This is an optimization exercise on Yosys and OpenROAD, whose aim is small area, a short achievable clock period and few clock cycles per item, not a production implementation.
At most, simulation tests tie the RTL to the original design; equivalence was not proved.
Some runs may be left out. An edit can pass the tests and still lose a function that they never use.
The RTL of runs 2 to 4 was laid out without a check of its function.
No activity file was given, so power comes from the tool's default toggle rates.

$ cat run.sh
#!/bin/bash
# synth_recipe.tcl (not shown) runs the flow's synth.tcl, then flattens the netlist and writes it again
# the make line also repeats each setting of config.mk as NAME=value (left out here)
make -C /OpenROAD-flow-scripts/flow DESIGN_CONFIG=/design/flow/config.mk WORK_HOME=/design/flow/orfs CLKGATE_MAP_FILE= SYNTH_SCRIPT=/design/flow/synth_recipe.tcl finish
$ cat config.mk
export PLATFORM = sky130hd
export DESIGN_NAME = argmax16
export DESIGN_NICKNAME = argmax16
export VERILOG_FILES = /design/flow/design.v
export SDC_FILE = /design/flow/constraint.sdc
export NUM_CORES = 4
export LEC_CHECK = 0
export CAP_MARGIN = 20
export CORE_MARGIN = 2
export CORE_UTILIZATION = 40
export SLEW_MARGIN = 20
$ cat constraint.sdc
create_clock -name core_clock -period 8.5 [get_ports {clk}]
set_input_delay 1.7000 -clock core_clock [delete_from_list [all_inputs] [get_ports {clk}]]
set_output_delay 1.7000 -clock core_clock [all_outputs]
set_load 0.01 [all_outputs]
$ cat design.v
module comparator 
#(
  parameter DATA_WIDTH  = 16,
  parameter BINARY_TREE = 1,
  parameter NUM_INPUTS  = 16
)
(
  input  logic [NUM_INPUTS-1:0][DATA_WIDTH-1 : 0] cmp_ip,
  output logic [$clog2(NUM_INPUTS)-1 :0]  out
);
  generate if (BINARY_TREE == 0) begin
    always_comb begin
      out      = '0;
      for (int i =0; i < NUM_INPUTS; ++i) begin
        if (cmp_ip[i] > cmp_ip[out]) begin
          out      = i;
        end
      end
    end
  end else begin
    logic [$clog2(NUM_INPUTS)-1 : 0] out_stg[$clog2(NUM_INPUTS) + 1][NUM_INPUTS];
    logic [DATA_WIDTH-1 : 0]         cmp_stg[$clog2(NUM_INPUTS) + 1][NUM_INPUTS];
    always_comb begin
      for (int i = 0; i < NUM_INPUTS; i++) begin
        cmp_stg[0][i]  = cmp_ip[i];
        out_stg[0][i]  = i;
      end
      for (int i = 0;i < $clog2(NUM_INPUTS); i++) begin
        for (int j = 0;j < NUM_INPUTS; ++j) begin
          out_stg[i+1][j]    = 'X;
          cmp_stg[i+1][j]    = 'X;
        end
      end
      for (int i = 0;i < $clog2(NUM_INPUTS); i++) begin
        for (int j = 0;j < (NUM_INPUTS/2**i); j= j+2) begin
          if (cmp_stg[i][j] > cmp_stg[i][j+1]) begin
            out_stg[i+1][j/2]    = out_stg[i][j];
            cmp_stg[i+1][j/2]    = cmp_stg[i][j];
          end else begin
            out_stg[i+1][j/2]    = out_stg[i][j+1];
            cmp_stg[i+1][j/2]    = cmp_stg[i][j+1];
          end
        end
      end
      out   = out_stg[$clog2(NUM_INPUTS)][0];
    end
  end
  endgenerate
endmodule
module argmax16 (
  input  logic         clk,
  input  logic         rstn,        
  input  logic         in_valid,
  input  logic [255:0] in_data,     
  output logic         out_valid,
  output logic [3:0]   out_idx
);
  logic [255:0] data_q;
  logic         valid_q;
  logic [3:0]   idx_c;
  always_ff @(posedge clk or negedge rstn) begin
    if (!rstn) begin
      valid_q   <= 1'b0;
      out_valid <= 1'b0;
    end else begin
      valid_q   <= in_valid;
      out_valid <= valid_q;
    end
  end
  always_ff @(posedge clk) begin
    data_q  <= in_data;
    out_idx <= idx_c;
  end
  comparator #(
    .DATA_WIDTH  (16),
    .BINARY_TREE (1),
    .NUM_INPUTS  (16)
  ) u_cmp (
    .cmp_ip (data_q),
    .out    (idx_c)
  );
endmodule
==> run summary, run 1 <==
Startpoint Class -> flop
Buf/Inv on CP -> 4
Final min period -> 7.79 ns
Most used flip-flop cell after synthesis -> dfxtp_1
Most common cell after layout, fill and taps aside -> clkdlybuf4s50_1
Final sequential cell count -> 262
CP delay by family, top -> compound AO/OA/AOI/OAI gates
Reg2reg start -> data_q[145]
Routed WL -> 40,000 um
Final Hold Viols -> 0
Max Buffers Root-to-Sink -> 3
Antenna violations before repair -> 1
Adder-Cell Fraction of Synth Area -> 21.7%
Fin util -> 52.6%
Asr flop ratio synth -> 0.763%
F_max -> 128 MHz
Y dimension of the die -> 190 um
CTS H-Tree Depth -> 1
Gate Count Post-Synth -> 1,434
CP startpoint -> data_q[145]
Post-DR wirelength/cell -> 18.3 um
Most frequent cell after synthesis -> dfxtp_1
Outcome -> complete, no violations
Signal buf overhead -> 15.9%
Clk latency of the worst-skew pair -> 0.57 ns
Mapped Nets -> 1,933
Multi-input gates -> 989
Final ANT Viol Nets -> 0
First-pass GRT wire length -> 61,400 um
Seq area share -> 29.2%
Tap Count -> 455
Critical Setup Path Class -> flop to flop
Pin count of the biggest net entering global routing -> 36
XOR/XNOR Fraction of Synth Area -> 0%
Met2 Wirelength -> 16,400 um
Grt ovf -> 0
Number of flops mapped to enable cells by yosys -> 0
Dpl hpwl -> 32,600 um
Simple-gate share of the synthesized area -> 10.2%
Hold Path Class -> flop to flop
Arr. time, crit path -> 8.28 ns
HP Start -> valid_q
Area of the multi-input gates -> 7870 um2
Pwr dens -> 238 nW/um2
Final setup violation count -> 0
Most frequent CP cell -> a21o_1
Hold path cells -> 0
Fraction of area in multi-input gates -> 43.7%
Vias/cell -> 5.23
Synth top area share -> 37.7%
Die ar. -> 36,100 um2
Flop and latch count out of synthesis -> 262
Synth top area cells -> dfxtp_1 38%, ha_1 22%, a21oi_1 5.6%
Clock skew -> 0.0141 ns
Die X -> 190 um
Grt met1 use -> 31.4%
Setup TNS -> 0 ns
Crit path required time -> 8.98 ns
Highest metal used -> met5
Synth area leader -> dfxtp_1
Worst Tran Pin Value -> 0.921 ns
Inverters -> 140
Seq/Total Area, Yosys -> 38.0%
Met3 Routed Length -> 2970 um
Synth Area in Compound Gates -> 17.3%
Worst Reg-to-Reg Cells -> 34
Max-Cap Viols -> 0
Largest class -> multi-input combinational cells
Area Overhead vs Synth -> 30.3%
Synth top cells by count -> 260 x dfxtp_1, 240 x ha_1, 154 x a21oi_1
Testbench counts for the RTL of run 1, summed over its fixed seeds: cycles 8,208, items 8,192.
[run 1: report_power, final]
part	leakage (uW)	switching [uW]	internal [uW]
clock network	0.000465	515	715
registers	0.00222	45.4	1310
logic	0.00544	950	750
total	0.00812	1510	2770
[run 1: stage by stage]
step,setup WS (ns),std cells,instance area [um2]
floorplan,1.31,1434,13800
global placement,0.161,2137,17000
detailed placement,0.0625,2137,17000
CTS,0.0496,2189,18000
global route,0.0141,2190,18000
finish,0.706,2190,18000
[run 1: how the worst max path moves through the flow]
stage,endpoint,slack (ns),cells past startpoint
finish,out_idx[0],0.71,34
global route,out_idx[0],0.01,36
CTS,out_idx[0],0.05,33
detailed placement,out_idx[0],0.06,33
global placement,out_idx[0],0.16,33
floorplan,out_idx[0],1.31,39
[run 1: sequential cells by signal, indices dropped and copies added (netlist names)]
register   count
data_q       256
out_idx        4
out_valid      1
valid_q        1
[run 1: repair_timing]
| action | CTS | global route |
|---|---|---|
| buffers inserted | 0 | 1 |
| gates resized for setup | 0 | 10 |
| hold endpoints to repair | 0 | 0 |
| hold buffers | 0 | 0 |
| endpoints found under the setup margin | 0 | 4 |
**Run 1: the metal 1 layer**

(3 px per um) Supply wires on this layer in grey. Cells faint in the background.
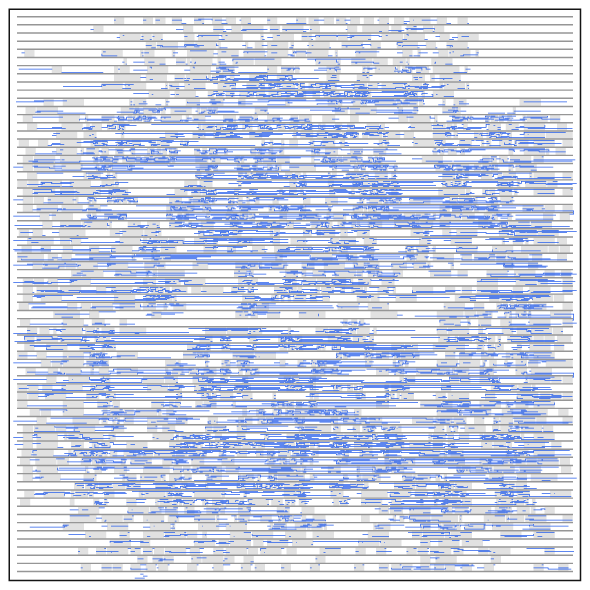
main direction: horizontal
wire length on this layer: 19,700 um

**Run 1: clock tree branches**

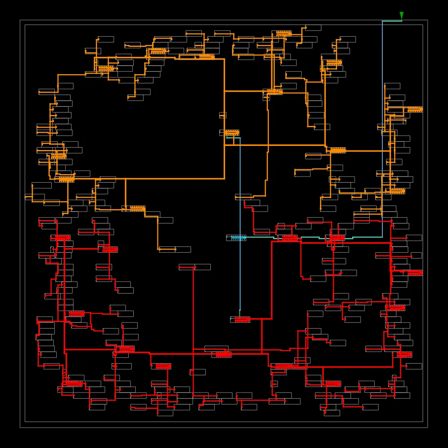
cts bufs inserted: 29
# clock sinks: 262
CTS root buffer: clkbuf_16

**Run 1: wires at chosen ports, followed through buffers**

(4 px per um)
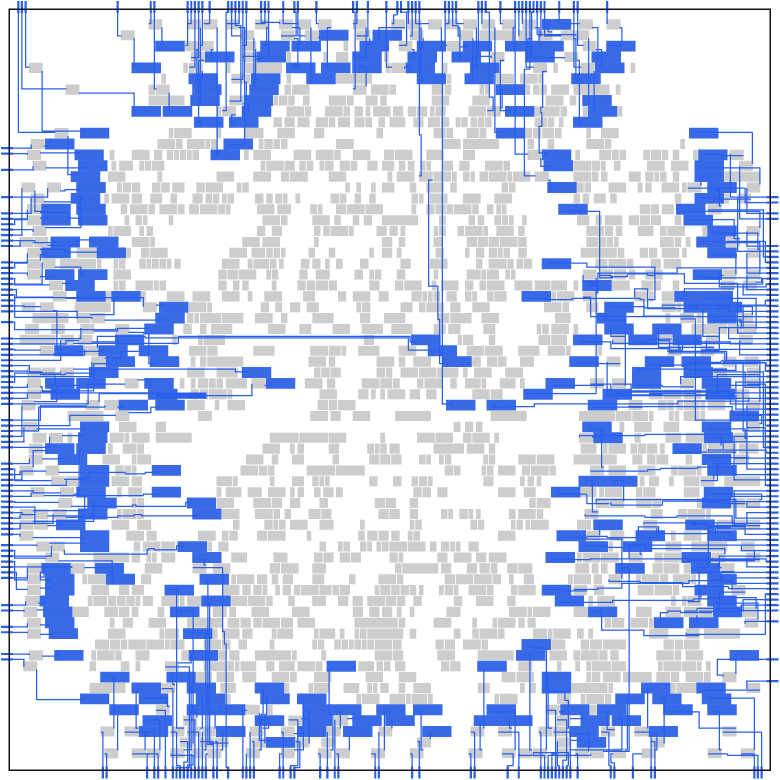
[in_data] blue | bits: 256 | direction: input | end cells: 256 | buffers: 256 | wire: 7,600 um

**Run 1: metal 2**

(4 px per um)
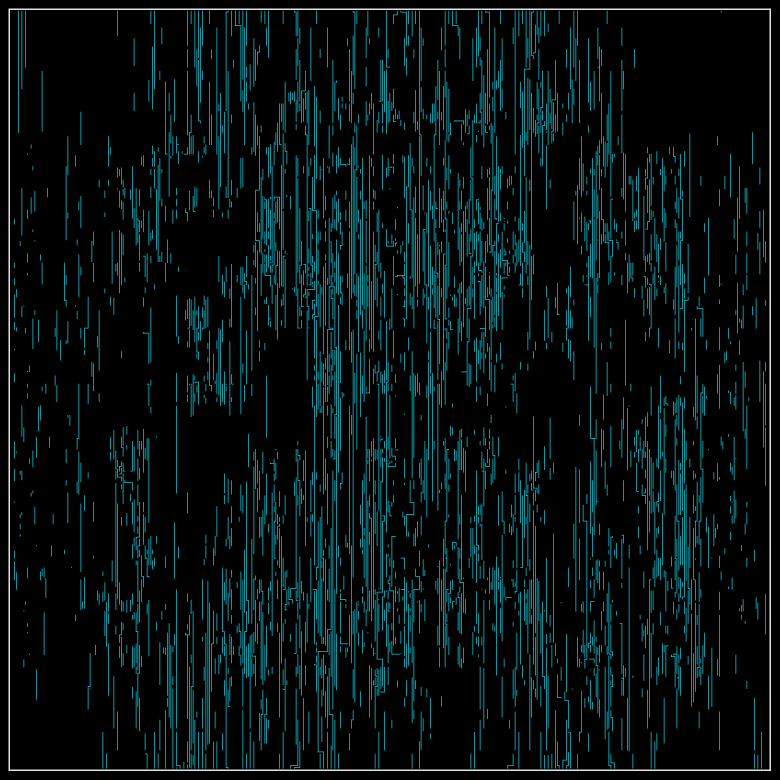

==> run 1 -> run 2 <==
==> design.v (replaced) <==
module comparator #(
  parameter int DW = 16
) (
  input  logic [DW-1:0] a_val,
  input  logic [3:0]    a_idx,
  input  logic [DW-1:0] b_val,
  input  logic [3:0]    b_idx,
  output logic [DW-1:0] o_val,
  output logic [3:0]    o_idx
);
  logic a_wins;
  assign a_wins = a_val > b_val;
  assign o_val  = a_wins ? a_val : b_val;
  assign o_idx  = a_wins ? a_idx : b_idx;
endmodule
module argmax16 #(
  parameter int CUT = 2
) (
  input  logic         clk,
  input  logic         rstn,        
  input  logic         in_valid,
  input  logic [255:0] in_data,     
  output logic         out_valid,
  output logic [3:0]   out_idx
);
  logic [15:0] val [5][16];
  logic [3:0]  idx [5][16];
  logic [15:0] val_r [5][16];
  logic [3:0]  idx_r [5][16];
  always_ff @(posedge clk or negedge rstn) begin
    if (!rstn) out_valid <= 1'b0;
    else       out_valid <= in_valid;
  end
  for (genvar i = 0; i < 16; i++) begin : g_in
    assign val_r[0][i] = in_data[16*i +: 16];
    assign idx_r[0][i] = 4'(i);
  end
  for (genvar l = 0; l < 4; l++) begin : g_lvl
    for (genvar j = 0; j < (8 >> l); j++) begin : g_node
      comparator #(.DW(16)) u_node (
        .a_val (val_r[l][2*j]),   .a_idx (idx_r[l][2*j]),
        .b_val (val_r[l][2*j+1]), .b_idx (idx_r[l][2*j+1]),
        .o_val (val[l+1][j]),     .o_idx (idx[l+1][j])
      );
      if (l + 1 == CUT) begin : g_reg
        if (CUT < 4) begin : g_v
          always_ff @(posedge clk) val_r[l+1][j] <= val[l+1][j];
        end
        always_ff @(posedge clk) idx_r[l+1][j] <= idx[l+1][j];
      end else begin : g_wire
        assign val_r[l+1][j] = val[l+1][j];
        assign idx_r[l+1][j] = idx[l+1][j];
      end
    end
  end
  assign out_idx = idx_r[4][0];
endmodule
**Run 2: metal 2**

(4 px per um)
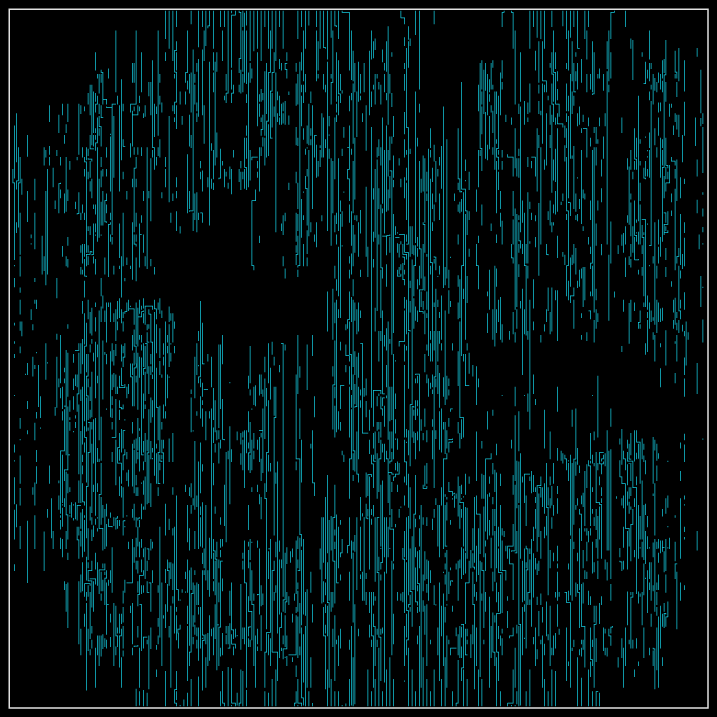
main direction: vertical
share of all routed wire: 46%

**Run 2: path with the least slack**

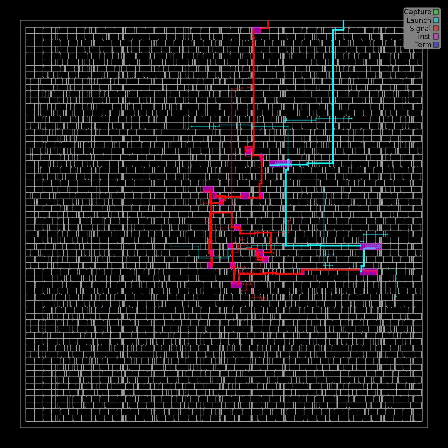
Setup WS post-layout: 1.33 ns
fin cells: 2,106
Setup TNS: 0 ns
Final min period: 7.17 ns

==> run 2 against run 1 <==
  * Largest cell class unchanged
  * Still clean on timing, DRC and antenna
  * Hold slack better by 1.1 ns
  * Final cell count down 3.8%
  * Worst setup slack better by 0.63 ns
==> run summary, run 2 <==
Outcome -> complete, no violations
Critical path peak fanout -> 23
Hold buffer count at cts -> 0 (unchanged)
Max-slew headroom -> 29.8%
Adder-Cell Fraction of Synth Area -> 25.9% (+4.2 points)
Startpoint Class -> flop
Comb power -> 1610 uW (-5%)
Largest register by flop count -> val_r
Flop and latch count out of synthesis -> 73 (-72%)
Maximum vdd ir drop -> 0.129 mV
Layout cell share with drive strength beyond 1 -> 4.12%
Switching Share -> 43.2% (+7.9 points)
Post-CTS Setup Bufs -> 0 (unchanged)
Post-synth cell types -> 68
Most used flip-flop cell after synthesis -> dfxtp_1
Simple-gate share of the synthesized area -> 18.1% (+7.9 points)
Most frequent cells in the layout -> 263 x clkdlybuf4s50_1, 240 x ha_1, 222 x inv_1
PortBufs -> 263
Met2 GRT Util -> 39.3%
RSZ-0062 raised after global routing -> false
Dpl hpwl -> 30,100 um (-7.8%)
Synth top area share -> 25.9% (-12 points)
Pwr dens -> 170 nW/um2 (-29%)
First-pass GRT wire length -> 58,300 um (-5.0%)
Synth area leader -> ha_1
1st-iter DRT viols -> 780
Seq/Total Area, Yosys -> 12.6% (-25 points)
Antenna violations before repair -> 0 (-1)
Clk power -> 380 uW (-69%)
Met3 usage -> 2.54%
Fin nets -> 2,216
Combinational share of power -> 64.0% (+24 points)
Synth top cells by count -> 240 x ha_1, 222 x inv_1, 122 x nand2_1
F_max -> 140 MHz (+8.8%)
DR pass1 iterations -> 5
Max-Cap Viols -> 0 (unchanged)
Largest registers -> val_r x64, idx_r x8, out_valid x1
Grt met1 use -> 32.1% (+0.63 points)
Arr. time, crit path -> 5.47 ns (-2.81 ns)
Total track usage -> 23.4%
Placed inst area -> 14,500 um2 (-15%)
Post_cts resized -> 0 (unchanged)
Crit-path slowest cell -> o31a_1
Main power group -> combinational cells
TritonCTS clock tree -> yes
Crit path required time -> 6.80 ns (-2.18 ns)
Critical Setup Path Class -> flop to primary output
Combinational family with the most area after synthesis -> adder cells
Max Buffers Root-to-Sink -> 2 (-1)
Period Utilization, post-route -> 84.3%
# clock sinks -> 73 (-72%)
CP startpoint -> val_r[33][14]
Largest register FFs -> 64 (-75%)
Grt ovf -> 0 (unchanged)
Mapped Nets -> 1,998 (+3.4%)
Cts bufs inserted -> 9 (-69%)
Rows -> 62
Sequential power share -> 20.9% (-11 points)
Area Overhead vs Synth -> 27.6%
Gate Count Post-Synth -> 1,499 (+4.5%)
Pin count of the biggest net entering global routing -> 36 (unchanged)
Cell area after synthesis -> 11,600 um2
DRC -> 0
Hold Path Class -> input port to asynchronous set/reset pin
Synth Area in Compound Gates -> 22.7% (+5.4 points)
Psw -> 1080 uW (-28%)
Ys Warns -> 19
Die ar. -> 30,400 um2 (-16%)
Seq power -> 525 uW (-61%)
Via Count -> 11,800
CTS H-Tree Depth -> 3 (+2)
Max-slew violation count -> 0
Post-synthesis mux area share -> 10.3%
Starting density of the core -> 40.5%
Worst setup EP type -> primary output
RePlAce Congestion -> 0.857
Vias/cell -> 5.61 (+7.2%)
CP Cell Sequence -> inv_1 > ha_1 > nand4_1 > nor4_1 > a21boi_0 > o31a_1 > buf_4 > nand2_1 > o21ai_0 > ha_1 > a21oi_1 > o21ai_0 > a221o_1 > nor3_1 > nor2_1 > a22oi_1 > clkdlybuf4s50_1
Design Area, Final -> 14,800 um2 (-18%)
Average size of a mapped cell -> 7.74 um2
Synth top area cells -> ha_1 26%, dfxtp_1 12%, mux2i_1 10%
Top Ports -> 264
Internal Power -> 1430 uW (-49%)
Clock share of power -> 15.1% (-14 points)
Fillers -> 2,729
Number of flops mapped to enable cells by yosys -> 0 (unchanged)
Most frequent cell after synthesis -> ha_1
Y dimension of the die -> 174 um (-8.2%)
Vias in the first global route -> 11,500
Clock transition at path regs -> 0.06 ns
Lkg Pwr -> 0.00714 uW
Core area -> 28,600 um2
Most common cell after layout, fill and taps aside -> clkdlybuf4s50_1
Critical path destination -> out_idx[1]
Die X -> 174 um (-8.2%)
Final Hold Viols -> 0 (unchanged)
Final setup violation count -> 0 (unchanged)
Tot Pwr -> 2510 uW
Final ANT Viol Nets -> 0 (unchanged)
Asr flop ratio synth -> 1.37% (+0.61 points)
CTS root buffer -> clkbuf_16
Post-DR wirelength/cell -> 17.2 um (-5.6%)
Worst Tran Pin Value -> 1.05 ns (+0.131 ns)
XOR/XNOR Fraction of Synth Area -> 0% (unchanged)
Routed WL -> 36,300 um (-9.2%)
N_diodes -> 0
**Run 2: the metal 1 layer**

(3 px per um) Supply wires on this layer in grey. Cells faint in the background.
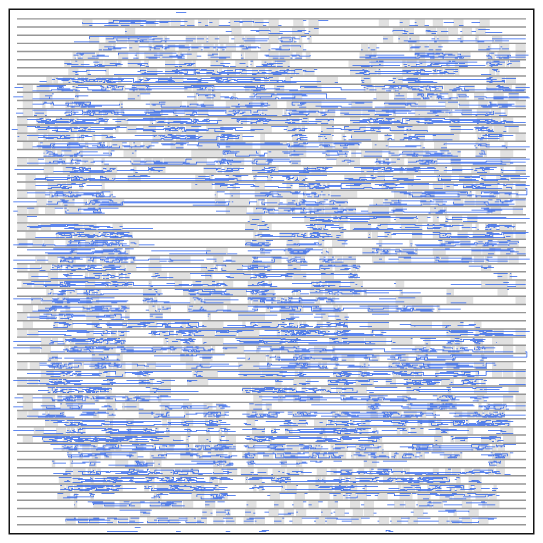
nets with wire on the layer: 2,065
longest straight run: 43.2 um
wire length on this layer: 17,200 um
main direction: horizontal

==> run 2: layout make-up <==
| class | count | area, um2 | share of cell area, % |
|---|---|---|---|
| clock buffer | 10 | 229 | 1.55 |
| timing repair buffer | 279 | 2750 | 18.6 |
| clock inverter | 6 | 65.1 | 0.439 |
| multi-input combinational | 1132 | 8980 | 60.7 |
| inverter | 222 | 833 | 5.63 |
| tap | 384 | 480 | 3.24 |
| sequential | 73 | 1470 | 9.90 |
==> run 2: stage by stage <==
step           instances  worst slack [ns]  utilization [%]  hold WS (ns)
6_report            2106              1.33             51.7          1.50
5_1_grt             2106             0.880             51.7          1.49
4_1_cts             2106              1.37             51.7          1.48
3_5_place_dp        2090              1.52             50.7          1.85
3_3_place_gp        2090              1.63             50.7          1.85
2_1_floorplan       1499              3.22                -          1.40
==> run 2: critical path, delay by kind of cell (launching register included) <==
kind / cells / cell delay (ns)
compound gates: 7 / 1.94
flops: 1 / 0.34
buf+inv: 3 / 1.00
simple gates: 5 / 1.21
fa+ha+maj: 2 / 0.64
==> run 2: layer usage <==
metal  vias up  share of wire [%]
met2       337                 46
met5         -                  0
met3        38                4.5
met4         0                2.0
met1      5469                 47
li1       5965                  -
**Run 2: placed cells, one colour a class**

(2 px per um)
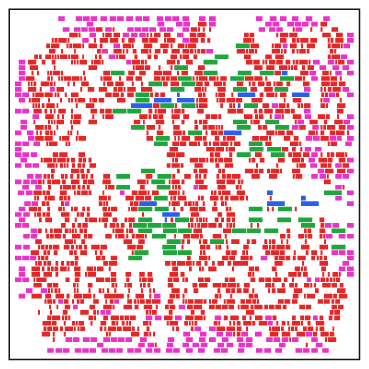

==> run 2 -> run 3 <==
==> flow/run.sh (new file) <==
#!/bin/bash
# Standard ORFS layout, with the port buffers made of sky130 buf cells
# instead of the delay buffer buffer_ports picks by default.
set -e
export BUFFER_PORTS_ARGS="-buffer_cell sky130_fd_sc_hd__buf_2"
bash standard.sh > standard.log 2>&1
==> standard.sh (new file) <==
#!/bin/bash
# synth_recipe.tcl (not shown) runs the flow's synth.tcl, then flattens the netlist and writes it again
# the make line also repeats each setting of config.mk as NAME=value (left out here)
make -C /OpenROAD-flow-scripts/flow DESIGN_CONFIG=/design/flow/config.mk WORK_HOME=/design/flow/orfs CLKGATE_MAP_FILE= SYNTH_SCRIPT=/design/flow/synth_recipe.tcl "${@:-finish}"
removed: run.sh
**Run 3: placed cells, one colour a class**

(2 px per um)
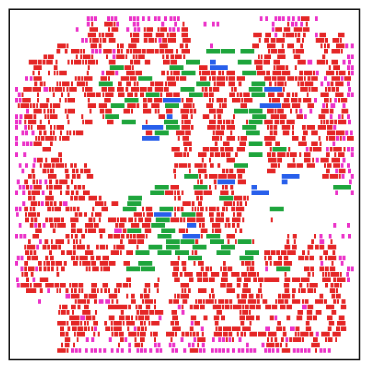
[all other logic] red | cells: 1,354 | share of their area: 75%
[clock drivers and dummy loads] blue | cells: 16 | share of their area: 2.6%
[flops] green | cells: 73 | share of their area: 11%
[other buffers and delay cells] magenta | cells: 276 | share of their area: 11%

**Run 3: wires at chosen ports, followed through buffers**

(4 px per um)
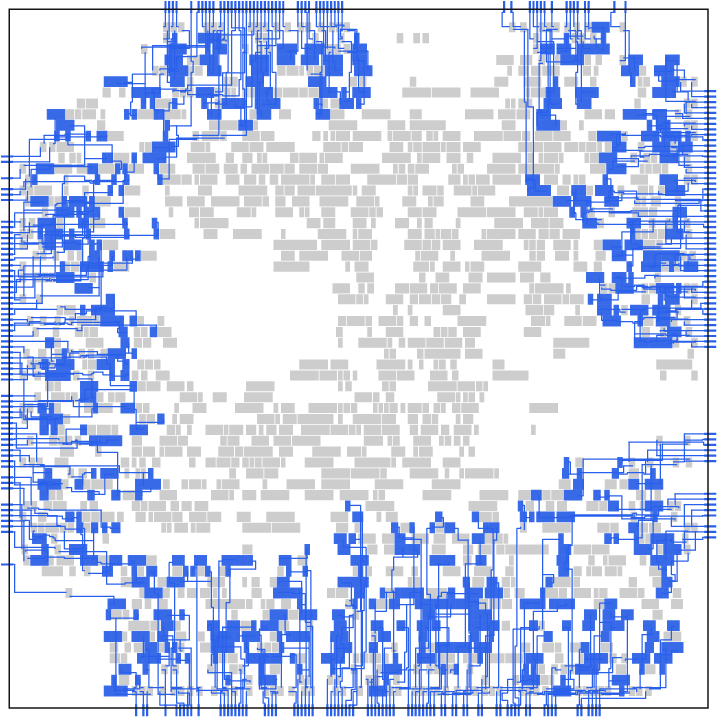
[in_data] blue | bits: 256 | direction: input | end cells: 529 | buffers: 256 | wire: 8,180 um

**Run 3: path with the least slack**

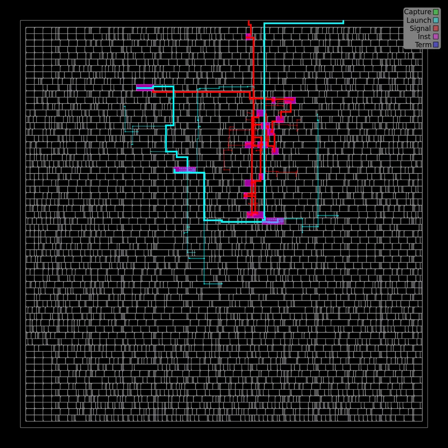
Final min period: 6.64 ns
Setup WS post-layout: 1.86 ns
fin cells: 2,103
fin util: 47.2%

==> run 3 against run 2 <==
  * First-iteration DRC count decreased by 8.5%
  * Wire length decreased by 2.8%
  * Worst setup slack improved by 0.53 ns
  * Synthesized cell count unchanged
==> run summary, run 3 <==
Most frequent cells in the layout -> 263 x buf_2, 240 x ha_1, 222 x inv_1
Y dimension of the die -> 174 um (unchanged)
Crit-path slowest cell -> nor2_2
Synth area leader -> ha_1
Most used flip-flop cell after synthesis -> dfxtp_1
Ys Warns -> 19 (unchanged)
Worst Tran Pin Value -> 1.14 ns (+0.0857 ns)
Hold Path Class -> input port to asynchronous set/reset pin
Max-slew headroom -> 24.2% (-5.6 points)
First-pass GRT wire length -> 57,900 um (-0.73%)
TritonCTS clock tree -> yes
Cell area after synthesis -> 11,600 um2 (unchanged)
DR pass1 iterations -> 5 (unchanged)
Final ANT Viol Nets -> 0 (unchanged)
Lkg Pwr -> 0.00715 uW (+0.14%)
Mapped Nets -> 1,998 (unchanged)
Design Area, Final -> 13,500 um2 (-8.8%)
Gate Count Post-Synth -> 1,499 (unchanged)
Layout cell share with drive strength beyond 1 -> 19.4% (+15 points)
Antenna violations before repair -> 0 (unchanged)
Final setup violation count -> 0 (unchanged)
Critical Setup Path Class -> flop to primary output
Routed WL -> 35,300 um (-2.8%)
Flop and latch count out of synthesis -> 73 (unchanged)
Area Overhead vs Synth -> 16.4%
Die X -> 174 um (unchanged)
Worst setup EP type -> primary output
Buf/Inv on CP -> 2 (-1)
Outcome -> complete, no violations
Rows -> 62 (unchanged)
Startpoint Class -> flop
Starting density of the core -> 40.5% (unchanged)
Critical path peak fanout -> 17 (-26%)
Pin count of the biggest net entering global routing -> 36 (unchanged)
Most frequent cell after synthesis -> ha_1
N_diodes -> 0 (unchanged)
Max-Cap Viols -> 0 (unchanged)
Fillers -> 2,832 (+3.8%)
Post-CTS Setup Bufs -> 0 (unchanged)
Grt ovf -> 0 (unchanged)
F_max -> 151 MHz (+8.0%)
==> run 3: per-layer routing <==
layer | wire, um | part of all wire (%) | GRT usage [%]
met5 | 0 | 0 | 0
met4 | 906 | 2.6 | 7.84
met3 | 1710 | 4.9 | 2.32
met2 | 16000 | 45 | 38.3
met1 | 16700 | 47 | 31.3
==> run 3: final cells by class <==
type,instances,area share (%)
multi-input combinational,1132,66.5
sequential,73,10.9
timing repair buffer,276,10.5
inverter,222,6.17
tap,384,3.56
clock buffer,10,1.77
clock inverter,6,0.704
==> run 3: cell families (layout without fill, tap and decap cells) <==
logic type,count (synthesis),in the layout,share of synthesized area (%)
compound gates,372,372,22.7
flops,73,73,12.6
fa+ha+maj,240,240,25.9
mux,119,119,10.3
simple gates,401,401,18.1
buf+inv,294,514,10.4
==> run 3: worst paths after layout <==
kind	from	end
worst max-delay path	val_r[35][11]	out_idx[2]
min in group core_clock	in_valid	out_valid
max in group asynchronous	rstn	out_valid
worst min-delay path	rstn	out_valid
==> run 3: report_power, final <==
part | leakage [uW] | switching (uW) | internal, uW
logic | 0.00637 | 864 | 650
registers | 0.000619 | 71.0 | 450
clock network | 0.000164 | 163 | 269
**Run 3: the metal 1 layer**

(3 px per um) Supply wires on this layer in grey. Cells faint in the background.
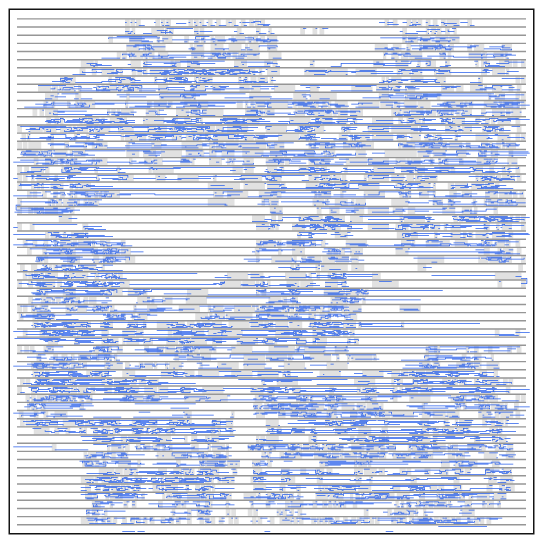

==> run 3 -> run 4 <==
--- a/design.v
+++ b/design.v
@@ -9,12 +9,16 @@
   output logic [3:0]    o_idx
 );
   logic a_wins;
-  assign a_wins = a_val > b_val;
+  always_comb begin
+    a_wins = 1'b0;
+    for (int i = 0; i < DW; i++)
+      a_wins = (a_val[i] & ~b_val[i]) | ((a_val[i] | ~b_val[i]) & a_wins);
+  end
   assign o_val  = a_wins ? a_val : b_val;
   assign o_idx  = a_wins ? a_idx : b_idx;
 endmodule
 module argmax16 #(
-  parameter int CUT = 2
+  parameter int CUT = 3
 ) (
   input  logic         clk,
   input  logic         rstn,        
==> run.sh (new file) <==
#!/bin/bash
# synth_recipe.tcl (not shown) runs the flow's synth.tcl, then flattens the netlist and writes it again
# the make line also repeats each setting of config.mk as NAME=value (left out here)
make -C /OpenROAD-flow-scripts/flow DESIGN_CONFIG=/design/flow/config.mk WORK_HOME=/design/flow/orfs CLKGATE_MAP_FILE= SYNTH_SCRIPT=/design/flow/synth_recipe.tcl finish
removed: flow/run.sh
removed: standard.sh
**Run 4: the metal 1 layer**

(4 px per um) Supply wires on this layer in grey. Cells faint in the background.
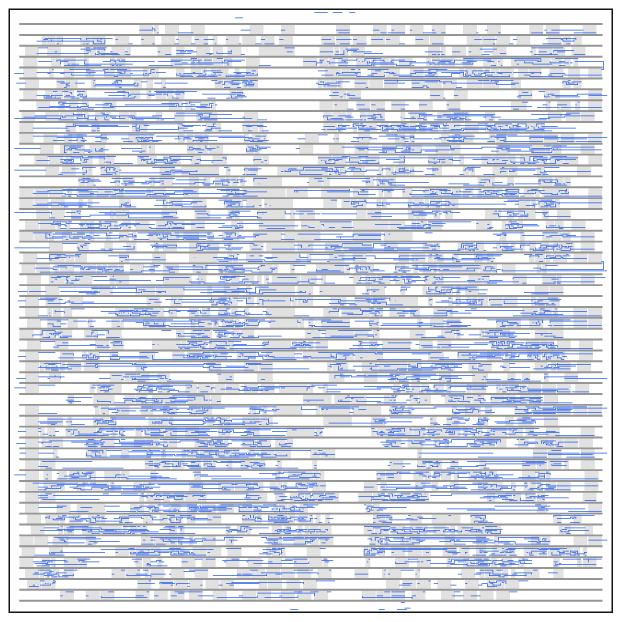
nets with wire on the layer: 1,552
wire length on this layer: 12,700 um
share of all routed wire: 43%
longest straight run: 56.1 um
main direction: horizontal

**Run 4: wires at chosen ports, followed through buffers**

(4 px per um)
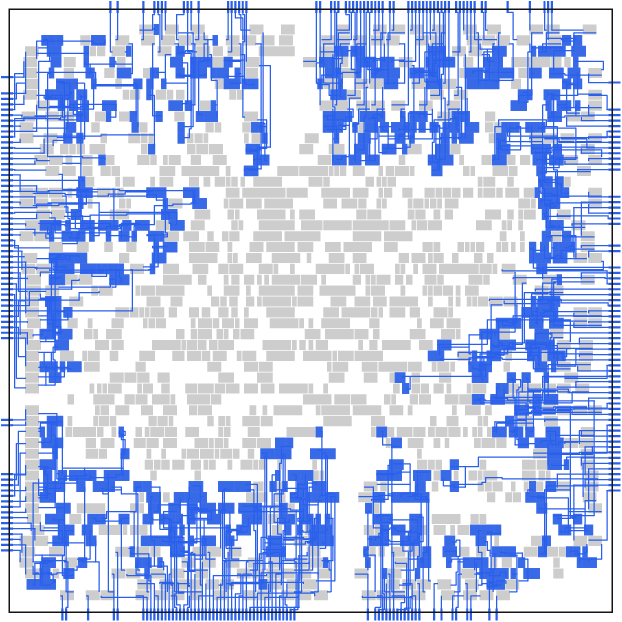
[in_data] blue | bits: 256 | direction: input | end cells: 523 | buffers: 256 | wire: 9,410 um

**Run 4: placed cells, one colour a class**

(2 px per um)
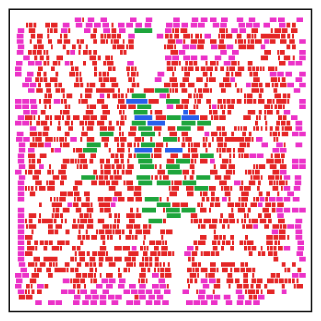
[all other logic] red | cells: 1,123 | share of their area: 67%
[flops] green | cells: 39 | share of their area: 6.9%
[other buffers and delay cells] magenta | cells: 283 | share of their area: 24%
[clock drivers and dummy loads] blue | cells: 7 | share of their area: 1.4%

==> run 4 against run 3 <==
  * Still clean
  * Die area down 26%
  * Sequential cell count down 34
  * Fmax down 16%
  * Final cell count down 18%
  * Hold slack better by 0.44 ns
==> run summary, run 4 <==
Via Count -> 9,898
Most used flip-flop cell after synthesis -> dfxtp_1
Seq power -> 310 uW (-40%)
DR pass1 iterations -> 7 (+2)
Final sequential cell count -> 39 (-47%)
Layout cell share with drive strength beyond 1 -> 9.23% (-10 points)
Antenna violations before repair -> 0 (unchanged)
Most frequent cell after synthesis -> inv_1
Adder-Cell Fraction of Synth Area -> 7.46% (-18 points)
Synth Area in Compound Gates -> 31.4% (+8.7 points)
Final setup violation count -> 0 (unchanged)
Combinational share of power -> 72.6% (+11 points)
Fin cells -> 1,727 (-18%)
Flop and latch count out of synthesis -> 39 (-47%)
Vias/cell -> 5.73
Critical path peak fanout -> 20 (+3)
Max-Cap Viols -> 0 (unchanged)
Crit-path slowest cell -> maj3_2
Fillers -> 2,066 (-27%)
First-pass GRT wire length -> 46,200 um (-20%)
Largest class -> multi-input combinational cells
Critical path destination -> val_r[48][1]
Area Overhead vs Synth -> 36.7%
Lkg Pwr -> 0.00499 uW (-30%)
Most frequent cells in the layout -> 263 x clkdlybuf4s50_1, 161 x inv_1, 110 x mux2i_1
Outcome -> complete, no violations
Layout clock area frac -> 1.39% (-1.1 points)
Multi-input gates -> 962 (-15%)
Ys Warns -> 12 (-7)
TritonCTS clock tree -> yes
Clk power -> 206 uW (-52%)
Combinational family with the most area after synthesis -> compound AO/OA/AOI/OAI gates
Pin count of the biggest net entering global routing -> 29 (-19%)
Signal buffers -> 283 (+2.5%)
N_diodes -> 0 (unchanged)
Y dimension of the die -> 150 um (-14%)
Rows -> 53 (-15%)
Final min period -> 7.89 ns (+1.26 ns)
Main power group -> combinational cells
Signal buf overhead -> 23.7% (+13 points)
WP depth -> 22
Inverters -> 161 (-27%)
Clkbuf count -> 5 (-5)
Max-slew headroom -> 35.1% (+11 points)
Clock share of power -> 10.9% (-6.6 points)
Cell area after synthesis -> 8570 um2 (-26%)
Buf/Inv on CP -> 3 (+1)
Tap Count -> 275 (-28%)
Worst Tran Pin Value -> 0.967 ns (-0.171 ns)
Gate Count Post-Synth -> 1,193 (-20%)
Post-CTS Setup Bufs -> 0 (unchanged)
Switching Share -> 42.7% (-1.8 points)
1st-iter DRT viols -> 608
Synth area leader -> mux2i_1
Average size of a mapped cell -> 7.19 um2
Fraction of area in multi-input gates -> 60.1% (-6.4 points)
Largest register by flop count -> val_r
Internal Power -> 1080 uW (-21%)
Critical Setup Path Class -> input port to flop
Starting density of the core -> 40.8% (+0.24 points)
Simple-gate share of the synthesized area -> 22.4% (+4.3 points)
Routed WL -> 29,400 um (-17%)
Final ANT Viol Nets -> 0 (unchanged)
Psw -> 806 uW (-27%)
Die X -> 150 um (-14%)
Sequential power share -> 16.5% (-4.6 points)
Grt ovf -> 0 (unchanged)
Worst setup EP type -> flop
Seq area share -> 6.70% (-4.1 points)
Comb power -> 1370 uW (-9%)
[run 4: cell types whose count changed in the layout (fill, tap and decap cells not counted), moves of 25 or more]
cell / delta
buf_2: -263
clkdlybuf4s50_1: +263
dfxtp_1: -34
ha_1: -240
inv_1: -61
maj3_1: +38
mux2_2: +45
nand2_1: -43
nand2b_1: +43
nand4_1: -54
nor2_1: +31
o22ai_1: +25
[run 4: cell families (layout without fill, tap and decap cells)]
kind of cell | count (synthesis) | in the layout
buf+inv | 192 | 451
mux | 167 | 167
simple gates | 373 | 373
flops | 39 | 39
compound gates | 361 | 361
fa+ha+maj | 61 | 61
[run 4: stage by stage]
stage / power [uW] / cell area, um2 / utilization, % / setup slack [ns]
6_report: 1890 / 11700 / 55.8 / 0.605
4_1_cts: 1890 / 11700 / 55.8 / 0.582
5_1_grt: 2030 / 11700 / 55.8 / 0.183
2_1_floorplan: 1250 / 8570 / - / 1.51
3_3_place_gp: 1670 / 11600 / 55.0 / 0.411
3_5_place_dp: 1670 / 11600 / 55.0 / 0.413
[run 4: layer usage]
metal	GRT usage [%]	share of wire (%)	wire [um]
met1	31.5	43	12700
met4	4.43	1.5	454
met2	46.2	50	14800
met3	1.91	5.0	1470
met5	0	0	0
**Run 4: path with the least slack**

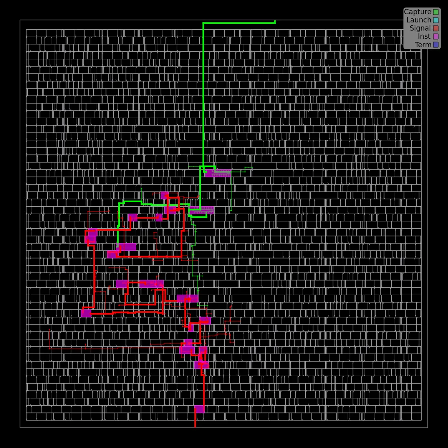

==> run 4 -> run 5 <==
==> design.v (replaced) <==
module comparator #(
  parameter int DW = 16,
  parameter int IW = 2
) (
  input  logic [3:0][DW-1:0] val,
  input  logic [3:0][IW-1:0] idx,
  output logic [DW-1:0]      o_val,
  output logic [IW+1:0]      o_idx
);
  logic gt01, gt02, gt03, gt12, gt13, gt23;
  logic [3:0] win;
  function automatic logic greater(input logic [DW-1:0] a, input logic [DW-1:0] b);
    logic c;
    c = 1'b0;
    for (int k = 0; k < DW; k++) c = (a[k] & ~b[k]) | ((a[k] | ~b[k]) & c);
    greater = c;
  endfunction
  assign gt01 = greater(val[0], val[1]);
  assign gt02 = greater(val[0], val[2]);
  assign gt03 = greater(val[0], val[3]);
  assign gt12 = greater(val[1], val[2]);
  assign gt13 = greater(val[1], val[3]);
  assign gt23 = greater(val[2], val[3]);
  assign win[0] =  gt01 &  gt02 &  gt03;
  assign win[1] = ~gt01 &  gt12 &  gt13;
  assign win[2] = ~gt02 & ~gt12 &  gt23;
  assign win[3] = ~gt03 & ~gt13 & ~gt23;
  always_comb begin
    o_val = '0;
    for (int i = 0; i < 4; i++) o_val |= {DW{win[i]}} & val[i];
  end
  assign o_idx[IW+1] = win[3] | win[2];
  assign o_idx[IW]   = win[3] | win[1];
  always_comb begin
    o_idx[IW-1:0] = '0;
    for (int i = 0; i < 4; i++) o_idx[IW-1:0] |= {IW{win[i]}} & idx[i];
  end
endmodule
module argmax16 #(
  parameter bit REG_MID = 1    
) (
  input  logic         clk,
  input  logic         rstn,        
  input  logic         in_valid,
  input  logic [255:0] in_data,     
  output logic         out_valid,
  output logic [3:0]   out_idx
);
  logic [3:0][15:0] gval, gval_q;    
  logic [3:0][1:0]  gidx, gidx_q;    
  logic [3:0]       idx_c;
  logic [3:0][3:0]  gx;              
  logic [15:0]      unused_val;
  always_ff @(posedge clk or negedge rstn) begin
    if (!rstn) out_valid <= 1'b0;
    else       out_valid <= in_valid;
  end
  for (genvar g = 0; g < 4; g++) begin : g_grp
    comparator #(.DW(16), .IW(1)) u_grp (
      .val   (in_data[64*g +: 64]),
      .idx   ('0),
      .o_val (gval[g]),
      .o_idx (gx[g][2:0])
    );
    assign gx[g][3] = 1'b0;
    assign gidx[g]  = gx[g][2:1];
  end
  comparator #(.DW(16), .IW(2)) u_top (
    .val   (gval_q),
    .idx   (gidx_q),
    .o_val (unused_val),
    .o_idx (idx_c)
  );
  if (REG_MID) begin : g_mid
    always_ff @(posedge clk) begin
      gval_q <= gval;
      gidx_q <= gidx;
    end
    assign out_idx = idx_c;
  end else begin : g_out
    assign gval_q = gval;
    assign gidx_q = gidx;
    always_ff @(posedge clk) out_idx <= idx_c;
  end
endmodule
==> flow/run.sh (new file) <==
#!/bin/bash
# Standard ORFS layout, with the port buffers made of sky130 buf cells
# instead of the delay buffer buffer_ports picks by default.
set -e
export BUFFER_PORTS_ARGS="-buffer_cell sky130_fd_sc_hd__buf_2"
bash standard.sh > standard.log 2>&1
==> standard.sh (new file) <==
#!/bin/bash
# synth_recipe.tcl (not shown) runs the flow's synth.tcl, then flattens the netlist and writes it again
# the make line also repeats each setting of config.mk as NAME=value (left out here)
make -C /OpenROAD-flow-scripts/flow DESIGN_CONFIG=/design/flow/config.mk WORK_HOME=/design/flow/orfs CLKGATE_MAP_FILE= SYNTH_SCRIPT=/design/flow/synth_recipe.tcl "${@:-finish}"
removed: run.sh
**Run 5: path with the least slack**

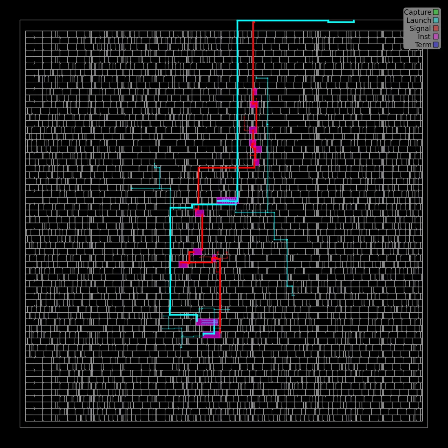
Final min period: 5.37 ns
fin util: 47.7%
fin cells: 2,241

**Run 5: wires at chosen ports, followed through buffers**

(4 px per um)
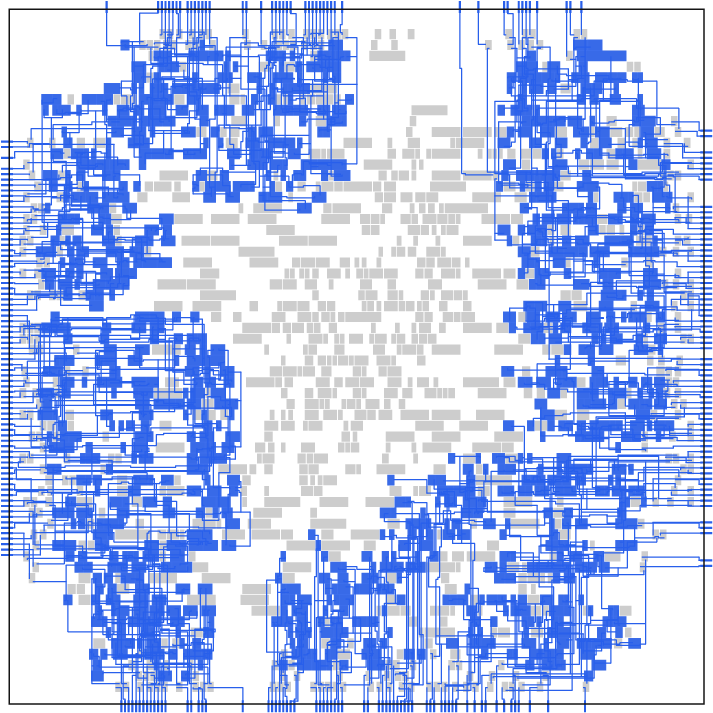
[in_data] blue | bits: 256 | direction: input | end cells: 1,000 | buffers: 256 | wire: 16,500 um

**Run 5: clock tree branches**

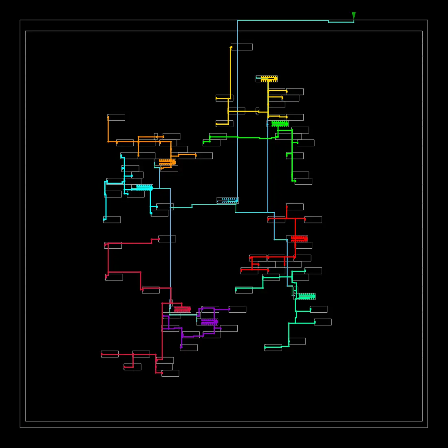
final sequential cell count: 73
cts bufs inserted: 9
# clock sinks: 73

==> run 5 against run 4 <==
  * Global-route usage up 3.9 points
  * Clock power increased by 84%
  * Hold slack worse by 0.45 ns
  * Worst setup slack gained 2.5 ns
  * Synthesized cell count increased by 37%
  * Non-clock buffer count down 16
  * Synthesized area increased by 34%
  * Final cell count increased by 30%
  * Combinational power fell by 29%
  * Critical path type is now flop to primary output
==> run summary, run 5 <==
Outcome -> complete, no violations
Grt met1 use -> 39.9% (+8.4 points)
Top Ports -> 264
Combinational share of power -> 52.1% (-20 points)
Sequential power share -> 27.5% (+11 points)
DR pass1 iterations -> 8 (+1)
CP peak stage delay -> 0.77 ns
Clock share of power -> 20.4% (+9.5 points)
Synth Area in Compound Gates -> 38.8% (+7.4 points)
Most frequent cell after synthesis -> inv_1
Rows -> 61 (+15%)
Largest registers -> gval_q x64, gidx_q x8, out_valid x1
Starting density of the core -> 40.9% (+0.16 points)
Buf/Inv on CP -> 2 (-1)
Post-synthesis mux area share -> 0.0982%
Post-CTS Setup Bufs -> 0 (unchanged)
Vias/cell -> 6.43 (+12%)
Final Hold Viols -> 0
Max-Cap Viols -> 0 (unchanged)
First-pass GRT wire length -> 71,600 um (+55%)
Critical path peak fanout -> 4 (-80%)
Die ar. -> 30,000 um2
DRT met1 WL -> 20,000 um (+58%)
Ys Warns -> 3 (-9)
Core area -> 28,000 um2
Most frequent cells in the layout -> 263 x buf_2, 245 x inv_1, 133 x maj3_1
CP delay by family, top -> compound AO/OA/AOI/OAI gates
Met2 GRT Util -> 47.3% (+1.1 points)
Layout cell share with drive strength beyond 1 -> 17.1% (+7.9 points)
Final setup violation count -> 0 (unchanged)
Setup TNS -> 0 ns
CTS H-Tree Depth -> 3
Critical Setup Path Class -> flop to primary output
Lkg Pwr -> 0.00551 uW (+10%)
Die X -> 173 um (+15%)
Area Overhead vs Synth -> 16.4%
Worst Tran Pin Value -> 1.07 ns (+0.105 ns)
Clock transition at path regs -> 0.05 ns
N_diodes -> 0 (unchanged)
Asr flop ratio synth -> 1.37%
Highest metal used -> met4
Simple-gate share of the synthesized area -> 25.7% (+3.3 points)
WP depth -> 10 (-55%)
Switching Share -> 43.8% (+1.0 points)
Via Count -> 14,400 (+46%)
Internal Power -> 1050 uW (-3.0%)
Cell area after synthesis -> 11,500 um2 (+34%)
RSZ-0062 raised after global routing -> false
Critical path destination -> out_idx[0]
Largest register by flop count -> gval_q
Flop and latch count out of synthesis -> 73 (+87%)
RePlAce Congestion -> 0.972
TritonCTS clock tree -> yes
Pin count of the biggest net entering global routing -> 19 (-34%)
Max-slew violation count -> 0
Met3 usage -> 2.59% (+0.68 points)
Main power group -> combinational cells
1st-iter DRT viols -> 1,799 (+200%)
Dpl hpwl -> 36,500 um
Gate Count Post-Synth -> 1,630 (+37%)
Y dimension of the die -> 173 um (+15%)
Met2 Wirelength -> 20,800 um (+41%)
Synth area leader -> dfxtp_1
Busiest grt layer -> met2
Adder-Cell Fraction of Synth Area -> 12.3% (+4.8 points)
Grt ovf -> 0 (unchanged)
Seq power -> 512 uW (+65%)
Max-slew headroom -> 28.1% (-7.0 points)
Seq/Total Area, Yosys -> 12.8%
Met3 Routed Length -> 3680 um (+150%)
Most used flip-flop cell after synthesis -> dfxtp_1
Psw -> 816 uW (+1.2%)
Clk power -> 380 uW (+84%)
CP Cell Sequence -> inv_1 > maj3_1 > a221o_1 > a2111oi_1 > o22ai_1 > a2111oi_0 > a211oi_1 > or3b_1 > o221ai_1 > buf_2
Combinational family with the most area after synthesis -> compound AO/OA/AOI/OAI gates
Comb power -> 972 uW (-29%)
XOR/XNOR Fraction of Synth Area -> 0%
Crit-path slowest cell -> a2111oi_1
Worst setup EP type -> primary output
Antenna violations before repair -> 0 (unchanged)
Routed WL -> 45,600 um (+55%)
Average size of a mapped cell -> 7.03 um2 (-2.1%)
Final ANT Viol Nets -> 0 (unchanged)
Testbench counts for the RTL of run 5, summed over its fixed seeds: cycles 8,200, items 8,192.
run 5: cell types whose count changed in the layout (fill, tap and decap cells not counted), moves of 39 or more:
| cell | previous run | this run |
|---|---|---|
| nand3_1 | 27 | 66 |
| o2111ai_1 | 2 | 46 |
| o22ai_1 | 26 | 68 |
| clkdlybuf4s50_1 | 263 | 0 |
| mux2i_1 | 110 | 0 |
| nand2b_1 | 45 | 92 |
| buf_2 | 0 | 263 |
| inv_1 | 161 | 245 |
| maj3_1 | 38 | 133 |
| mux2_2 | 46 | 1 |
run 5: final cells by class:
type	instances	area [um2]
clock buffers	13	250
clock inverters	3	40.0
fillers	2879	14700
inverters	246	923
multi-input cells	1261	8850
flip-flops and latches	73	1470
well taps	378	473
repair buffers	267	1350
run 5: per-stage QoR:
step / setup slack [ns] / instances / instance area [um2] / power [uW] / utilization, %
after floorplan: 4.14 / 1630 / 11500 / 1120 / -
after global placement: 3.42 / 2224 / 13000 / 1460 / 46.5
after detailed placement: 3.43 / 2225 / 13000 / 1470 / 46.6
after CTS: 3.19 / 2241 / 13300 / 1850 / 47.6
after global routing: 2.94 / 2241 / 13400 / 1980 / 47.7
final: 3.13 / 2241 / 13400 / 1860 / 47.7
**Run 5: placed cells, one colour a class**

(2 px per um)
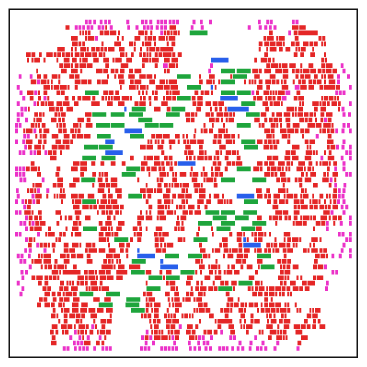

==> run 5 -> run 6 <==
--- a/config.mk
+++ b/config.mk
@@ -8,4 +8,5 @@
 export CAP_MARGIN = 20
 export CORE_MARGIN = 2
 export CORE_UTILIZATION = 40
+export SETUP_SLACK_MARGIN = 4
 export SLEW_MARGIN = 20
**Run 6: placed cells, one colour a class**

(2 px per um)
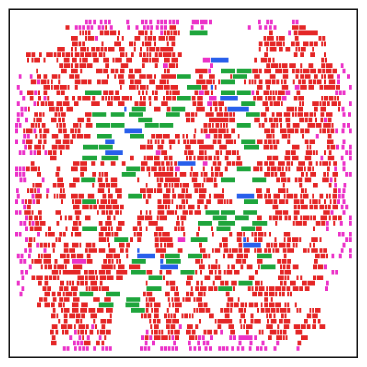
[clock drivers and dummy loads] blue | cells: 16 | share of their area: 2.2%
[other buffers and delay cells] magenta | cells: 278 | share of their area: 11%
[flops] green | cells: 73 | share of their area: 11%
[all other logic] red | cells: 1,507 | share of their area: 75%

**Run 6: wires at chosen ports, followed through buffers**

(4 px per um)
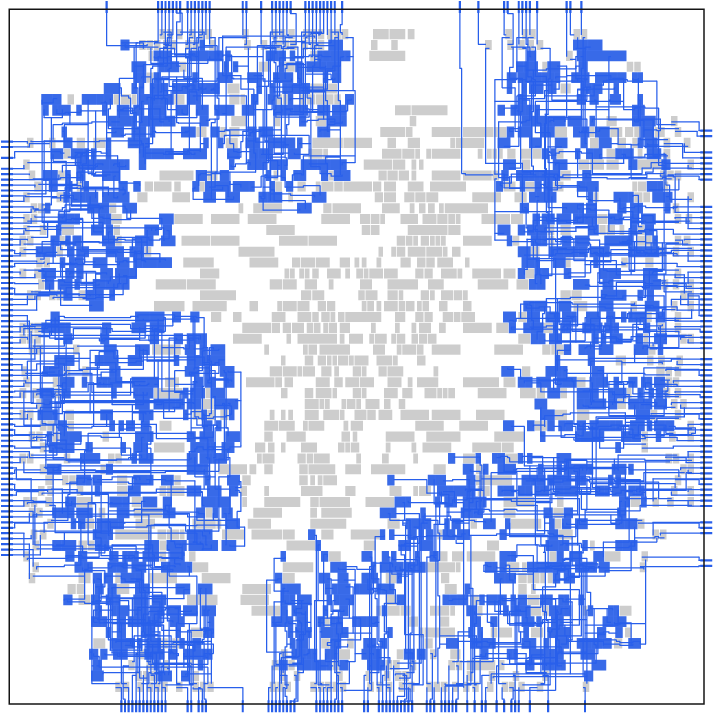
[in_data] blue | bits: 256 | direction: input | end cells: 1,000 | buffers: 256 | wire: 16,400 um

**Run 6: clock tree branches**

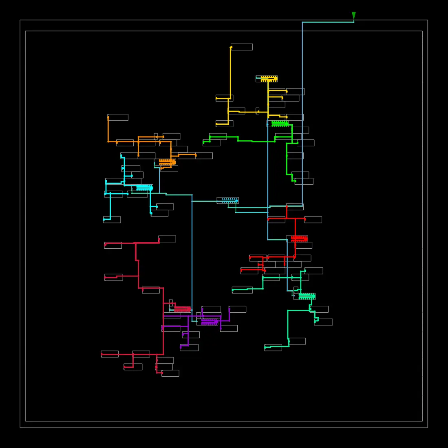
CTS H-Tree Depth: 3

==> run 6 against run 5 <==
  * Hold slack lost 0.0011 ns
  * Clock power about the same
  * Clock-buffer cell count stayed put
  * Sequential share of layout area hardly changed
  * Utilization rose by 1.2 points
  * Combinational power grew 12%
  * First-iteration DRC count grew 5.2%
  * Critical path depth unchanged
  * Total power is 6.6% higher
  * Final cell count increased by 0.49%
  * Critical endpoint unchanged
  * Largest cell class unchanged
==> run summary, run 6 <==
Dpl hpwl -> 36,500 um (unchanged)
Critical path destination -> out_idx[0]
Internal Power -> 1120 uW (+6.9%)
Grt ovf -> 0 (unchanged)
Layout clock area frac -> 2.12% (-0.055 points)
Period Utilization, post-route -> 55.7%
Final min period -> 4.74 ns (-0.634 ns)
Arr. time, crit path -> 3.04 ns
Final sequential cell count -> 73 (unchanged)
Lkg Pwr -> 0.00563 uW (+2.2%)
Tap Count -> 378 (unchanged)
RSZ-0062 raised after global routing -> true
# clock sinks -> 73 (unchanged)
Average size of a mapped cell -> 7.03 um2 (unchanged)
Fillers -> 2,839 (-1.4%)
Most frequent cell after synthesis -> inv_1
Main power group -> combinational cells
Outcome -> complete, no violations
Setup TNS -> 0 ns (unchanged)
Largest registers -> gval_q x64, gidx_q x8, out_valid x1
Psw -> 867 uW (+6.2%)
Largest register by flop count -> gval_q
Flop and latch count out of synthesis -> 73 (unchanged)
Comb power -> 1090 uW (+12%)
F_max -> 211 MHz
Final setup violation count -> 0 (unchanged)
Pin count of the biggest net entering global routing -> 19 (unchanged)
RePlAce Congestion -> 0.972 (unchanged)
DR pass1 iterations -> 8 (unchanged)
Switching Share -> 43.6% (-0.16 points)
Clock share of power -> 19.2% (-1.2 points)
Max-Cap Viols -> 0 (unchanged)
Placed inst area -> 13,000 um2 (unchanged)
Maximum vdd ir drop -> 0.0950 mV
Setup WS post-layout -> 3.76 ns (+0.634 ns)
Die X -> 173 um (unchanged)
Area Overhead vs Synth -> 19.5%
Area of the multi-input gates -> 9040 um2 (+2.1%)
Dpl cells -> 2,225 (unchanged)
Cell area after synthesis -> 11,500 um2 (unchanged)
N_diodes -> 0 (unchanged)
Gate Count Post-Synth -> 1,630 (unchanged)
Sequential power share -> 26.2% (-1.3 points)
Layout cell share with drive strength beyond 1 -> 20.4% (+3.3 points)
CP Cell Sequence -> nor2b_4 > maj3_2 > a221o_1 > a2111oi_4 > o22ai_2 > a2111oi_4 > a211oi_2 > or3b_1 > o221ai_1 > buf_2
PortBufs -> 263
Hold buffer count at cts -> 0
TritonCTS clock tree -> yes
Most frequent cells in the layout -> 261 x buf_2, 243 x inv_1, 121 x maj3_1
Vias/cell -> 6.41 (-0.21%)
DRC -> 0
Max-slew violation count -> 0 (unchanged)
Routed WL -> 45,900 um (+0.71%)
Most common cell after layout, fill and taps aside -> buf_2
Worst Tran Pin Value -> 1.06 ns (-0.0108 ns)
Tot Pwr -> 1990 uW (+6.6%)
Clk power -> 381 uW (about the same)
Fraction of area in multi-input gates -> 66.0% (-0.34 points)
Final ANT Viol Nets -> 0 (unchanged)
Die ar. -> 30,000 um2 (unchanged)
Critical path peak fanout -> 2 (-2)
Cts bufs inserted -> 9 (unchanged)
Seq/Total Area, Yosys -> 12.8% (unchanged)
Y dimension of the die -> 173 um (unchanged)
CP peak stage delay -> 0.42 ns (-0.35 ns)
Asr flop ratio synth -> 1.37% (unchanged)
Critical Setup Path Class -> flop to primary output
Most used flip-flop cell after synthesis -> dfxtp_1
Synth area leader -> dfxtp_1
Worst setup EP type -> primary output
Fin nets -> 2,128
Ys Warns -> 3 (unchanged)
Seq power -> 521 uW (+2%)
Clock transition at path regs -> 0.06 ns (about the same)
Pre-CTS WS -> 3.43 ns (unchanged)
First-pass GRT wire length -> 72,000 um (+0.65%)
Signal buf overhead -> 10.8% (+0.70 points)
Multi-input gates -> 1,261 (unchanged)
Core area -> 28,000 um2 (unchanged)
Clkbuf count -> 13 (unchanged)
Via Count -> 14,400 (+0.28%)
Sequential cell area -> 1500 um2 (+2.2%)
Signal buffers -> 278 (+4.1%)
Final Hold Viols -> 0 (unchanged)
Inverters -> 246 (unchanged)
Combinational share of power -> 54.6% (+2.5 points)
Top Ports -> 264 (unchanged)
Rows -> 61 (unchanged)
1st-iter DRT viols -> 1,893 (+5.2%)
Antenna violations before repair -> 0 (unchanged)
Fin cells -> 2,252 (+0.49%)
Max-slew headroom -> 28.9% (+0.72 points)
Seq area share -> 10.9% (-0.042 points)
Largest class -> multi-input combinational cells
Fin util -> 48.9% (+1.2 points)
Starting density of the core -> 40.9% (unchanged)
Crit-path slowest cell -> a2111oi_4
Max Buffers Root-to-Sink -> 2
Design Area, Final -> 13,700 um2 (+2.6%)
run 6: timing repair:
item | CTS | global route
pin swaps | 18 | 15
resized for setup | 60 | 21
setup buffers | 9 | 2
hold endpoints to repair | 0 | 0
setup endpoints to repair | 33 | 54
run 6: cell families (layout without fill, tap and decap cells):
| kind of cell | Yosys count | in the layout | share of synthesized area (%) |
|---|---|---|---|
| buffers and inverters | 296 | 540 | 10.3 |
| AOI/OAI and AO/OA | 578 | 578 | 38.8 |
| adders and majority gates | 140 | 140 | 12.3 |
| and+or+nand+nor | 542 | 542 | 25.7 |
| muxes | 1 | 1 | 0.0982 |
| DFF | 73 | 73 | 12.8 |
run 6: per-layer routing:
layer / share of wire, % / GRT usage [%] / wire length [um] / up-vias
li1: - / - / - / 6773
met1: 44 / 40.0 / 20300 / 6836
met2: 46 / 47.9 / 21100 / 759
met3: 7.7 / 2.61 / 3530 / 78
met4: 2.2 / 8.23 / 990 / 0
met5: 0 / 0 / 0 / -
run 6: critical path, delay by kind of cell (launching register included):
kind,cells,cell delay [ns]
compound gates,6,1.40
simple gates,2,0.50
flops,1,0.34
fa+ha+maj,1,0.29
buf+inv,1,0.17
**Run 6: path with the least slack**

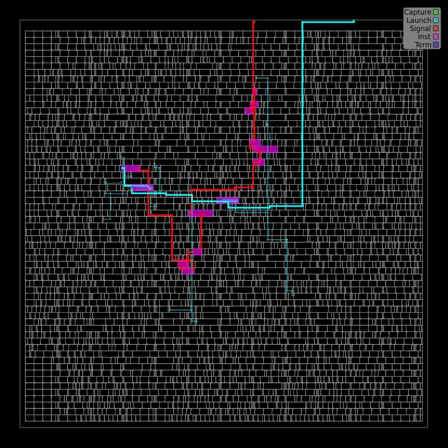

==> run 6 -> run 7 <==
--- a/config.mk
+++ b/config.mk
@@ -8,5 +8,5 @@
 export CAP_MARGIN = 20
 export CORE_MARGIN = 2
 export CORE_UTILIZATION = 40
-export SETUP_SLACK_MARGIN = 4
+export SETUP_SLACK_MARGIN = 5
 export SLEW_MARGIN = 20
**Run 7: path with the least slack**

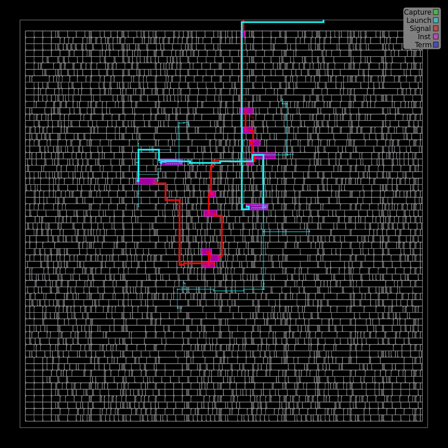
Setup WS post-layout: 3.75 ns
fin util: 60.0%
Final min period: 4.75 ns

**Run 7: placed cells, one colour a class**

(2 px per um)
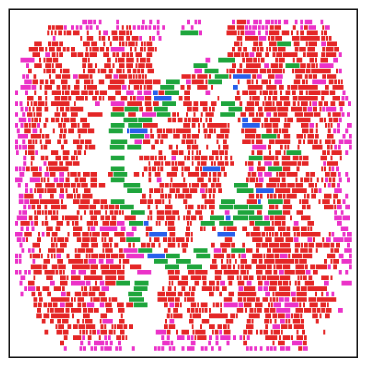
[clock drivers and dummy loads] blue | cells: 16 | share of their area: 1.7%
[flops] green | cells: 73 | share of their area: 9.2%
[all other logic] red | cells: 1,519 | share of their area: 73%
[other buffers and delay cells] magenta | cells: 370 | share of their area: 17%

==> run 7 against run 6 <==
  * Sequential share of layout area decreased by 2.0 points
  * Clock power shrank 8.9%
  * Wire length rose by 13%
  * Still clean
  * Global-route usage increased by 3.1 points
  * Synthesized area unchanged
  * Via count is 8.6% higher
  * Final cell count is 4.6% higher
  * Synthesized cell count unchanged
  * Utilization grew 11 points
  * Critical endpoint unchanged
  * Die area did not move
  * Sequential cell count stayed put
  * Largest power group unchanged
  * Design area rose by 23%
==> run summary, run 7 <==
TritonCTS clock tree -> yes
Clock transition at path regs -> 0.06 ns (about the same)
Worst setup EP type -> primary output
Cts bufs inserted -> 9 (unchanged)
Psw -> 999 uW (+15%)
Worst Tran Pin Value -> 1.04 ns (-0.0188 ns)
Average size of a mapped cell -> 7.03 um2 (unchanged)
Final setup violation count -> 0 (unchanged)
CTS H-Tree Depth -> 3 (unchanged)
Layout clock area frac -> 1.62% (-0.50 points)
Flop and latch count out of synthesis -> 73 (unchanged)
Top Ports -> 264 (unchanged)
Layout cell share with drive strength beyond 1 -> 39.8% (+19 points)
Via Count -> 15,700 (+8.6%)
Seq area share -> 8.92% (-2.0 points)
Final sequential cell count -> 73 (unchanged)
Met3 Routed Length -> 4980 um (+41%)
Hold buffer count at cts -> 0 (unchanged)
Startpoint Class -> flop
Switching Share -> 44.8% (+1.2 points)
First-pass GRT wire length -> 80,000 um (+11%)
Inverters -> 246 (unchanged)
Busiest grt layer -> met2
Pin count of the biggest net entering global routing -> 21 (+2)
F_max -> 210 MHz (-0.31%)
Fin nets -> 2,232 (+4.9%)
Buf/Inv on CP -> 2 (+1)
Critical path peak fanout -> 2 (unchanged)
Tap Count -> 378 (unchanged)
RSZ-0062 raised after global routing -> true
Most frequent cells in the layout -> 207 x inv_1, 205 x buf_2, 94 x nand2_1
DRT met1 WL -> 21,100 um (+4.3%)
CP Cell Sequence -> nor2b_4 > maj3_2 > a221o_1 > a2111oi_2 > buf_4 > nor2_2 > a2111oi_4 > a211oi_2 > or3b_4 > o221ai_2 > buf_2
Fraction of area in multi-input gates -> 64.8% (-1.1 points)
Arr. time, crit path -> 3.05 ns (about the same)
Comb power -> 1360 uW (+25%)
1st-iter DRT viols -> 1,801 (-4.9%)
Met3 usage -> 4.54% (+1.9 points)
Die X -> 173 um (unchanged)
Core area -> 28,000 um2 (unchanged)
Starting density of the core -> 40.9% (unchanged)
Most frequent cell after synthesis -> inv_1
Asr flop ratio synth -> 1.37% (unchanged)
Ys Warns -> 3 (unchanged)
Seq/Total Area, Yosys -> 12.8% (unchanged)
Crit-path slowest cell -> or3b_4
Area of the multi-input gates -> 10,900 um2 (+21%)
Main power group -> combinational cells
CP peak stage delay -> 0.40 ns (-0.02 ns)
Max Buffers Root-to-Sink -> 2 (unchanged)
Grt ovf -> 0 (unchanged)
Clkbuf count -> 10 (-3)
N_diodes -> 0 (unchanged)
Seq power -> 519 uW (about the same)
Antenna violations before repair -> 0 (unchanged)
Sequential power share -> 23.3% (-2.9 points)
Outcome -> complete, no violations
Internal Power -> 1230 uW (+9.9%)
Final Hold Viols -> 0 (unchanged)
Largest class -> multi-input combinational cells
DRC -> 0 (unchanged)
Area Overhead vs Synth -> 46.5%
Signal buffers -> 370 (+33%)
Vias/cell -> 6.66 (+3.9%)
Rows -> 61 (unchanged)
Max-slew violation count -> 0 (unchanged)
Lkg Pwr -> 0.00680 uW (+21%)
Combinational share of power -> 61.2% (+6.6 points)
Period Utilization, post-route -> 55.9% (+0.17 points)
Largest register by flop count -> gval_q
Highest metal used -> met4
Grt met1 use -> 42.9% (+2.9 points)
Met2 GRT Util -> 51.9% (+4.0 points)
DR pass1 iterations -> 8 (unchanged)
Clk power -> 347 uW (-8.9%)
Routed WL -> 52,000 um (+13%)
Max-Cap Viols -> 0 (unchanged)
Critical Setup Path Class -> flop to primary output
Signal buf overhead -> 16.2% (+5.4 points)
CP delay by family, top -> compound AO/OA/AOI/OAI gates
Setup TNS -> 0 ns (unchanged)
Met2 Wirelength -> 23,900 um (+13%)
Max-slew headroom -> 30.5% (+1.6 points)
Gate Count Post-Synth -> 1,630 (unchanged)
Most used flip-flop cell after synthesis -> dfxtp_1
Synth top area cells -> dfxtp_1 13%, maj3_1 12%, inv_1 8.0%
RePlAce Congestion -> 0.958 (-1.5%)
Largest registers -> gval_q x64, gidx_q x8, out_valid x1
Synth area leader -> dfxtp_1
Final ANT Viol Nets -> 0 (unchanged)
Cell area after synthesis -> 11,500 um2 (unchanged)
Maximum vdd ir drop -> 0.109 mV (+14%)
Most common cell after layout, fill and taps aside -> inv_1
# clock sinks -> 73 (unchanged)
Die ar. -> 30,000 um2 (unchanged)
Clock share of power -> 15.6% (-3.6 points)
**Run 7: metal 2**

(4 px per um)
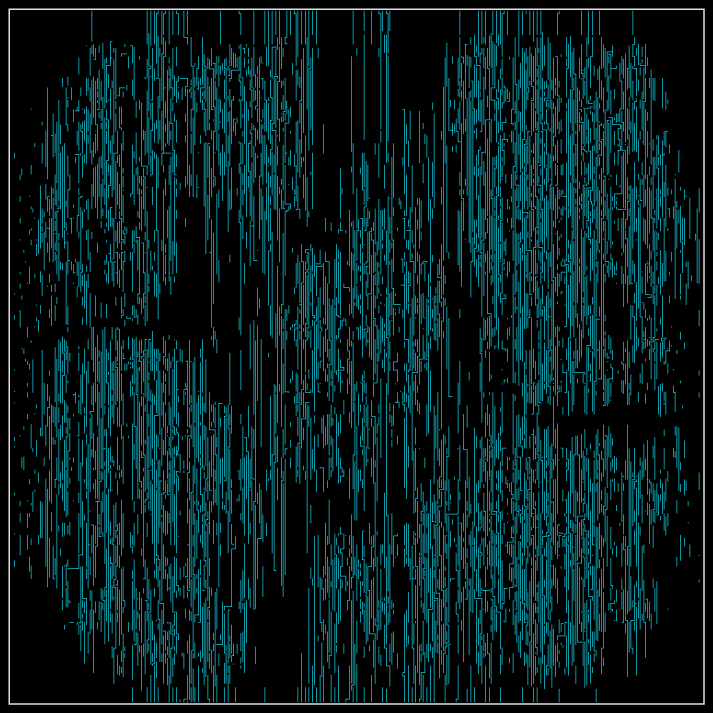
longest straight run: 53.7 um
share of all routed wire: 46%
nets with wire on the layer: 2,023
main direction: vertical
wire length on this layer: 23.9 mm

run 7: cell counts after synthesis:
Identical to the previous run, type by type.
run 7: worst paths after layout:
check                      startpoint         end  slack [ns]  cells after the start
max in group asynchronous        rstn   out_valid        7.30                      1
max                        gval_q[50]  out_idx[0]        3.75                     11
min                              rstn   out_valid        1.12                      1
min in group core_clock      in_valid   out_valid        1.46                      1
run 7: kinds of logic after synthesis:
| group | synth area share (%) |
|---|---|
| simple gates | 25.7 |
| flops | 12.8 |
| mux | 0.0982 |
| fa+ha+maj | 12.3 |
| compound gates | 38.8 |
| buf+inv | 10.3 |
run 7: what timing repair did:
item	in CTS	in global routing
setup endpoints to repair	76	76
endpoints found under the hold margin	0	0
resized for setup	321	192
buffers inserted	80	20
cloned	17	1
pin swaps	200	144
run 7: through the flow:
stage                     hold WS [ns]  cells  cell area (um2)  total power [uW]  setup slack [ns]
after floorplan                   1.40   1630            12100              1190              4.37
after global placement            1.47   2221            13500              1520              3.76
after detailed placement          1.48   2221            13500              1520              3.76
after CTS                         1.11   2334            15900              2130              3.75
after global routing              1.11   2356            16800              2350              3.64
final                             1.12   2356            16800              2230              3.75
**Run 7: the metal 1 layer**

(3 px per um) Supply wires on this layer in grey. Cells faint in the background.
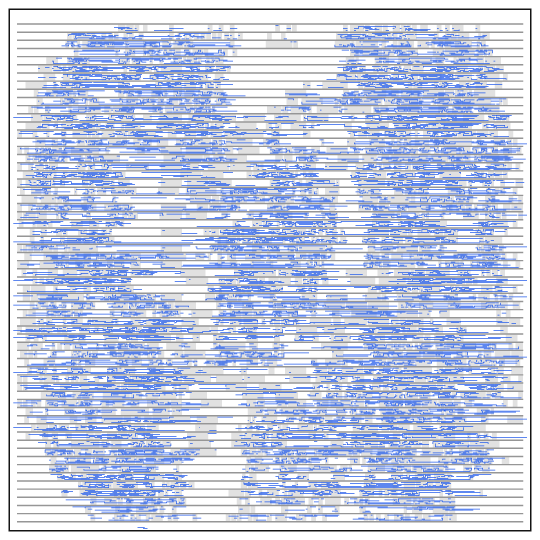

==> run 7 -> run 8 <==
==> flow/run.sh (replaced) <==
#!/bin/bash
# Standard ORFS layout, with the port buffers made of sky130 buf cells
# instead of the delay buffer buffer_ports picks by default.
set -e
export BUFFER_PORTS_ARGS="-buffer_cell sky130_fd_sc_hd__buf_1"
bash standard.sh > standard.log 2>&1
--- a/config.mk
+++ b/config.mk
@@ -8,5 +8,4 @@
 export CAP_MARGIN = 20
 export CORE_MARGIN = 2
 export CORE_UTILIZATION = 40
-export SETUP_SLACK_MARGIN = 5
 export SLEW_MARGIN = 20
**Run 8: the metal 1 layer**

(3 px per um) Supply wires on this layer in grey. Cells faint in the background.
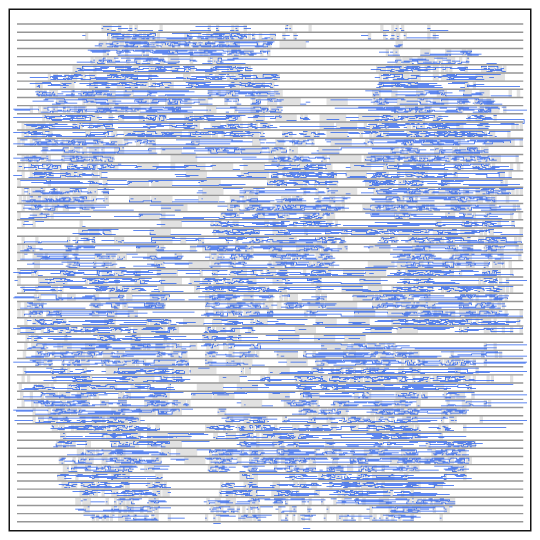
nets with wire on the layer: 1,899
wire length on this layer: 20.3 mm
share of all routed wire: 44%
main direction: horizontal
longest straight run: 46.5 um

**Run 8: path with the least slack**

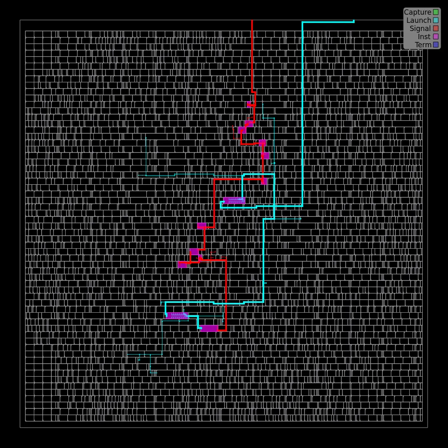
Setup WS post-layout: 3.12 ns
fin util: 46.6%

**Run 8: placed cells, one colour a class**

(2 px per um)
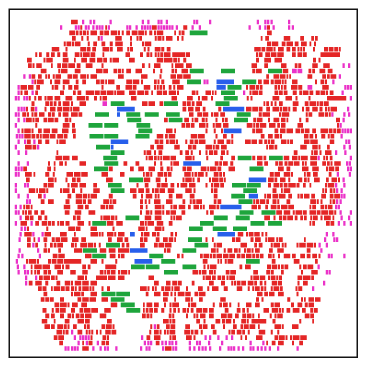
[all other logic] red | cells: 1,507 | share of their area: 78%
[flops] green | cells: 73 | share of their area: 12%
[other buffers and delay cells] magenta | cells: 267 | share of their area: 8.1%
[clock drivers and dummy loads] blue | cells: 16 | share of their area: 2.6%

==> run 8 against run 7 <==
  * Synthesized area is the same
  * Clock-buffer cell count grew 1
  * Wire length decreased by 12%
==> run summary, run 8 <==
Grt ovf -> 0 (unchanged)
Top Ports -> 264 (unchanged)
Pin count of the biggest net entering global routing -> 19 (-9.5%)
Critical Setup Path Class -> flop to primary output
Routed WL -> 45,800 um (-12%)
Die X -> 173 um (unchanged)
Startpoint Class -> flop
Signal buf overhead -> 7.79% (-8.4 points)
Final min period -> 5.38 ns (+0.634 ns)
Clock transition at path regs -> 0.06 ns (about the same)
TritonCTS clock tree -> yes
Signal buffers -> 267 (-28%)
Die ar. -> 30,000 um2 (unchanged)
Post-DR wirelength/cell -> 20.4 um
Via Count -> 14,400 (-8.3%)
XOR/XNOR Fraction of Synth Area -> 0% (unchanged)
Seq/Total Area, Yosys -> 12.8% (unchanged)
Fraction of area in multi-input gates -> 67.8% (+2.9 points)
Sequential cell area -> 1470 um2
Crit-path slowest cell -> a2111oi_1
Max-slew headroom -> 33.7% (+3.2 points)
Antenna violations before repair -> 0 (unchanged)
Worst setup EP type -> primary output
Pre-CTS WS -> 3.28 ns (-0.481 ns)
Average size of a mapped cell -> 7.03 um2 (unchanged)
Lkg Pwr -> 0.00480 uW (-29%)
Gate Count Post-Synth -> 1,630 (unchanged)
Synth top area cells -> dfxtp_1 13%, maj3_1 12%, inv_1 8.0%
RePlAce Congestion -> 0.970 (+1.3%)
DR pass1 iterations -> 6 (-2)
Final setup violation count -> 0 (unchanged)
Area of the multi-input gates -> 8860 um2 (-19%)
Arr. time, crit path -> 3.68 ns (+0.63 ns)
Max-Cap Viols -> 0 (unchanged)
Tap Count -> 378 (unchanged)
Final ANT Viol Nets -> 0 (unchanged)
Worst hold slack -> 1.11 ns (-0.0126 ns)
RSZ-0062 raised after global routing -> false
Final Hold Viols -> 0 (unchanged)
Layout cell share with drive strength beyond 1 -> 3.06% (-37 points)
Most common cell after layout, fill and taps aside -> buf_1
Simple-gate share of the synthesized area -> 25.7% (unchanged)
Largest class -> multi-input combinational cells
Synth top area share -> 12.6%
Area Overhead vs Synth -> 14.0%
Fin nets -> 2,117 (-5.2%)
CP delay by family, top -> compound AO/OA/AOI/OAI gates
Post-synthesis mux area share -> 0.0982% (unchanged)
Buf/Inv on CP -> 2 (unchanged)
Dpl hpwl -> 36,500 um
Core area -> 28,000 um2 (unchanged)
Hold Path Class -> input port to asynchronous set/reset pin
Flop and latch count out of synthesis -> 73 (unchanged)
Vias/cell -> 6.43 (-3.5%)
Inverters -> 246 (unchanged)
Post-synth cell types -> 91
CP peak stage delay -> 0.73 ns (+0.33 ns)
Post_cts resized -> 0 (-100%)
Synth area leader -> dfxtp_1
Maximum vdd ir drop -> 0.0994 mV (-8.5%)
Clkbuf count -> 11 (+1)
Layout clock area frac -> 2.53% (+0.90 points)
Asr flop ratio synth -> 1.37% (unchanged)
Most frequent cells in the layout -> 263 x buf_1, 245 x inv_1, 133 x maj3_1
Outcome -> complete, no violations
Most frequent cell after synthesis -> inv_1
Design Area, Final -> 13,100 um2 (-22%)
DRC -> 0 (unchanged)
F_max -> 186 MHz (-12%)
Most used flip-flop cell after synthesis -> dfxtp_1
Period Utilization, post-route -> 63.3% (+7.5 points)
Setup TNS -> 0 ns (unchanged)
1st-iter DRT viols -> 1,578 (-12%)
Adder-Cell Fraction of Synth Area -> 12.3% (unchanged)
Tot Pwr -> 1880 uW (-15%)
Starting density of the core -> 40.9% (unchanged)
Final sequential cell count -> 73 (unchanged)
Hold buffer count at cts -> 0 (unchanged)
Combinational family with the most area after synthesis -> compound AO/OA/AOI/OAI gates
Cell area after synthesis -> 11,500 um2 (unchanged)
Synth Area in Compound Gates -> 38.8% (unchanged)
Seq area share -> 11.2% (+2.3 points)
Worst Tran Pin Value -> 0.987 ns (-0.0561 ns)
Largest register by flop count -> gval_q
N_diodes -> 0 (unchanged)
Largest registers -> gval_q x64, gidx_q x8, out_valid x1
Number of flops mapped to enable cells by yosys -> 0
Ys Warns -> 3 (unchanged)
First-pass GRT wire length -> 73,100 um (-8.7%)
CTS H-Tree Depth -> 3 (unchanged)
Cts bufs inserted -> 9 (unchanged)
CP Cell Sequence -> inv_1 > maj3_1 > a221o_1 > a2111oi_1 > o22ai_1 > a2111oi_0 > a211oi_1 > or3b_1 > o221ai_1 > buf_1
Placed inst area -> 12,700 um2 (-5.6%)
Max-slew violation count -> 0 (unchanged)
Critical path peak fanout -> 4 (+2)
Post-CTS Setup Bufs -> 0 (-100%)
Max Buffers Root-to-Sink -> 2 (unchanged)
Fillers -> 3,013
# clock sinks -> 73 (unchanged)
Rows -> 61 (unchanged)
## run 8: cell count changes in the layout (fill, tap and decap cells not counted), moves of 30 or more
cell    change
maj3_2     -57
inv_1      +38
buf_2     -205
buf_6      -39
inv_2      -30
buf_4      -86
buf_1     +263
maj3_1     +59
## run 8: path summary, 6_finish.rpt
kind | start | endpoint | slack, ns | cells after the start
max in group asynchronous | rstn | out_valid | 7.30 | 1
min in group core_clock | in_valid | out_valid | 1.45 | 1
hold / removal | rstn | out_valid | 1.11 | 1
setup / recovery | gval_q[3] | out_idx[1] | 3.12 | 10
## run 8: per-layer routing
metal  part of all wire, %  GRT usage [%]  routed length [um]
met4                   2.5           8.62                1170
met2                    45           47.8               20800
met1                    44           40.2               20300
met5                     0              0                   0
met3                   7.7           3.82                3530
## run 8: through the flow
stage	instances	utilization, %
final	2241	46.6
after global routing	2241	46.6
after CTS	2241	46.6
after detailed placement	2225	45.4
after global placement	2225	45.4
after floorplan	1630	-
## run 8: power by group
part           leakage, uW  switching [uW]  internal, uW
sequential        0.000612             101           412
combinational      0.00402             573           380
clock             0.000162             148           272
**Run 8: metal 2**

(4 px per um)
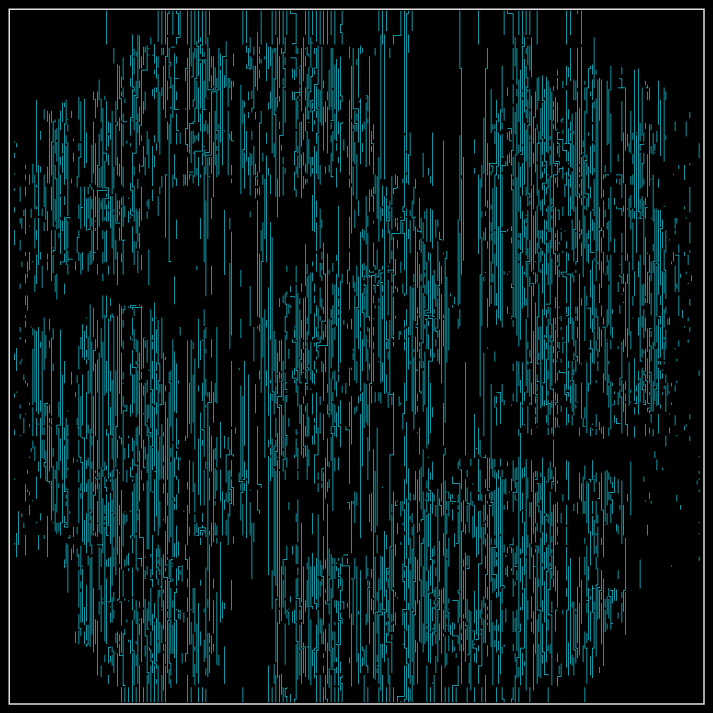

==> run 8 -> run 9 <==
--- a/config.mk
+++ b/config.mk
@@ -8,4 +8,5 @@
 export CAP_MARGIN = 20
 export CORE_MARGIN = 2
 export CORE_UTILIZATION = 40
+export SETUP_SLACK_MARGIN = 5
 export SLEW_MARGIN = 20
**Run 9: metal 2**

(4 px per um)
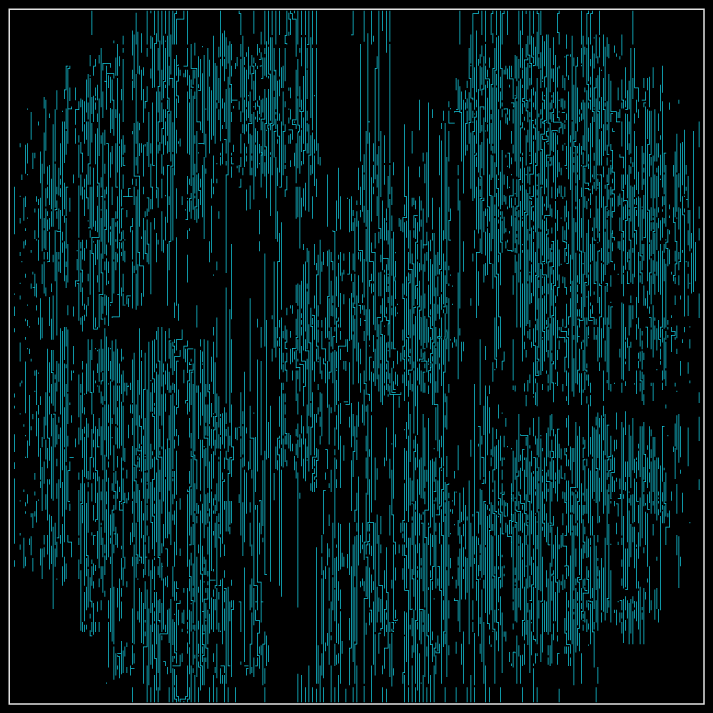
main direction: vertical
share of all routed wire: 46%
nets with wire on the layer: 2,027

**Run 9: clock tree branches**

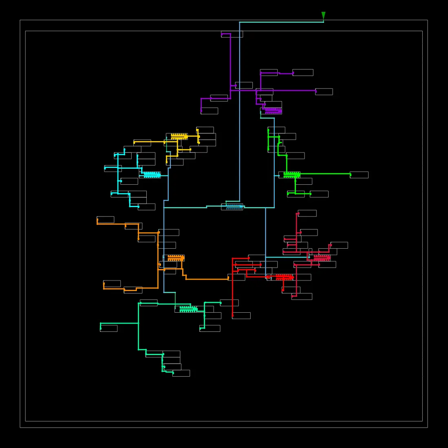

**Run 9: the metal 1 layer**

(3 px per um) Supply wires on this layer in grey. Cells faint in the background.
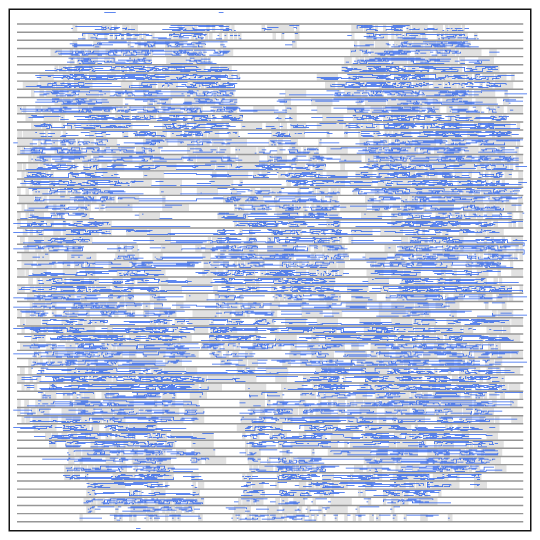
longest straight run: 43.2 um
wire length on this layer: 21.0 mm
main direction: horizontal
share of all routed wire: 40%
nets with wire on the layer: 2,012

==> run 9 against run 8 <==
  * First-iteration DRC count grew 29%
  * Sequential share of layout area shrank 2.4 points
  * Non-clock buffer count grew 135
  * Critical path type unchanged
  * Critical endpoint unchanged
  * Final cell count grew 6.4%
==> run summary, run 9 <==
Dpl hpwl -> 36,900 um (+1.2%)
Sequential power share -> 22.9% (-4.3 points)
Layout clock area frac -> 1.61% (-0.91 points)
Critical path peak fanout -> 3 (-1)
Design Area, Final -> 17,100 um2 (+31%)
Worst hold slack -> 1.10 ns (-0.00317 ns)
Met2 Wirelength -> 24,100 um (+16%)
Maximum vdd ir drop -> 0.0968 mV (-2.5%)
Synth area leader -> dfxtp_1
Sequential cell area -> 1510 um2 (+2.6%)
DRC -> 0 (unchanged)
Most frequent cell after synthesis -> inv_1
Post-DR wirelength/cell -> 22.1 um (+8.0%)
Final sequential cell count -> 73 (unchanged)
Top Ports -> 264 (unchanged)
Max-Cap Viols -> 0 (unchanged)
Most used flip-flop cell after synthesis -> dfxtp_1
Main power group -> combinational cells
Startpoint Class -> flop
Area Overhead vs Synth -> 48.8%
Fin util -> 60.9% (+14 points)
Largest registers -> gval_q x64, gidx_q x8, out_valid x1
Clk power -> 358 uW (-15%)
Final min period -> 4.73 ns (-0.652 ns)
Fillers -> 2,549 (-15%)
Most common cell after layout, fill and taps aside -> inv_1
Post-synth cell types -> 91 (unchanged)
Synth top area cells -> dfxtp_1 13%, maj3_1 12%, inv_1 8.0%
Hold Path Class -> input port to asynchronous set/reset pin
Period Utilization, post-route -> 55.7% (-7.7 points)
Final ANT Viol Nets -> 0 (unchanged)
RSZ-0062 raised after global routing -> true
Tap Count -> 378 (unchanged)
Max-slew violation count -> 0 (unchanged)
Critical Setup Path Class -> flop to primary output
Die ar. -> 30,000 um2 (unchanged)
Switching Share -> 43.9% (+0.35 points)
Combinational share of power -> 61.4% (+11 points)
Flop and latch count out of synthesis -> 73 (unchanged)
Area of the multi-input gates -> 10,900 um2 (+23%)
Outcome -> complete, no violations
Max-slew headroom -> 35.2% (+1.5 points)
1st-iter DRT viols -> 2,037 (+29%)
Cts bufs inserted -> 9 (unchanged)
DRT met1 WL -> 21,000 um (+3.3%)
Core area -> 28,000 um2 (unchanged)
# clock sinks -> 73 (unchanged)
Ys Warns -> 3 (unchanged)
Signal buffers -> 402 (+51%)
Internal Power -> 1280 uW (+20%)
Clkbuf count -> 13 (+2)
Pre-CTS WS -> 3.69 ns (+0.405 ns)
Clock share of power -> 15.7% (-6.6 points)
Antenna violations before repair -> 0 (unchanged)
Met2 GRT Util -> 53.7% (+5.9 points)
DR pass1 iterations -> 12 (+6)
Fraction of area in multi-input gates -> 63.6% (-4.2 points)
Highest metal used -> met4
Number of flops mapped to enable cells by yosys -> 0 (unchanged)
Arr. time, crit path -> 3.03 ns (-0.65 ns)
Cell area after synthesis -> 11,500 um2 (unchanged)
Pin count of the biggest net entering global routing -> 21 (+2)
Gate Count Post-Synth -> 1,630 (unchanged)
Grt ovf -> 0 (unchanged)
Psw -> 1000 uW (+22%)
Vias/cell -> 6.60 (+2.8%)
First-pass GRT wire length -> 80,700 um (+10%)
Signal buf overhead -> 17.6% (+9.8 points)
Routed WL -> 52,700 um (+15%)
Comb power -> 1400 uW (+47%)
Met3 Routed Length -> 5410 um (+53%)
F_max -> 211 MHz (+14%)
TritonCTS clock tree -> yes
Seq/Total Area, Yosys -> 12.8% (unchanged)
Lkg Pwr -> 0.00666 uW (+39%)
Largest register by flop count -> gval_q
Asr flop ratio synth -> 1.37% (unchanged)
RePlAce Congestion -> 0.975 (+0.45%)
Fin cells -> 2,385 (+6.4%)
Clock transition at path regs -> 0.06 ns (about the same)
Dpl cells -> 2,221 (-0.18%)
Layout cell share with drive strength beyond 1 -> 34.2% (+31 points)
Inverters -> 246 (unchanged)
Most frequent cells in the layout -> 206 x inv_1, 132 x buf_1, 102 x buf_4
PortBufs -> 263
Tot Pwr -> 2280 uW (+21%)
Final Hold Viols -> 0 (unchanged)
Via Count -> 15,700 (+9.4%)
Placed inst area -> 13,200 um2 (+3.4%)
Seq area share -> 8.82% (-2.4 points)
Largest class -> multi-input combinational cells
N_diodes -> 0 (unchanged)
Busiest grt layer -> met2
Setup TNS -> 0 ns (unchanged)
Grt met1 use -> 42.7% (+2.5 points)
Worst setup EP type -> primary output
Met3 usage -> 4.80% (+0.99 points)
Synth top area share -> 12.6% (unchanged)
Starting density of the core -> 40.9% (unchanged)
Die X -> 173 um (unchanged)
Average size of a mapped cell -> 7.03 um2 (unchanged)
-- run 9: critical path, cell delays in order, from the launching register on --
cell and delay (ns):
dfxtp_2 0.32, nor2b_4 0.11, maj3_2 0.28, a221o_1 0.29, a2111oi_2 0.32, buf_4 0.20, nor2_4 0.04, a2111oi_4 0.28
a211oi_2 0.09, or3b_4 0.43, o221ai_2 0.16, buf_2 0.17
-- run 9: timing repair --
| item | in CTS | in global routing |
|---|---|---|
| gates cloned | 15 | 0 |
| endpoints found under the hold margin | 0 | 0 |
| resized for setup | 466 | 208 |
| buffers inserted | 115 | 18 |
| setup endpoints to repair | 76 | 76 |
| pin swaps | 200 | 132 |
| hold buffers | 0 | 0 |
-- run 9: cell families after synthesis --
family / Yosys count / synth area share (%)
flops: 73 / 12.8
buf+inv: 296 / 10.3
fa+ha+maj: 140 / 12.3
simple gates: 542 / 25.7
mux: 1 / 0.0982
compound gates: 578 / 38.8
-- run 9: path summary, 6_finish.rpt --
| check | start | end | slack [ns] |
|---|---|---|---|
| max | gval_q[50] | out_idx[1] | 3.77 |
| min | rstn | out_valid | 1.10 |
| max in group asynchronous | rstn | out_valid | 7.30 |
| min in group core_clock | in_valid | out_valid | 1.45 |
**Run 9: placed cells, one colour a class**

(2 px per um)
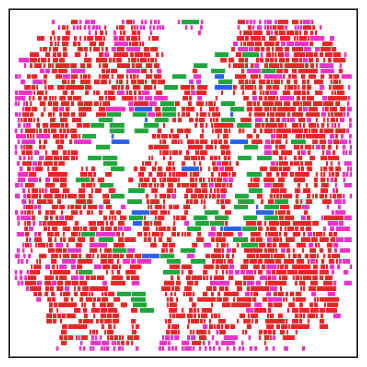

==> run 9 -> run 10 <==
--- a/config.mk
+++ b/config.mk
@@ -8,5 +8,5 @@
 export CAP_MARGIN = 20
 export CORE_MARGIN = 2
 export CORE_UTILIZATION = 40
-export SETUP_SLACK_MARGIN = 5
+export SETUP_SLACK_MARGIN = 3.5
 export SLEW_MARGIN = 20
**Run 10: placed cells, one colour a class**

(2 px per um)
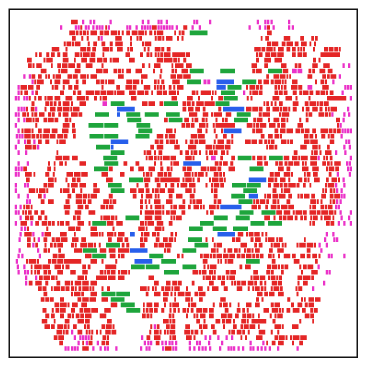
[flops] green | cells: 73 | share of their area: 12%
[clock drivers and dummy loads] blue | cells: 16 | share of their area: 2.6%
[other buffers and delay cells] magenta | cells: 268 | share of their area: 8.1%
[all other logic] red | cells: 1,507 | share of their area: 78%

**Run 10: clock tree branches**

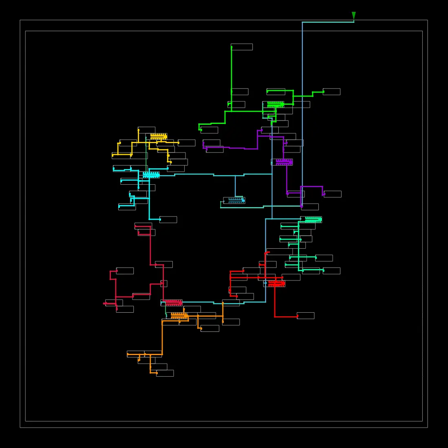

==> run 10 against run 9 <==
  * Final cell count down 6.0%
  * Clock power up 17%
  * Fmax down 3.7%
  * Sequential power down 1%
  * Total power down 15%
  * Critical path depth down 2
  * Worst setup slack worse by 0.18 ns
  * First-iteration DRC count down 20%
  * Non-clock buffer count down 134
  * Die area unchanged
  * Hold slack better by 0.0020 ns
  * Sequential cell count unchanged
  * Critical endpoint is now out_idx[0]
  * Highest routed layer unchanged
==> run summary, run 10 <==
Outcome -> complete, no violations
Critical path destination -> out_idx[0]
Area Overhead vs Synth -> 14.8%
Clock transition at path regs -> 0.06 ns (about the same)
Most frequent cell after synthesis -> inv_1
Most frequent CP cell -> maj3_1
Post-synth cell types -> 91 (unchanged)
Starting density of the core -> 40.9% (unchanged)
Antenna violations before repair -> 0 (unchanged)
Cell area after synthesis -> 11,500 um2 (unchanged)
Most used flip-flop cell after synthesis -> dfxtp_1
Pre-CTS WS -> 3.28 ns (-0.405 ns)
Gate Count Post-Synth -> 1,630 (unchanged)
Fin cells -> 2,242 (-6.0%)
Hold buffer count at cts -> 0 (unchanged)
Die X -> 173 um (unchanged)
First-pass GRT wire length -> 73,100 um (-9.4%)
Met3 Routed Length -> 3710 um (-31%)
CP Cell Sequence -> nor2_1 > maj3_1 > maj3_1 > o311ai_0 > o2111ai_1 > o211ai_1 > nand3b_1 > o221ai_2 > buf_2
Number of flops mapped to enable cells by yosys -> 0 (unchanged)
Routed WL -> 46,000 um (-13%)
Post-DR wirelength/cell -> 20.5 um (-7.2%)
CP peak stage delay -> 0.67 ns (+0.24 ns)
Met2 GRT Util -> 47.8% (-5.9 points)
Largest registers -> gval_q x64, gidx_q x8, out_valid x1
Psw -> 843 uW (-16%)
Cts bufs inserted -> 9 (unchanged)
Flop and latch count out of synthesis -> 73 (unchanged)
Synth top area share -> 12.6% (unchanged)
# clock sinks -> 73 (unchanged)
F_max -> 203 MHz (-3.7%)
Period Utilization, post-route -> 57.8% (+2.2 points)
RePlAce Congestion -> 0.970 (-0.45%)
Buf/Inv on CP -> 1 (-1)
Highest metal used -> met4
Combinational share of power -> 51.4% (-10 points)
Internal Power -> 1080 uW (-15%)
Clock share of power -> 21.8% (+6.1 points)
Max-Cap Viols -> 0 (unchanged)
Critical path peak fanout -> 4 (+1)
Critical Setup Path Class -> flop to primary output
DRT met1 WL -> 20,300 um (-3.3%)
Seq/Total Area, Yosys -> 12.8% (unchanged)
Maximum vdd ir drop -> 0.102 mV (+5.5%)
Die ar. -> 30,000 um2 (unchanged)
TritonCTS clock tree -> yes
Worst setup EP type -> primary output
Synth top area cells -> dfxtp_1 13%, maj3_1 12%, inv_1 8.0%
Final min period -> 4.92 ns (+0.184 ns)
Sequential power share -> 26.8% (+3.9 points)
RSZ-0062 raised after global routing -> false
Synth area leader -> dfxtp_1
Dpl hpwl -> 36,500 um (-1.2%)
Arr. time, crit path -> 3.22 ns (+0.19 ns)
Comb power -> 991 uW (-29%)
Startpoint Class -> flop
Grt ovf -> 0 (unchanged)
Post-CTS Setup Bufs -> 0 (-100%)
PortBufs -> 263 (unchanged)
Most frequent cells in the layout -> 261 x buf_1, 244 x inv_1, 132 x maj3_1
Post_cts resized -> 5 (-99%)
**Run 10: wires at chosen ports, followed through buffers**

(4 px per um)
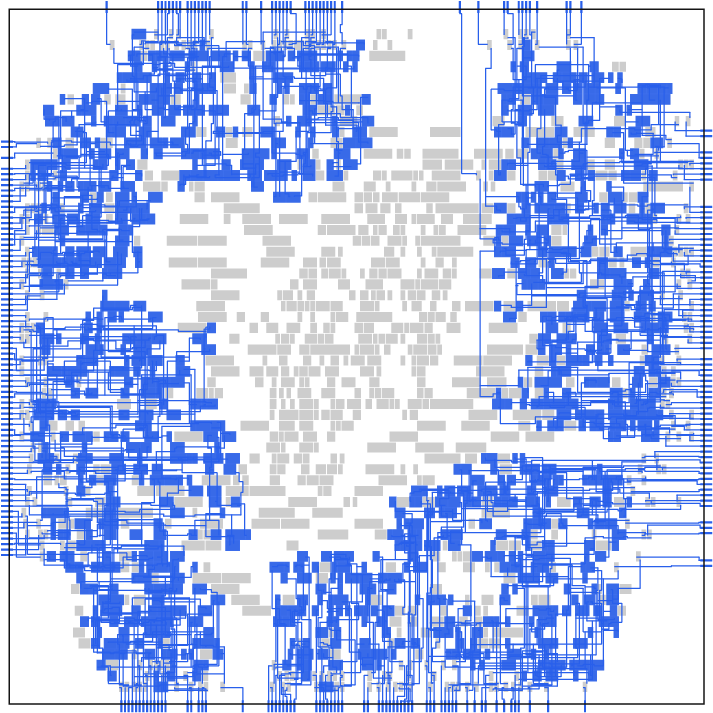
[in_data] blue | bits: 256 | direction: input | end cells: 1,000 | buffers: 256 | wire: 16,400 um

[run 10: cell types whose count changed in the layout (fill, tap and decap cells not counted), moves of 38 or more]
cell    delta
maj3_2    -57
maj3_1    +58
inv_1     +38
buf_1    +129
buf_6     -50
buf_2     -55
buf_4     -97
[run 10: cells by family after synthesis]
group / after synthesis / synth area share, %
DFF: 73 / 12.8
AOI/OAI and AO/OA: 578 / 38.8
and+or+nand+nor: 542 / 25.7
adders and majority gates: 140 / 12.3
muxes: 1 / 0.0982
buffers and inverters: 296 / 10.3
[run 10: through the flow]
step                hold WS [ns]  total power, uW  area [um2]
finish                      1.10             1930       13200
global route                1.09             2050       13200
CTS                         1.09             1880       13100
detailed placement          1.46             1440       12700
global placement            1.46             1440       12700
floorplan                   1.40             1120       11500
[run 10: layout make-up]
class	count	area, um2	area share (%)
Clock buffer	11	253	1.92
Clock inverter	5	77.6	0.589
Inverter	246	923	7.01
Multi-Input combinational cell	1261	8940	67.9
Sequential cell	73	1470	11.2
Tap cell	378	473	3.59
Timing Repair Buffer	268	1030	7.80
**Run 10: path with the least slack**

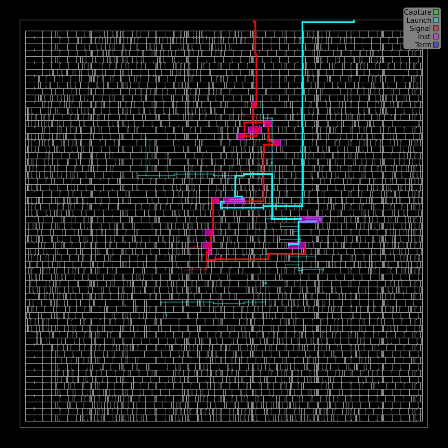

==> run 10 -> run 11 <==
--- a/config.mk
+++ b/config.mk
@@ -8,5 +8,5 @@
 export CAP_MARGIN = 20
 export CORE_MARGIN = 2
 export CORE_UTILIZATION = 40
-export SETUP_SLACK_MARGIN = 3.5
+export SETUP_SLACK_MARGIN = 4
 export SLEW_MARGIN = 20
**Run 11: path with the least slack**

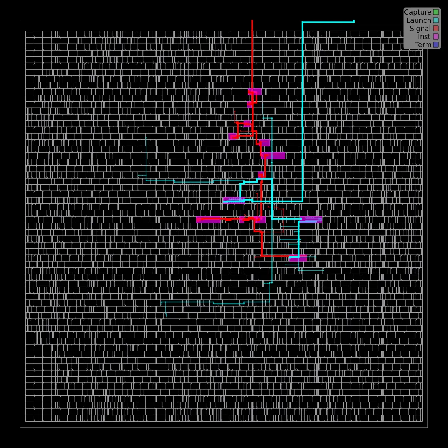
Final min period: 4.80 ns
fin cells: 2,259
fin util: 48.3%
Setup WS post-layout: 3.70 ns

**Run 11: clock tree branches**

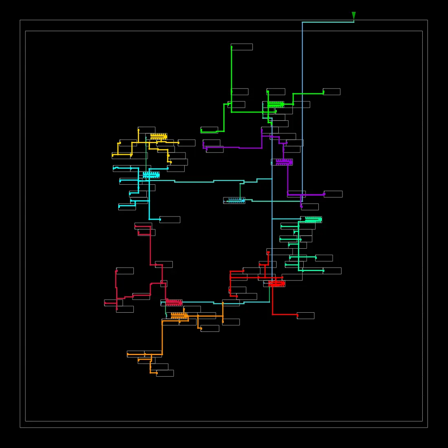

**Run 11: wires at chosen ports, followed through buffers**

(4 px per um)
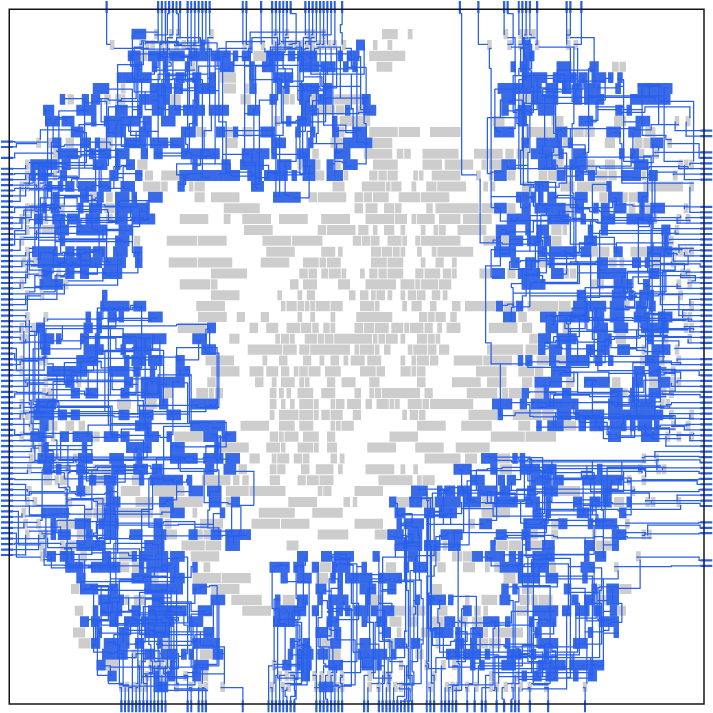
[in_data] blue | bits: 256 | direction: input | end cells: 1,000 | buffers: 256 | wire: 16,400 um

==> run 11 against run 10 <==
  * Die area did not move
  * Synthesized area is the same
  * Sequential power up 1%
  * Critical endpoint is now out_idx[1]
  * Sequential cell count stayed put
  * Combinational power grew 11%
  * Total power up 5.9%
  * Clock-buffer cell count is the same
  * Still clean
==> run summary, run 11 <==
Outcome -> complete, no violations
RePlAce Congestion -> 0.970 (unchanged)
Synth top area share -> 12.6% (unchanged)
Synth top area cells -> dfxtp_1 13%, maj3_1 12%, inv_1 8.0%
Crit path required time -> 6.80 ns
Core area -> 28,000 um2
Antenna violations before repair -> 0 (unchanged)
CTS H-Tree Depth -> 3
Critical path peak fanout -> 6 (+2)
Clock transition at path regs -> 0.06 ns (about the same)
Setup TNS -> 0 ns
Maximum vdd ir drop -> 0.102 mV (about the same)
Vias in the first global route -> 13,700
Largest registers -> gval_q x64, gidx_q x8, out_valid x1
DR pass1 iterations -> 7
Pwr dens -> 151 nW/um2
Grt ovf -> 0 (unchanged)
Total track usage -> 29.5%
Max-slew headroom -> 45.4%
Fin nets -> 2,135
Adder-Cell Fraction of Synth Area -> 12.3% (unchanged)
Y dimension of the die -> 173 um
Post-synth cell types -> 91 (unchanged)
Most common cell after layout, fill and taps aside -> buf_1
Routed WL -> 46,300 um (+0.71%)
Max Buffers Root-to-Sink -> 2
First-pass GRT wire length -> 73,500 um (+0.52%)
Synth Area in Compound Gates -> 38.8% (unchanged)
XOR/XNOR Fraction of Synth Area -> 0% (unchanged)
Period Utilization, post-route -> 56.5% (-1.3 points)
Startpoint Class -> flop
Cts bufs inserted -> 9 (unchanged)
Pin count of the biggest net entering global routing -> 19
Lkg Pwr -> 0.00498 uW
Final Hold Viols -> 0
Post_cts resized -> 55 (+50)
Dpl cells -> 2,225
Post-DR wirelength/cell -> 20.5 um (about the same)
# clock sinks -> 73 (unchanged)
Simple-gate share of the synthesized area -> 25.7% (unchanged)
Starting density of the core -> 40.9% (unchanged)
Number of flops mapped to enable cells by yosys -> 0 (unchanged)
Rows -> 61
Worst hold slack -> 1.11 ns (+0.00192 ns)
Cell area after synthesis -> 11,500 um2 (unchanged)
Post-synthesis mux area share -> 0.0982% (unchanged)
Mapped Nets -> 1,889
Largest register by flop count -> gval_q
Top Ports -> 264
Area Overhead vs Synth -> 18.1%
Dpl hpwl -> 36,500 um (unchanged)
1st-iter DRT viols -> 1,558
Most used flip-flop cell after synthesis -> dfxtp_1
Design Area, Final -> 13,500 um2 (+2.8%)
Average size of a mapped cell -> 7.03 um2
DRC -> 0
Final ANT Viol Nets -> 0
Gate Count Post-Synth -> 1,630 (unchanged)
Worst Tran Pin Value -> 0.819 ns
CP Cell Sequence -> inv_1 > a222oi_1 > o21ai_1 > a2111oi_4 > nor2_2 > a2111oi_4 > a211oi_2 > buf_4 > a32oi_1 > o221ai_2 > buf_2
PortBufs -> 263 (unchanged)
Layout cell share with drive strength beyond 1 -> 7.39%
Arr. time, crit path -> 3.10 ns (-0.12 ns)
Tot Pwr -> 2040 uW (+5.9%)
Hold Path Class -> input port to asynchronous set/reset pin
Largest register FFs -> 64
Critical Setup Path Class -> flop to primary output
Crit-path slowest cell -> dfxtp_1
Die X -> 173 um (unchanged)
CTS root buffer -> clkbuf_16
Most frequent cells in the layout -> 259 x buf_1, 242 x inv_1, 121 x maj3_1
TritonCTS clock tree -> yes
Max-slew violation count -> 0
RSZ-0062 raised after global routing -> true
Vias/cell -> 6.41
Seq/Total Area, Yosys -> 12.8% (unchanged)
Hold buffer count at cts -> 0 (unchanged)
F_max -> 208 MHz (+2.3%)
Die ar. -> 30,000 um2 (unchanged)
N_diodes -> 0
Final setup violation count -> 0
Synth top cells by count -> 245 x inv_1, 133 x maj3_1, 117 x nand2_1
Synth area leader -> dfxtp_1
Flop and latch count out of synthesis -> 73 (unchanged)
Via Count -> 14,500
Worst setup EP type -> primary output
Pre-CTS WS -> 3.28 ns (unchanged)
CP peak stage delay -> 0.46 ns (-0.21 ns)
Most frequent cell after synthesis -> inv_1
Placed inst area -> 12,700 um2 (unchanged)
Post-CTS Setup Bufs -> 5 (+5)
Combinational family with the most area after synthesis -> compound AO/OA/AOI/OAI gates
Max-Cap Viols -> 0 (unchanged)
Most frequent CP cell -> a2111oi_4
Ys Warns -> 3
Asr flop ratio synth -> 1.37%
-- run 11: cell counts after synthesis --
Identical to the previous run, type by type.
-- run 11: where the power goes --
part           internal [uW]  switching, uW
Combinational            463            639
Sequential               417            104
Clock                    272            146
-- run 11: layout make-up --
type / count / area [um2]
clock buffer: 11 / 253
clock inverter: 5 / 77.6
fill: 2949 / 14500
inverter: 246 / 923
multi-input combinational: 1261 / 9100
sequential: 73 / 1500
tap: 378 / 473
timing repair buffer: 285 / 1210
-- run 11: final timing paths --
path                       depth (start not counted)    endpoint  startpoint
setup / recovery                                  11  out_idx[1]  gval_q[10]
hold / removal                                     1   out_valid        rstn
max in group asynchronous                          1   out_valid        rstn
min in group core_clock                            1   out_valid    in_valid
-- run 11: worst max-delay path, delay by kind of cell, from the launching register on --
| family | cells | cell delay (ns) |
|---|---|---|
| buffers and inverters | 3 | 0.40 |
| AND/OR/NAND/NOR | 1 | 0.11 |
| AO/OA/AOI/OAI | 7 | 1.80 |
| flip-flops | 1 | 0.46 |
-- run 11: layer usage --
metal	track usage, %	share of wire, %
met1	40.3	44
met2	47.9	45
met3	3.88	7.6
met4	9.25	2.8
met5	0	0
**Run 11: placed cells, one colour a class**

(2 px per um)
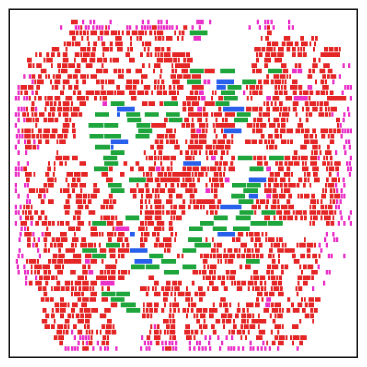

==> run 11 -> run 12 <==
--- a/config.mk
+++ b/config.mk
@@ -8,5 +8,5 @@
 export CAP_MARGIN = 20
 export CORE_MARGIN = 2
 export CORE_UTILIZATION = 40
-export SETUP_SLACK_MARGIN = 4
+export SETUP_SLACK_MARGIN = 3
 export SLEW_MARGIN = 20
**Run 12: placed cells, one colour a class**

(2 px per um)
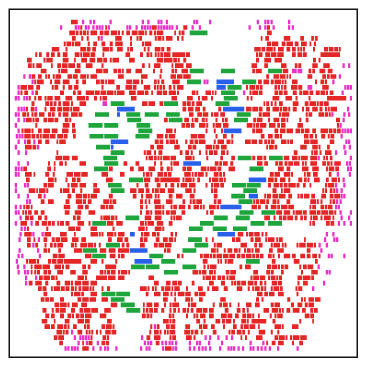
[other buffers and delay cells] magenta | cells: 267 | share of their area: 8.1%
[flops] green | cells: 73 | share of their area: 12%
[clock drivers and dummy loads] blue | cells: 16 | share of their area: 2.6%
[all other logic] red | cells: 1,507 | share of their area: 78%

**Run 12: metal 2**

(4 px per um)
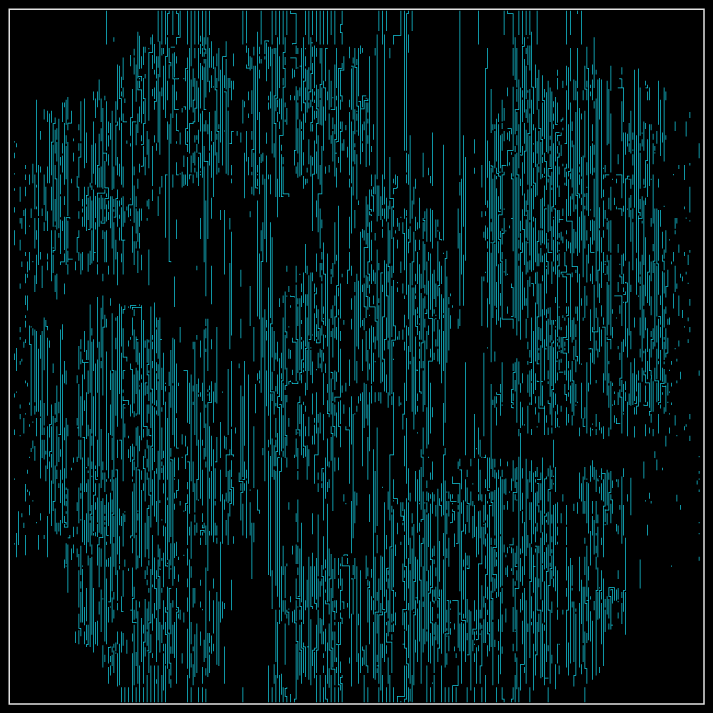
main direction: vertical
share of all routed wire: 45%
nets with wire on the layer: 1,818

**Run 12: clock tree branches**

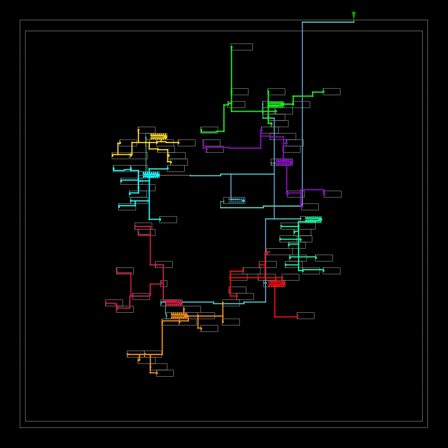

==> run 12 against run 11 <==
  * Design area fell by 3.4%
  * Highest routed layer unchanged
  * Total power fell by 7.4%
  * Sequential power decreased by 2%
  * Final cell count fell by 0.80%
  * Non-clock buffer count fell by 18
  * Global-route usage shrank 0.17 points
  * Clock-buffer cell count did not move
  * Largest power group unchanged
  * Sequential share of layout area up 0.12 points
  * Still clean on timing, DRC and antenna
  * Synthesized area stayed put
  * Via count is 0.75% lower
  * Utilization down 1.6 points
==> run summary, run 12 <==
XOR/XNOR Fraction of Synth Area -> 0% (unchanged)
Setup WS post-layout -> 3.43 ns (-0.264 ns)
Seq area share -> 11.2% (+0.12 points)
Adder-Cell Fraction of Synth Area -> 12.3% (unchanged)
Main power group -> combinational cells
Final sequential cell count -> 73 (unchanged)
First-pass GRT wire length -> 73,100 um (-0.55%)
TritonCTS clock tree -> yes
Dpl cells -> 2,225 (unchanged)
Vias in the first global route -> 13,600 (-0.71%)
Final Hold Viols -> 0 (unchanged)
Average size of a mapped cell -> 7.03 um2 (unchanged)
Gate Count Post-Synth -> 1,630 (unchanged)
Seq power -> 512 uW (-2%)
Flop and latch count out of synthesis -> 73 (unchanged)
Max Buffers Root-to-Sink -> 2 (unchanged)
Most frequent cell after synthesis -> inv_1
Vias/cell -> 6.41 (about the same)
Most used flip-flop cell after synthesis -> dfxtp_1
Post-DR wirelength/cell -> 20.4 um (-0.50%)
Clock share of power -> 22.1% (+1.6 points)
Switching Share -> 43.6% (about the same)
Core area -> 28,000 um2 (unchanged)
CP peak stage delay -> 0.44 ns (-0.02 ns)
Psw -> 824 uW (-7.4%)
Most frequent cells in the layout -> 263 x buf_1, 245 x inv_1, 133 x maj3_1
Post-CTS Setup Bufs -> 0 (-5)
Hold buffer count at cts -> 0 (unchanged)
Synth area leader -> dfxtp_1
Clkbuf count -> 11 (unchanged)
Max-slew headroom -> 34.3% (-11 points)
Lkg Pwr -> 0.00480 uW (-3.7%)
Simple-gate share of the synthesized area -> 25.7% (unchanged)
Largest register by flop count -> gval_q
Synth top cells by count -> 245 x inv_1, 133 x maj3_1, 117 x nand2_1
Crit-path slowest cell -> a2111oi_4
Total track usage -> 29.3% (-0.17 points)
Layout clock area frac -> 2.52% (+0.085 points)
Crit path required time -> 6.80 ns (about the same)
Post_cts resized -> 0 (-100%)
1st-iter DRT viols -> 1,557 (-0.064%)
Outcome -> complete, no violations
Fin cells -> 2,241 (-0.80%)
Inverters -> 246 (unchanged)
Asr flop ratio synth -> 1.37% (unchanged)
Largest registers -> gval_q x64, gidx_q x8, out_valid x1
CP Cell Sequence -> inv_1 > maj3_1 > a221o_1 > a2111oi_4 > o22ai_1 > a2111oi_0 > a211oi_1 > or3b_1 > o221ai_1 > buf_1
Fin nets -> 2,117 (-0.84%)
Maximum vdd ir drop -> 0.0991 mV (-3.1%)
RSZ-0062 raised after global routing -> false
WP depth -> 10 (-1)
Worst hold slack -> 1.11 ns (+0.000790 ns)
Comb power -> 960 uW (-13%)
Hold Path Class -> input port to asynchronous set/reset pin
F_max -> 197 MHz (-5.2%)
Most common cell after layout, fill and taps aside -> buf_1
Die X -> 173 um (unchanged)
Area Overhead vs Synth -> 14.1%
Signal buf overhead -> 7.77% (-1.1 points)
Placed inst area -> 12,700 um2 (unchanged)
Die ar. -> 30,000 um2 (unchanged)
DR pass1 iterations -> 8 (+1)
Cell area after synthesis -> 11,500 um2 (unchanged)
## run 12: cell counts after synthesis
Identical to the previous run, type by type.
## run 12: how the worst max path moves through the flow
| stage | end | slack (ns) | start |
|---|---|---|---|
| floorplan | out_idx[0] | 4.14 | gval_q[50] |
| global placement | gval_q[12] | 3.28 | in_data[42] |
| detailed placement | gval_q[4] | 3.28 | in_data[42] |
| CTS | out_idx[1] | 3.12 | gval_q[50] |
| global route | out_idx[1] | 3.06 | gval_q[12] |
| finish | out_idx[1] | 3.43 | gval_q[3] |
## run 12: metal layers
metal	share of wire [%]	vias up
met4	2.5	0
met3	7.5	84
li1	-	6752
met1	45	6776
met2	45	758
met5	0	-
## run 12: kinds of logic (layout without fill, tap and decap cells)
kind of cell / Yosys count / in the layout
AO/OA/AOI/OAI: 578 / 578
buffers and inverters: 296 / 529
AND/OR/NAND/NOR: 542 / 542
multiplexers: 1 / 1
flip-flops: 73 / 73
adder cells (fa/ha/maj): 140 / 140
**Run 12: the metal 1 layer**

(3 px per um) Supply wires on this layer in grey. Cells faint in the background.
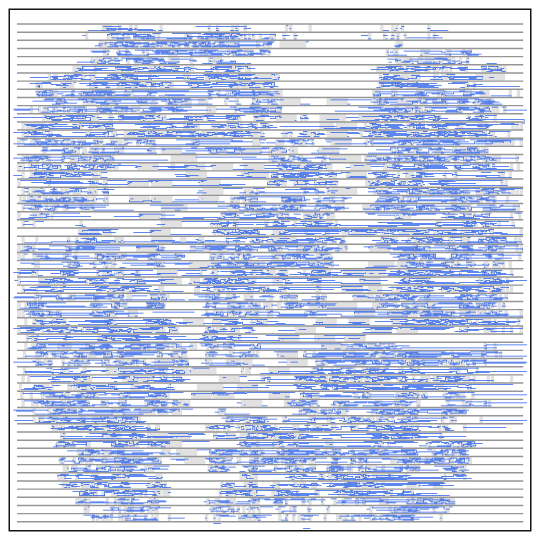

==> run 12 -> run 13 <==
--- a/config.mk
+++ b/config.mk
@@ -7,6 +7,6 @@
 export LEC_CHECK = 0
 export CAP_MARGIN = 20
 export CORE_MARGIN = 2
-export CORE_UTILIZATION = 40
-export SETUP_SLACK_MARGIN = 3
+export CORE_UTILIZATION = 62
+export SETUP_SLACK_MARGIN = 4
 export SLEW_MARGIN = 20
**Run 13: the metal 1 layer**

(4 px per um) Supply wires on this layer in grey. Cells faint in the background.
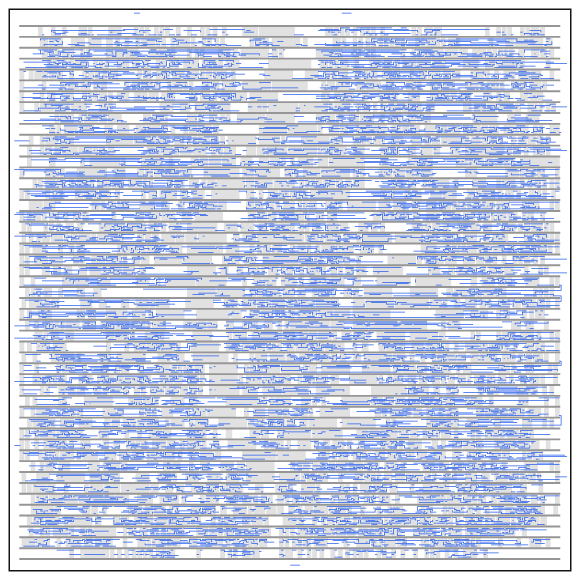
main direction: horizontal
longest straight run: 45.5 um
wire length on this layer: 16,600 um
share of all routed wire: 39%
nets with wire on the layer: 1,893

**Run 13: placed cells, one colour a class**

(3 px per um)
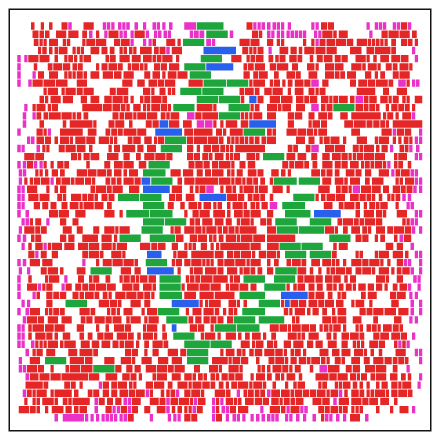
[other buffers and delay cells] magenta | cells: 276 | share of their area: 8.6%
[flops] green | cells: 73 | share of their area: 12%
[all other logic] red | cells: 1,507 | share of their area: 77%
[clock drivers and dummy loads] blue | cells: 16 | share of their area: 2.3%

==> run 13 against run 12 <==
  * Combinational power grew 11%
  * Fmax grew 7.8%
  * Clock power shrank 7.9%
  * Non-clock buffer count grew 9
==> run summary, run 13 <==
DRC -> 0
DR pass1 iterations -> 9 (+1)
CTS H-Tree Depth -> 3
Synth top area cells -> dfxtp_1 13%, maj3_1 12%, inv_1 8.0%
Most frequent cell after synthesis -> inv_1
Flop and latch count out of synthesis -> 73 (unchanged)
Area of the multi-input gates -> 9110 um2
Area Overhead vs Synth -> 15.4%
Rows -> 49
Met2 Wirelength -> 19,000 um (-8.1%)
Period Utilization, post-route -> 55.3%
Tot Pwr -> 1970 uW
Vias in the first global route -> 13,500 (-0.73%)
Final setup violation count -> 0
Setup WS post-layout -> 3.80 ns (+0.366 ns)
F_max -> 213 MHz (+7.8%)
DRT met1 WL -> 16,600 um (-19%)
RePlAce Congestion -> 1.02
Max-slew headroom -> 31.9% (-2.4 points)
Dpl cells -> 2,075 (-6.7%)
Hold buffer count at cts -> 0 (unchanged)
# clock sinks -> 73
Largest registers -> gval_q x64, gidx_q x8, out_valid x1
CTS root buffer -> clkbuf_16
CP peak stage delay -> 0.46 ns (+0.02 ns)
Seq/Total Area, Yosys -> 12.8%
Die ar. -> 19,600 um2 (-35%)
Largest register by flop count -> gval_q
Arr. time, crit path -> 3.00 ns
Starting density of the core -> 63.6%
CP Cell Sequence -> inv_1 > a222oi_1 > o21ai_1 > a2111oi_4 > nor2_2 > a2111oi_4 > a211oi_2 > or3b_4 > o221ai_2 > buf_2
Max-Cap Viols -> 0
Post-DR wirelength/cell -> 20.3 um (-0.48%)
Post-synth cell types -> 91
Antenna violations before repair -> 1
Highest metal used -> met5
Maximum vdd ir drop -> 0.126 mV (+27%)
PortBufs -> 263
Grt ovf -> 0
Pwr dens -> 149 nW/um2
Vias/cell -> 7.13 (+11%)
Average size of a mapped cell -> 7.03 um2 (unchanged)
Number of flops mapped to enable cells by yosys -> 0
Die X -> 140 um (-19%)
Total track usage -> 40.8% (+11 points)
Core area -> 18,000 um2 (-36%)
Design Area, Final -> 13,200 um2
Synth area leader -> dfxtp_1
Cell area after synthesis -> 11,500 um2 (unchanged)
Final min period -> 4.70 ns
Sequential cell area -> 1500 um2
Fillers -> 1,532
Crit-path slowest cell -> dfxtp_1
Pre-CTS WS -> 3.22 ns
Ys Warns -> 3
RSZ-0062 raised after global routing -> true
Lkg Pwr -> 0.00491 uW (+2.4%)
Post-CTS Setup Bufs -> 3 (+3)
Setup TNS -> 0 ns
CP startpoint -> gval_q[10]
Most used flip-flop cell after synthesis -> dfxtp_1
First-pass GRT wire length -> 67,600 um (-7.5%)
Top Ports -> 264
Gate Count Post-Synth -> 1,630 (unchanged)
Most common cell after layout, fill and taps aside -> buf_1
Met3 Routed Length -> 5280 um (+54%)
Y dimension of the die -> 140 um
1st-iter DRT viols -> 2,351 (+51%)
TritonCTS clock tree -> yes
Synth top cells by count -> 245 x inv_1, 133 x maj3_1, 117 x nand2_1
Post_cts resized -> 46 (+46)
Worst setup EP type -> primary output
N_diodes -> 0
Grt met1 use -> 54.6%
Max Buffers Root-to-Sink -> 2 (unchanged)
Asr flop ratio synth -> 1.37% (unchanged)
Via Count -> 15,000
Buf/Inv on CP -> 2
Most frequent cells in the layout -> 259 x buf_1, 245 x inv_1, 121 x maj3_1
Fin cells -> 2,101 (-6.2%)
Fin nets -> 2,126 (+0.43%)
WP depth -> 10 (unchanged)
Critical path destination -> out_idx[1]
Cts bufs inserted -> 9
Routed WL -> 42,600 um
Final Hold Viols -> 0 (unchanged)
Worst Tran Pin Value -> 1.01 ns
Hold Path Class -> input port to asynchronous set/reset pin
Fin util -> 73.4%
Mapped Nets -> 1,889
Final ANT Viol Nets -> 0
CP delay by family, top -> compound AO/OA/AOI/OAI gates
Critical Setup Path Class -> flop to primary output
Outcome -> complete, no violations
Crit path required time -> 6.80 ns (about the same)
Placed inst area -> 12,500 um2 (-1.7%)
Worst hold slack -> 1.11 ns (+0.00673 ns)
Clock transition at path regs -> 0.06 ns
Pin count of the biggest net entering global routing -> 19
**Run 13: wires at chosen ports, followed through buffers**

(4 px per um)
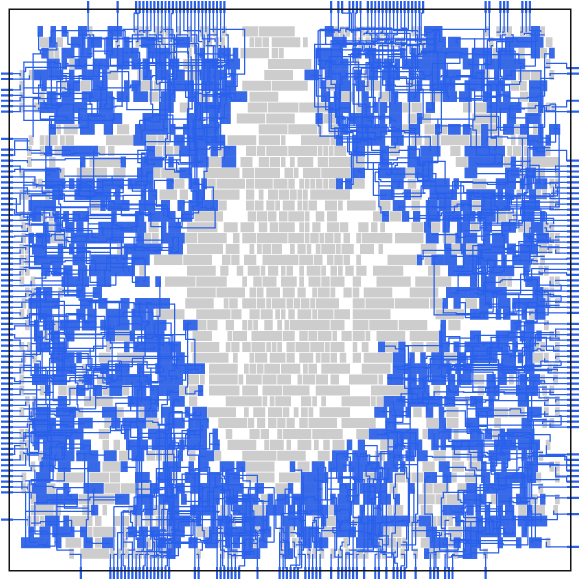
[in_data] blue | bits: 256 | direction: input | end cells: 1,000 | buffers: 256 | wire: 13,700 um

==> run 13: cell counts after synthesis <==
Identical to the previous run, type by type.
==> run 13: cells by family after synthesis <==
| logic type | synth area share (%) |
|---|---|
| simple gates | 25.7 |
| compound gates | 38.8 |
| buf+inv | 10.3 |
| mux | 0.0982 |
| fa+ha+maj | 12.3 |
| flops | 12.8 |
==> run 13: cell type report <==
type / count / share of cell area (%)
Multi-Input combinational cell: 1261 / 68.8
Sequential cell: 73 / 11.3
Timing Repair Buffer: 276 / 8.38
Inverter: 246 / 6.98
Tap cell: 229 / 2.17
Clock buffer: 10 / 1.81
Clock inverter: 6 / 0.492
==> run 13: worst min-delay path by stage <==
stage | endpoint | slack, ns | cells past startpoint
2_1_floorplan | out_valid | 1.40 | 0
3_3_place_gp | out_valid | 1.46 | 1
3_5_place_dp | out_valid | 1.47 | 1
4_1_cts | out_valid | 1.11 | 1
5_1_grt | out_valid | 1.12 | 1
6_report | out_valid | 1.11 | 1
==> run 13: power breakdown <==
part | leakage [uW] | internal [uW] | total (uW) | switching (uW)
clock network | 0.000149 | 235 | 385 | 149
registers | 0.000618 | 416 | 518 | 102
logic | 0.00415 | 444 | 1070 | 625
total | 0.00491 | 1100 | 1970 | 876

## separate check: timing with driven ports
How much do the figures lean on ideal ports? The routed layouts below were timed once more, with nothing changed but the port constraints.
Step 1 assumes that a clkbuf_16 drives the clock port and a buf_2 every other input.
Step 2 times the ports against the registers' clock, not the clock port: input delays grow and output delays shrink by t, the midpoint of the rising clock arrivals with the driver on.
Slacks: no drivers / after step 1 / after step 2; pairs: no drivers / after step 1.
run | shift t [ns] | setup WS [ns] | hold slack, ns | latest minus earliest clock arrival (ns)
run 1 | 0.610 | 0.706 / 0.706 / 0.706 | 0.367 / 0.367 / 0.367 | 0.014 / 0.014
run 2 | 0.373 | 1.334 / 1.296 / 1.636 | 1.497 / 1.491 / 1.865 | 0.007 / 0.007
run 3 | 0.383 | 1.862 / 1.820 / 1.696 | 1.121 / 1.102 / 1.485 | 0.010 / 0.011
run 4 | 0.305 | 0.605 / 0.598 / 0.304 | 1.565 / 1.556 / 1.861 | 0.007 / 0.007
run 5 | 0.390 | 3.130 / 3.086 / 3.289 | 1.117 / 1.098 / 1.487 | 0.013 / 0.013
run 6 | 0.392 | 3.764 / 3.717 / 3.675 | 1.116 / 1.094 / 1.486 | 0.013 / 0.014
run 7 | 0.384 | 3.749 / 3.708 / 4.092 | 1.118 / 1.099 / 1.483 | 0.007 / 0.006
run 8 | 0.387 | 3.115 / 3.068 / 3.313 | 1.106 / 1.085 / 1.472 | 0.007 / 0.008
run 9 | 0.385 | 3.767 / 3.724 / 4.109 | 1.102 / 1.084 / 1.468 | 0.012 / 0.013
run 10 | 0.387 | 3.583 / 3.536 / 3.294 | 1.105 / 1.084 / 1.470 | 0.007 / 0.007
run 11 | 0.385 | 3.696 / 3.649 / 3.757 | 1.106 / 1.086 / 1.471 | 0.006 / 0.006
run 12 | 0.386 | 3.433 / 3.385 / 3.314 | 1.107 / 1.086 / 1.472 | 0.006 / 0.006
run 13 | 0.377 | 3.799 / 3.761 / 3.610 | 1.114 / 1.104 / 1.480 | 0.011 / 0.011
After both steps setup and hold are still met in every run listed. The setup slack of run 4, which loses most, moves by -0.007 ns with the drivers and by -0.301 ns with both steps.
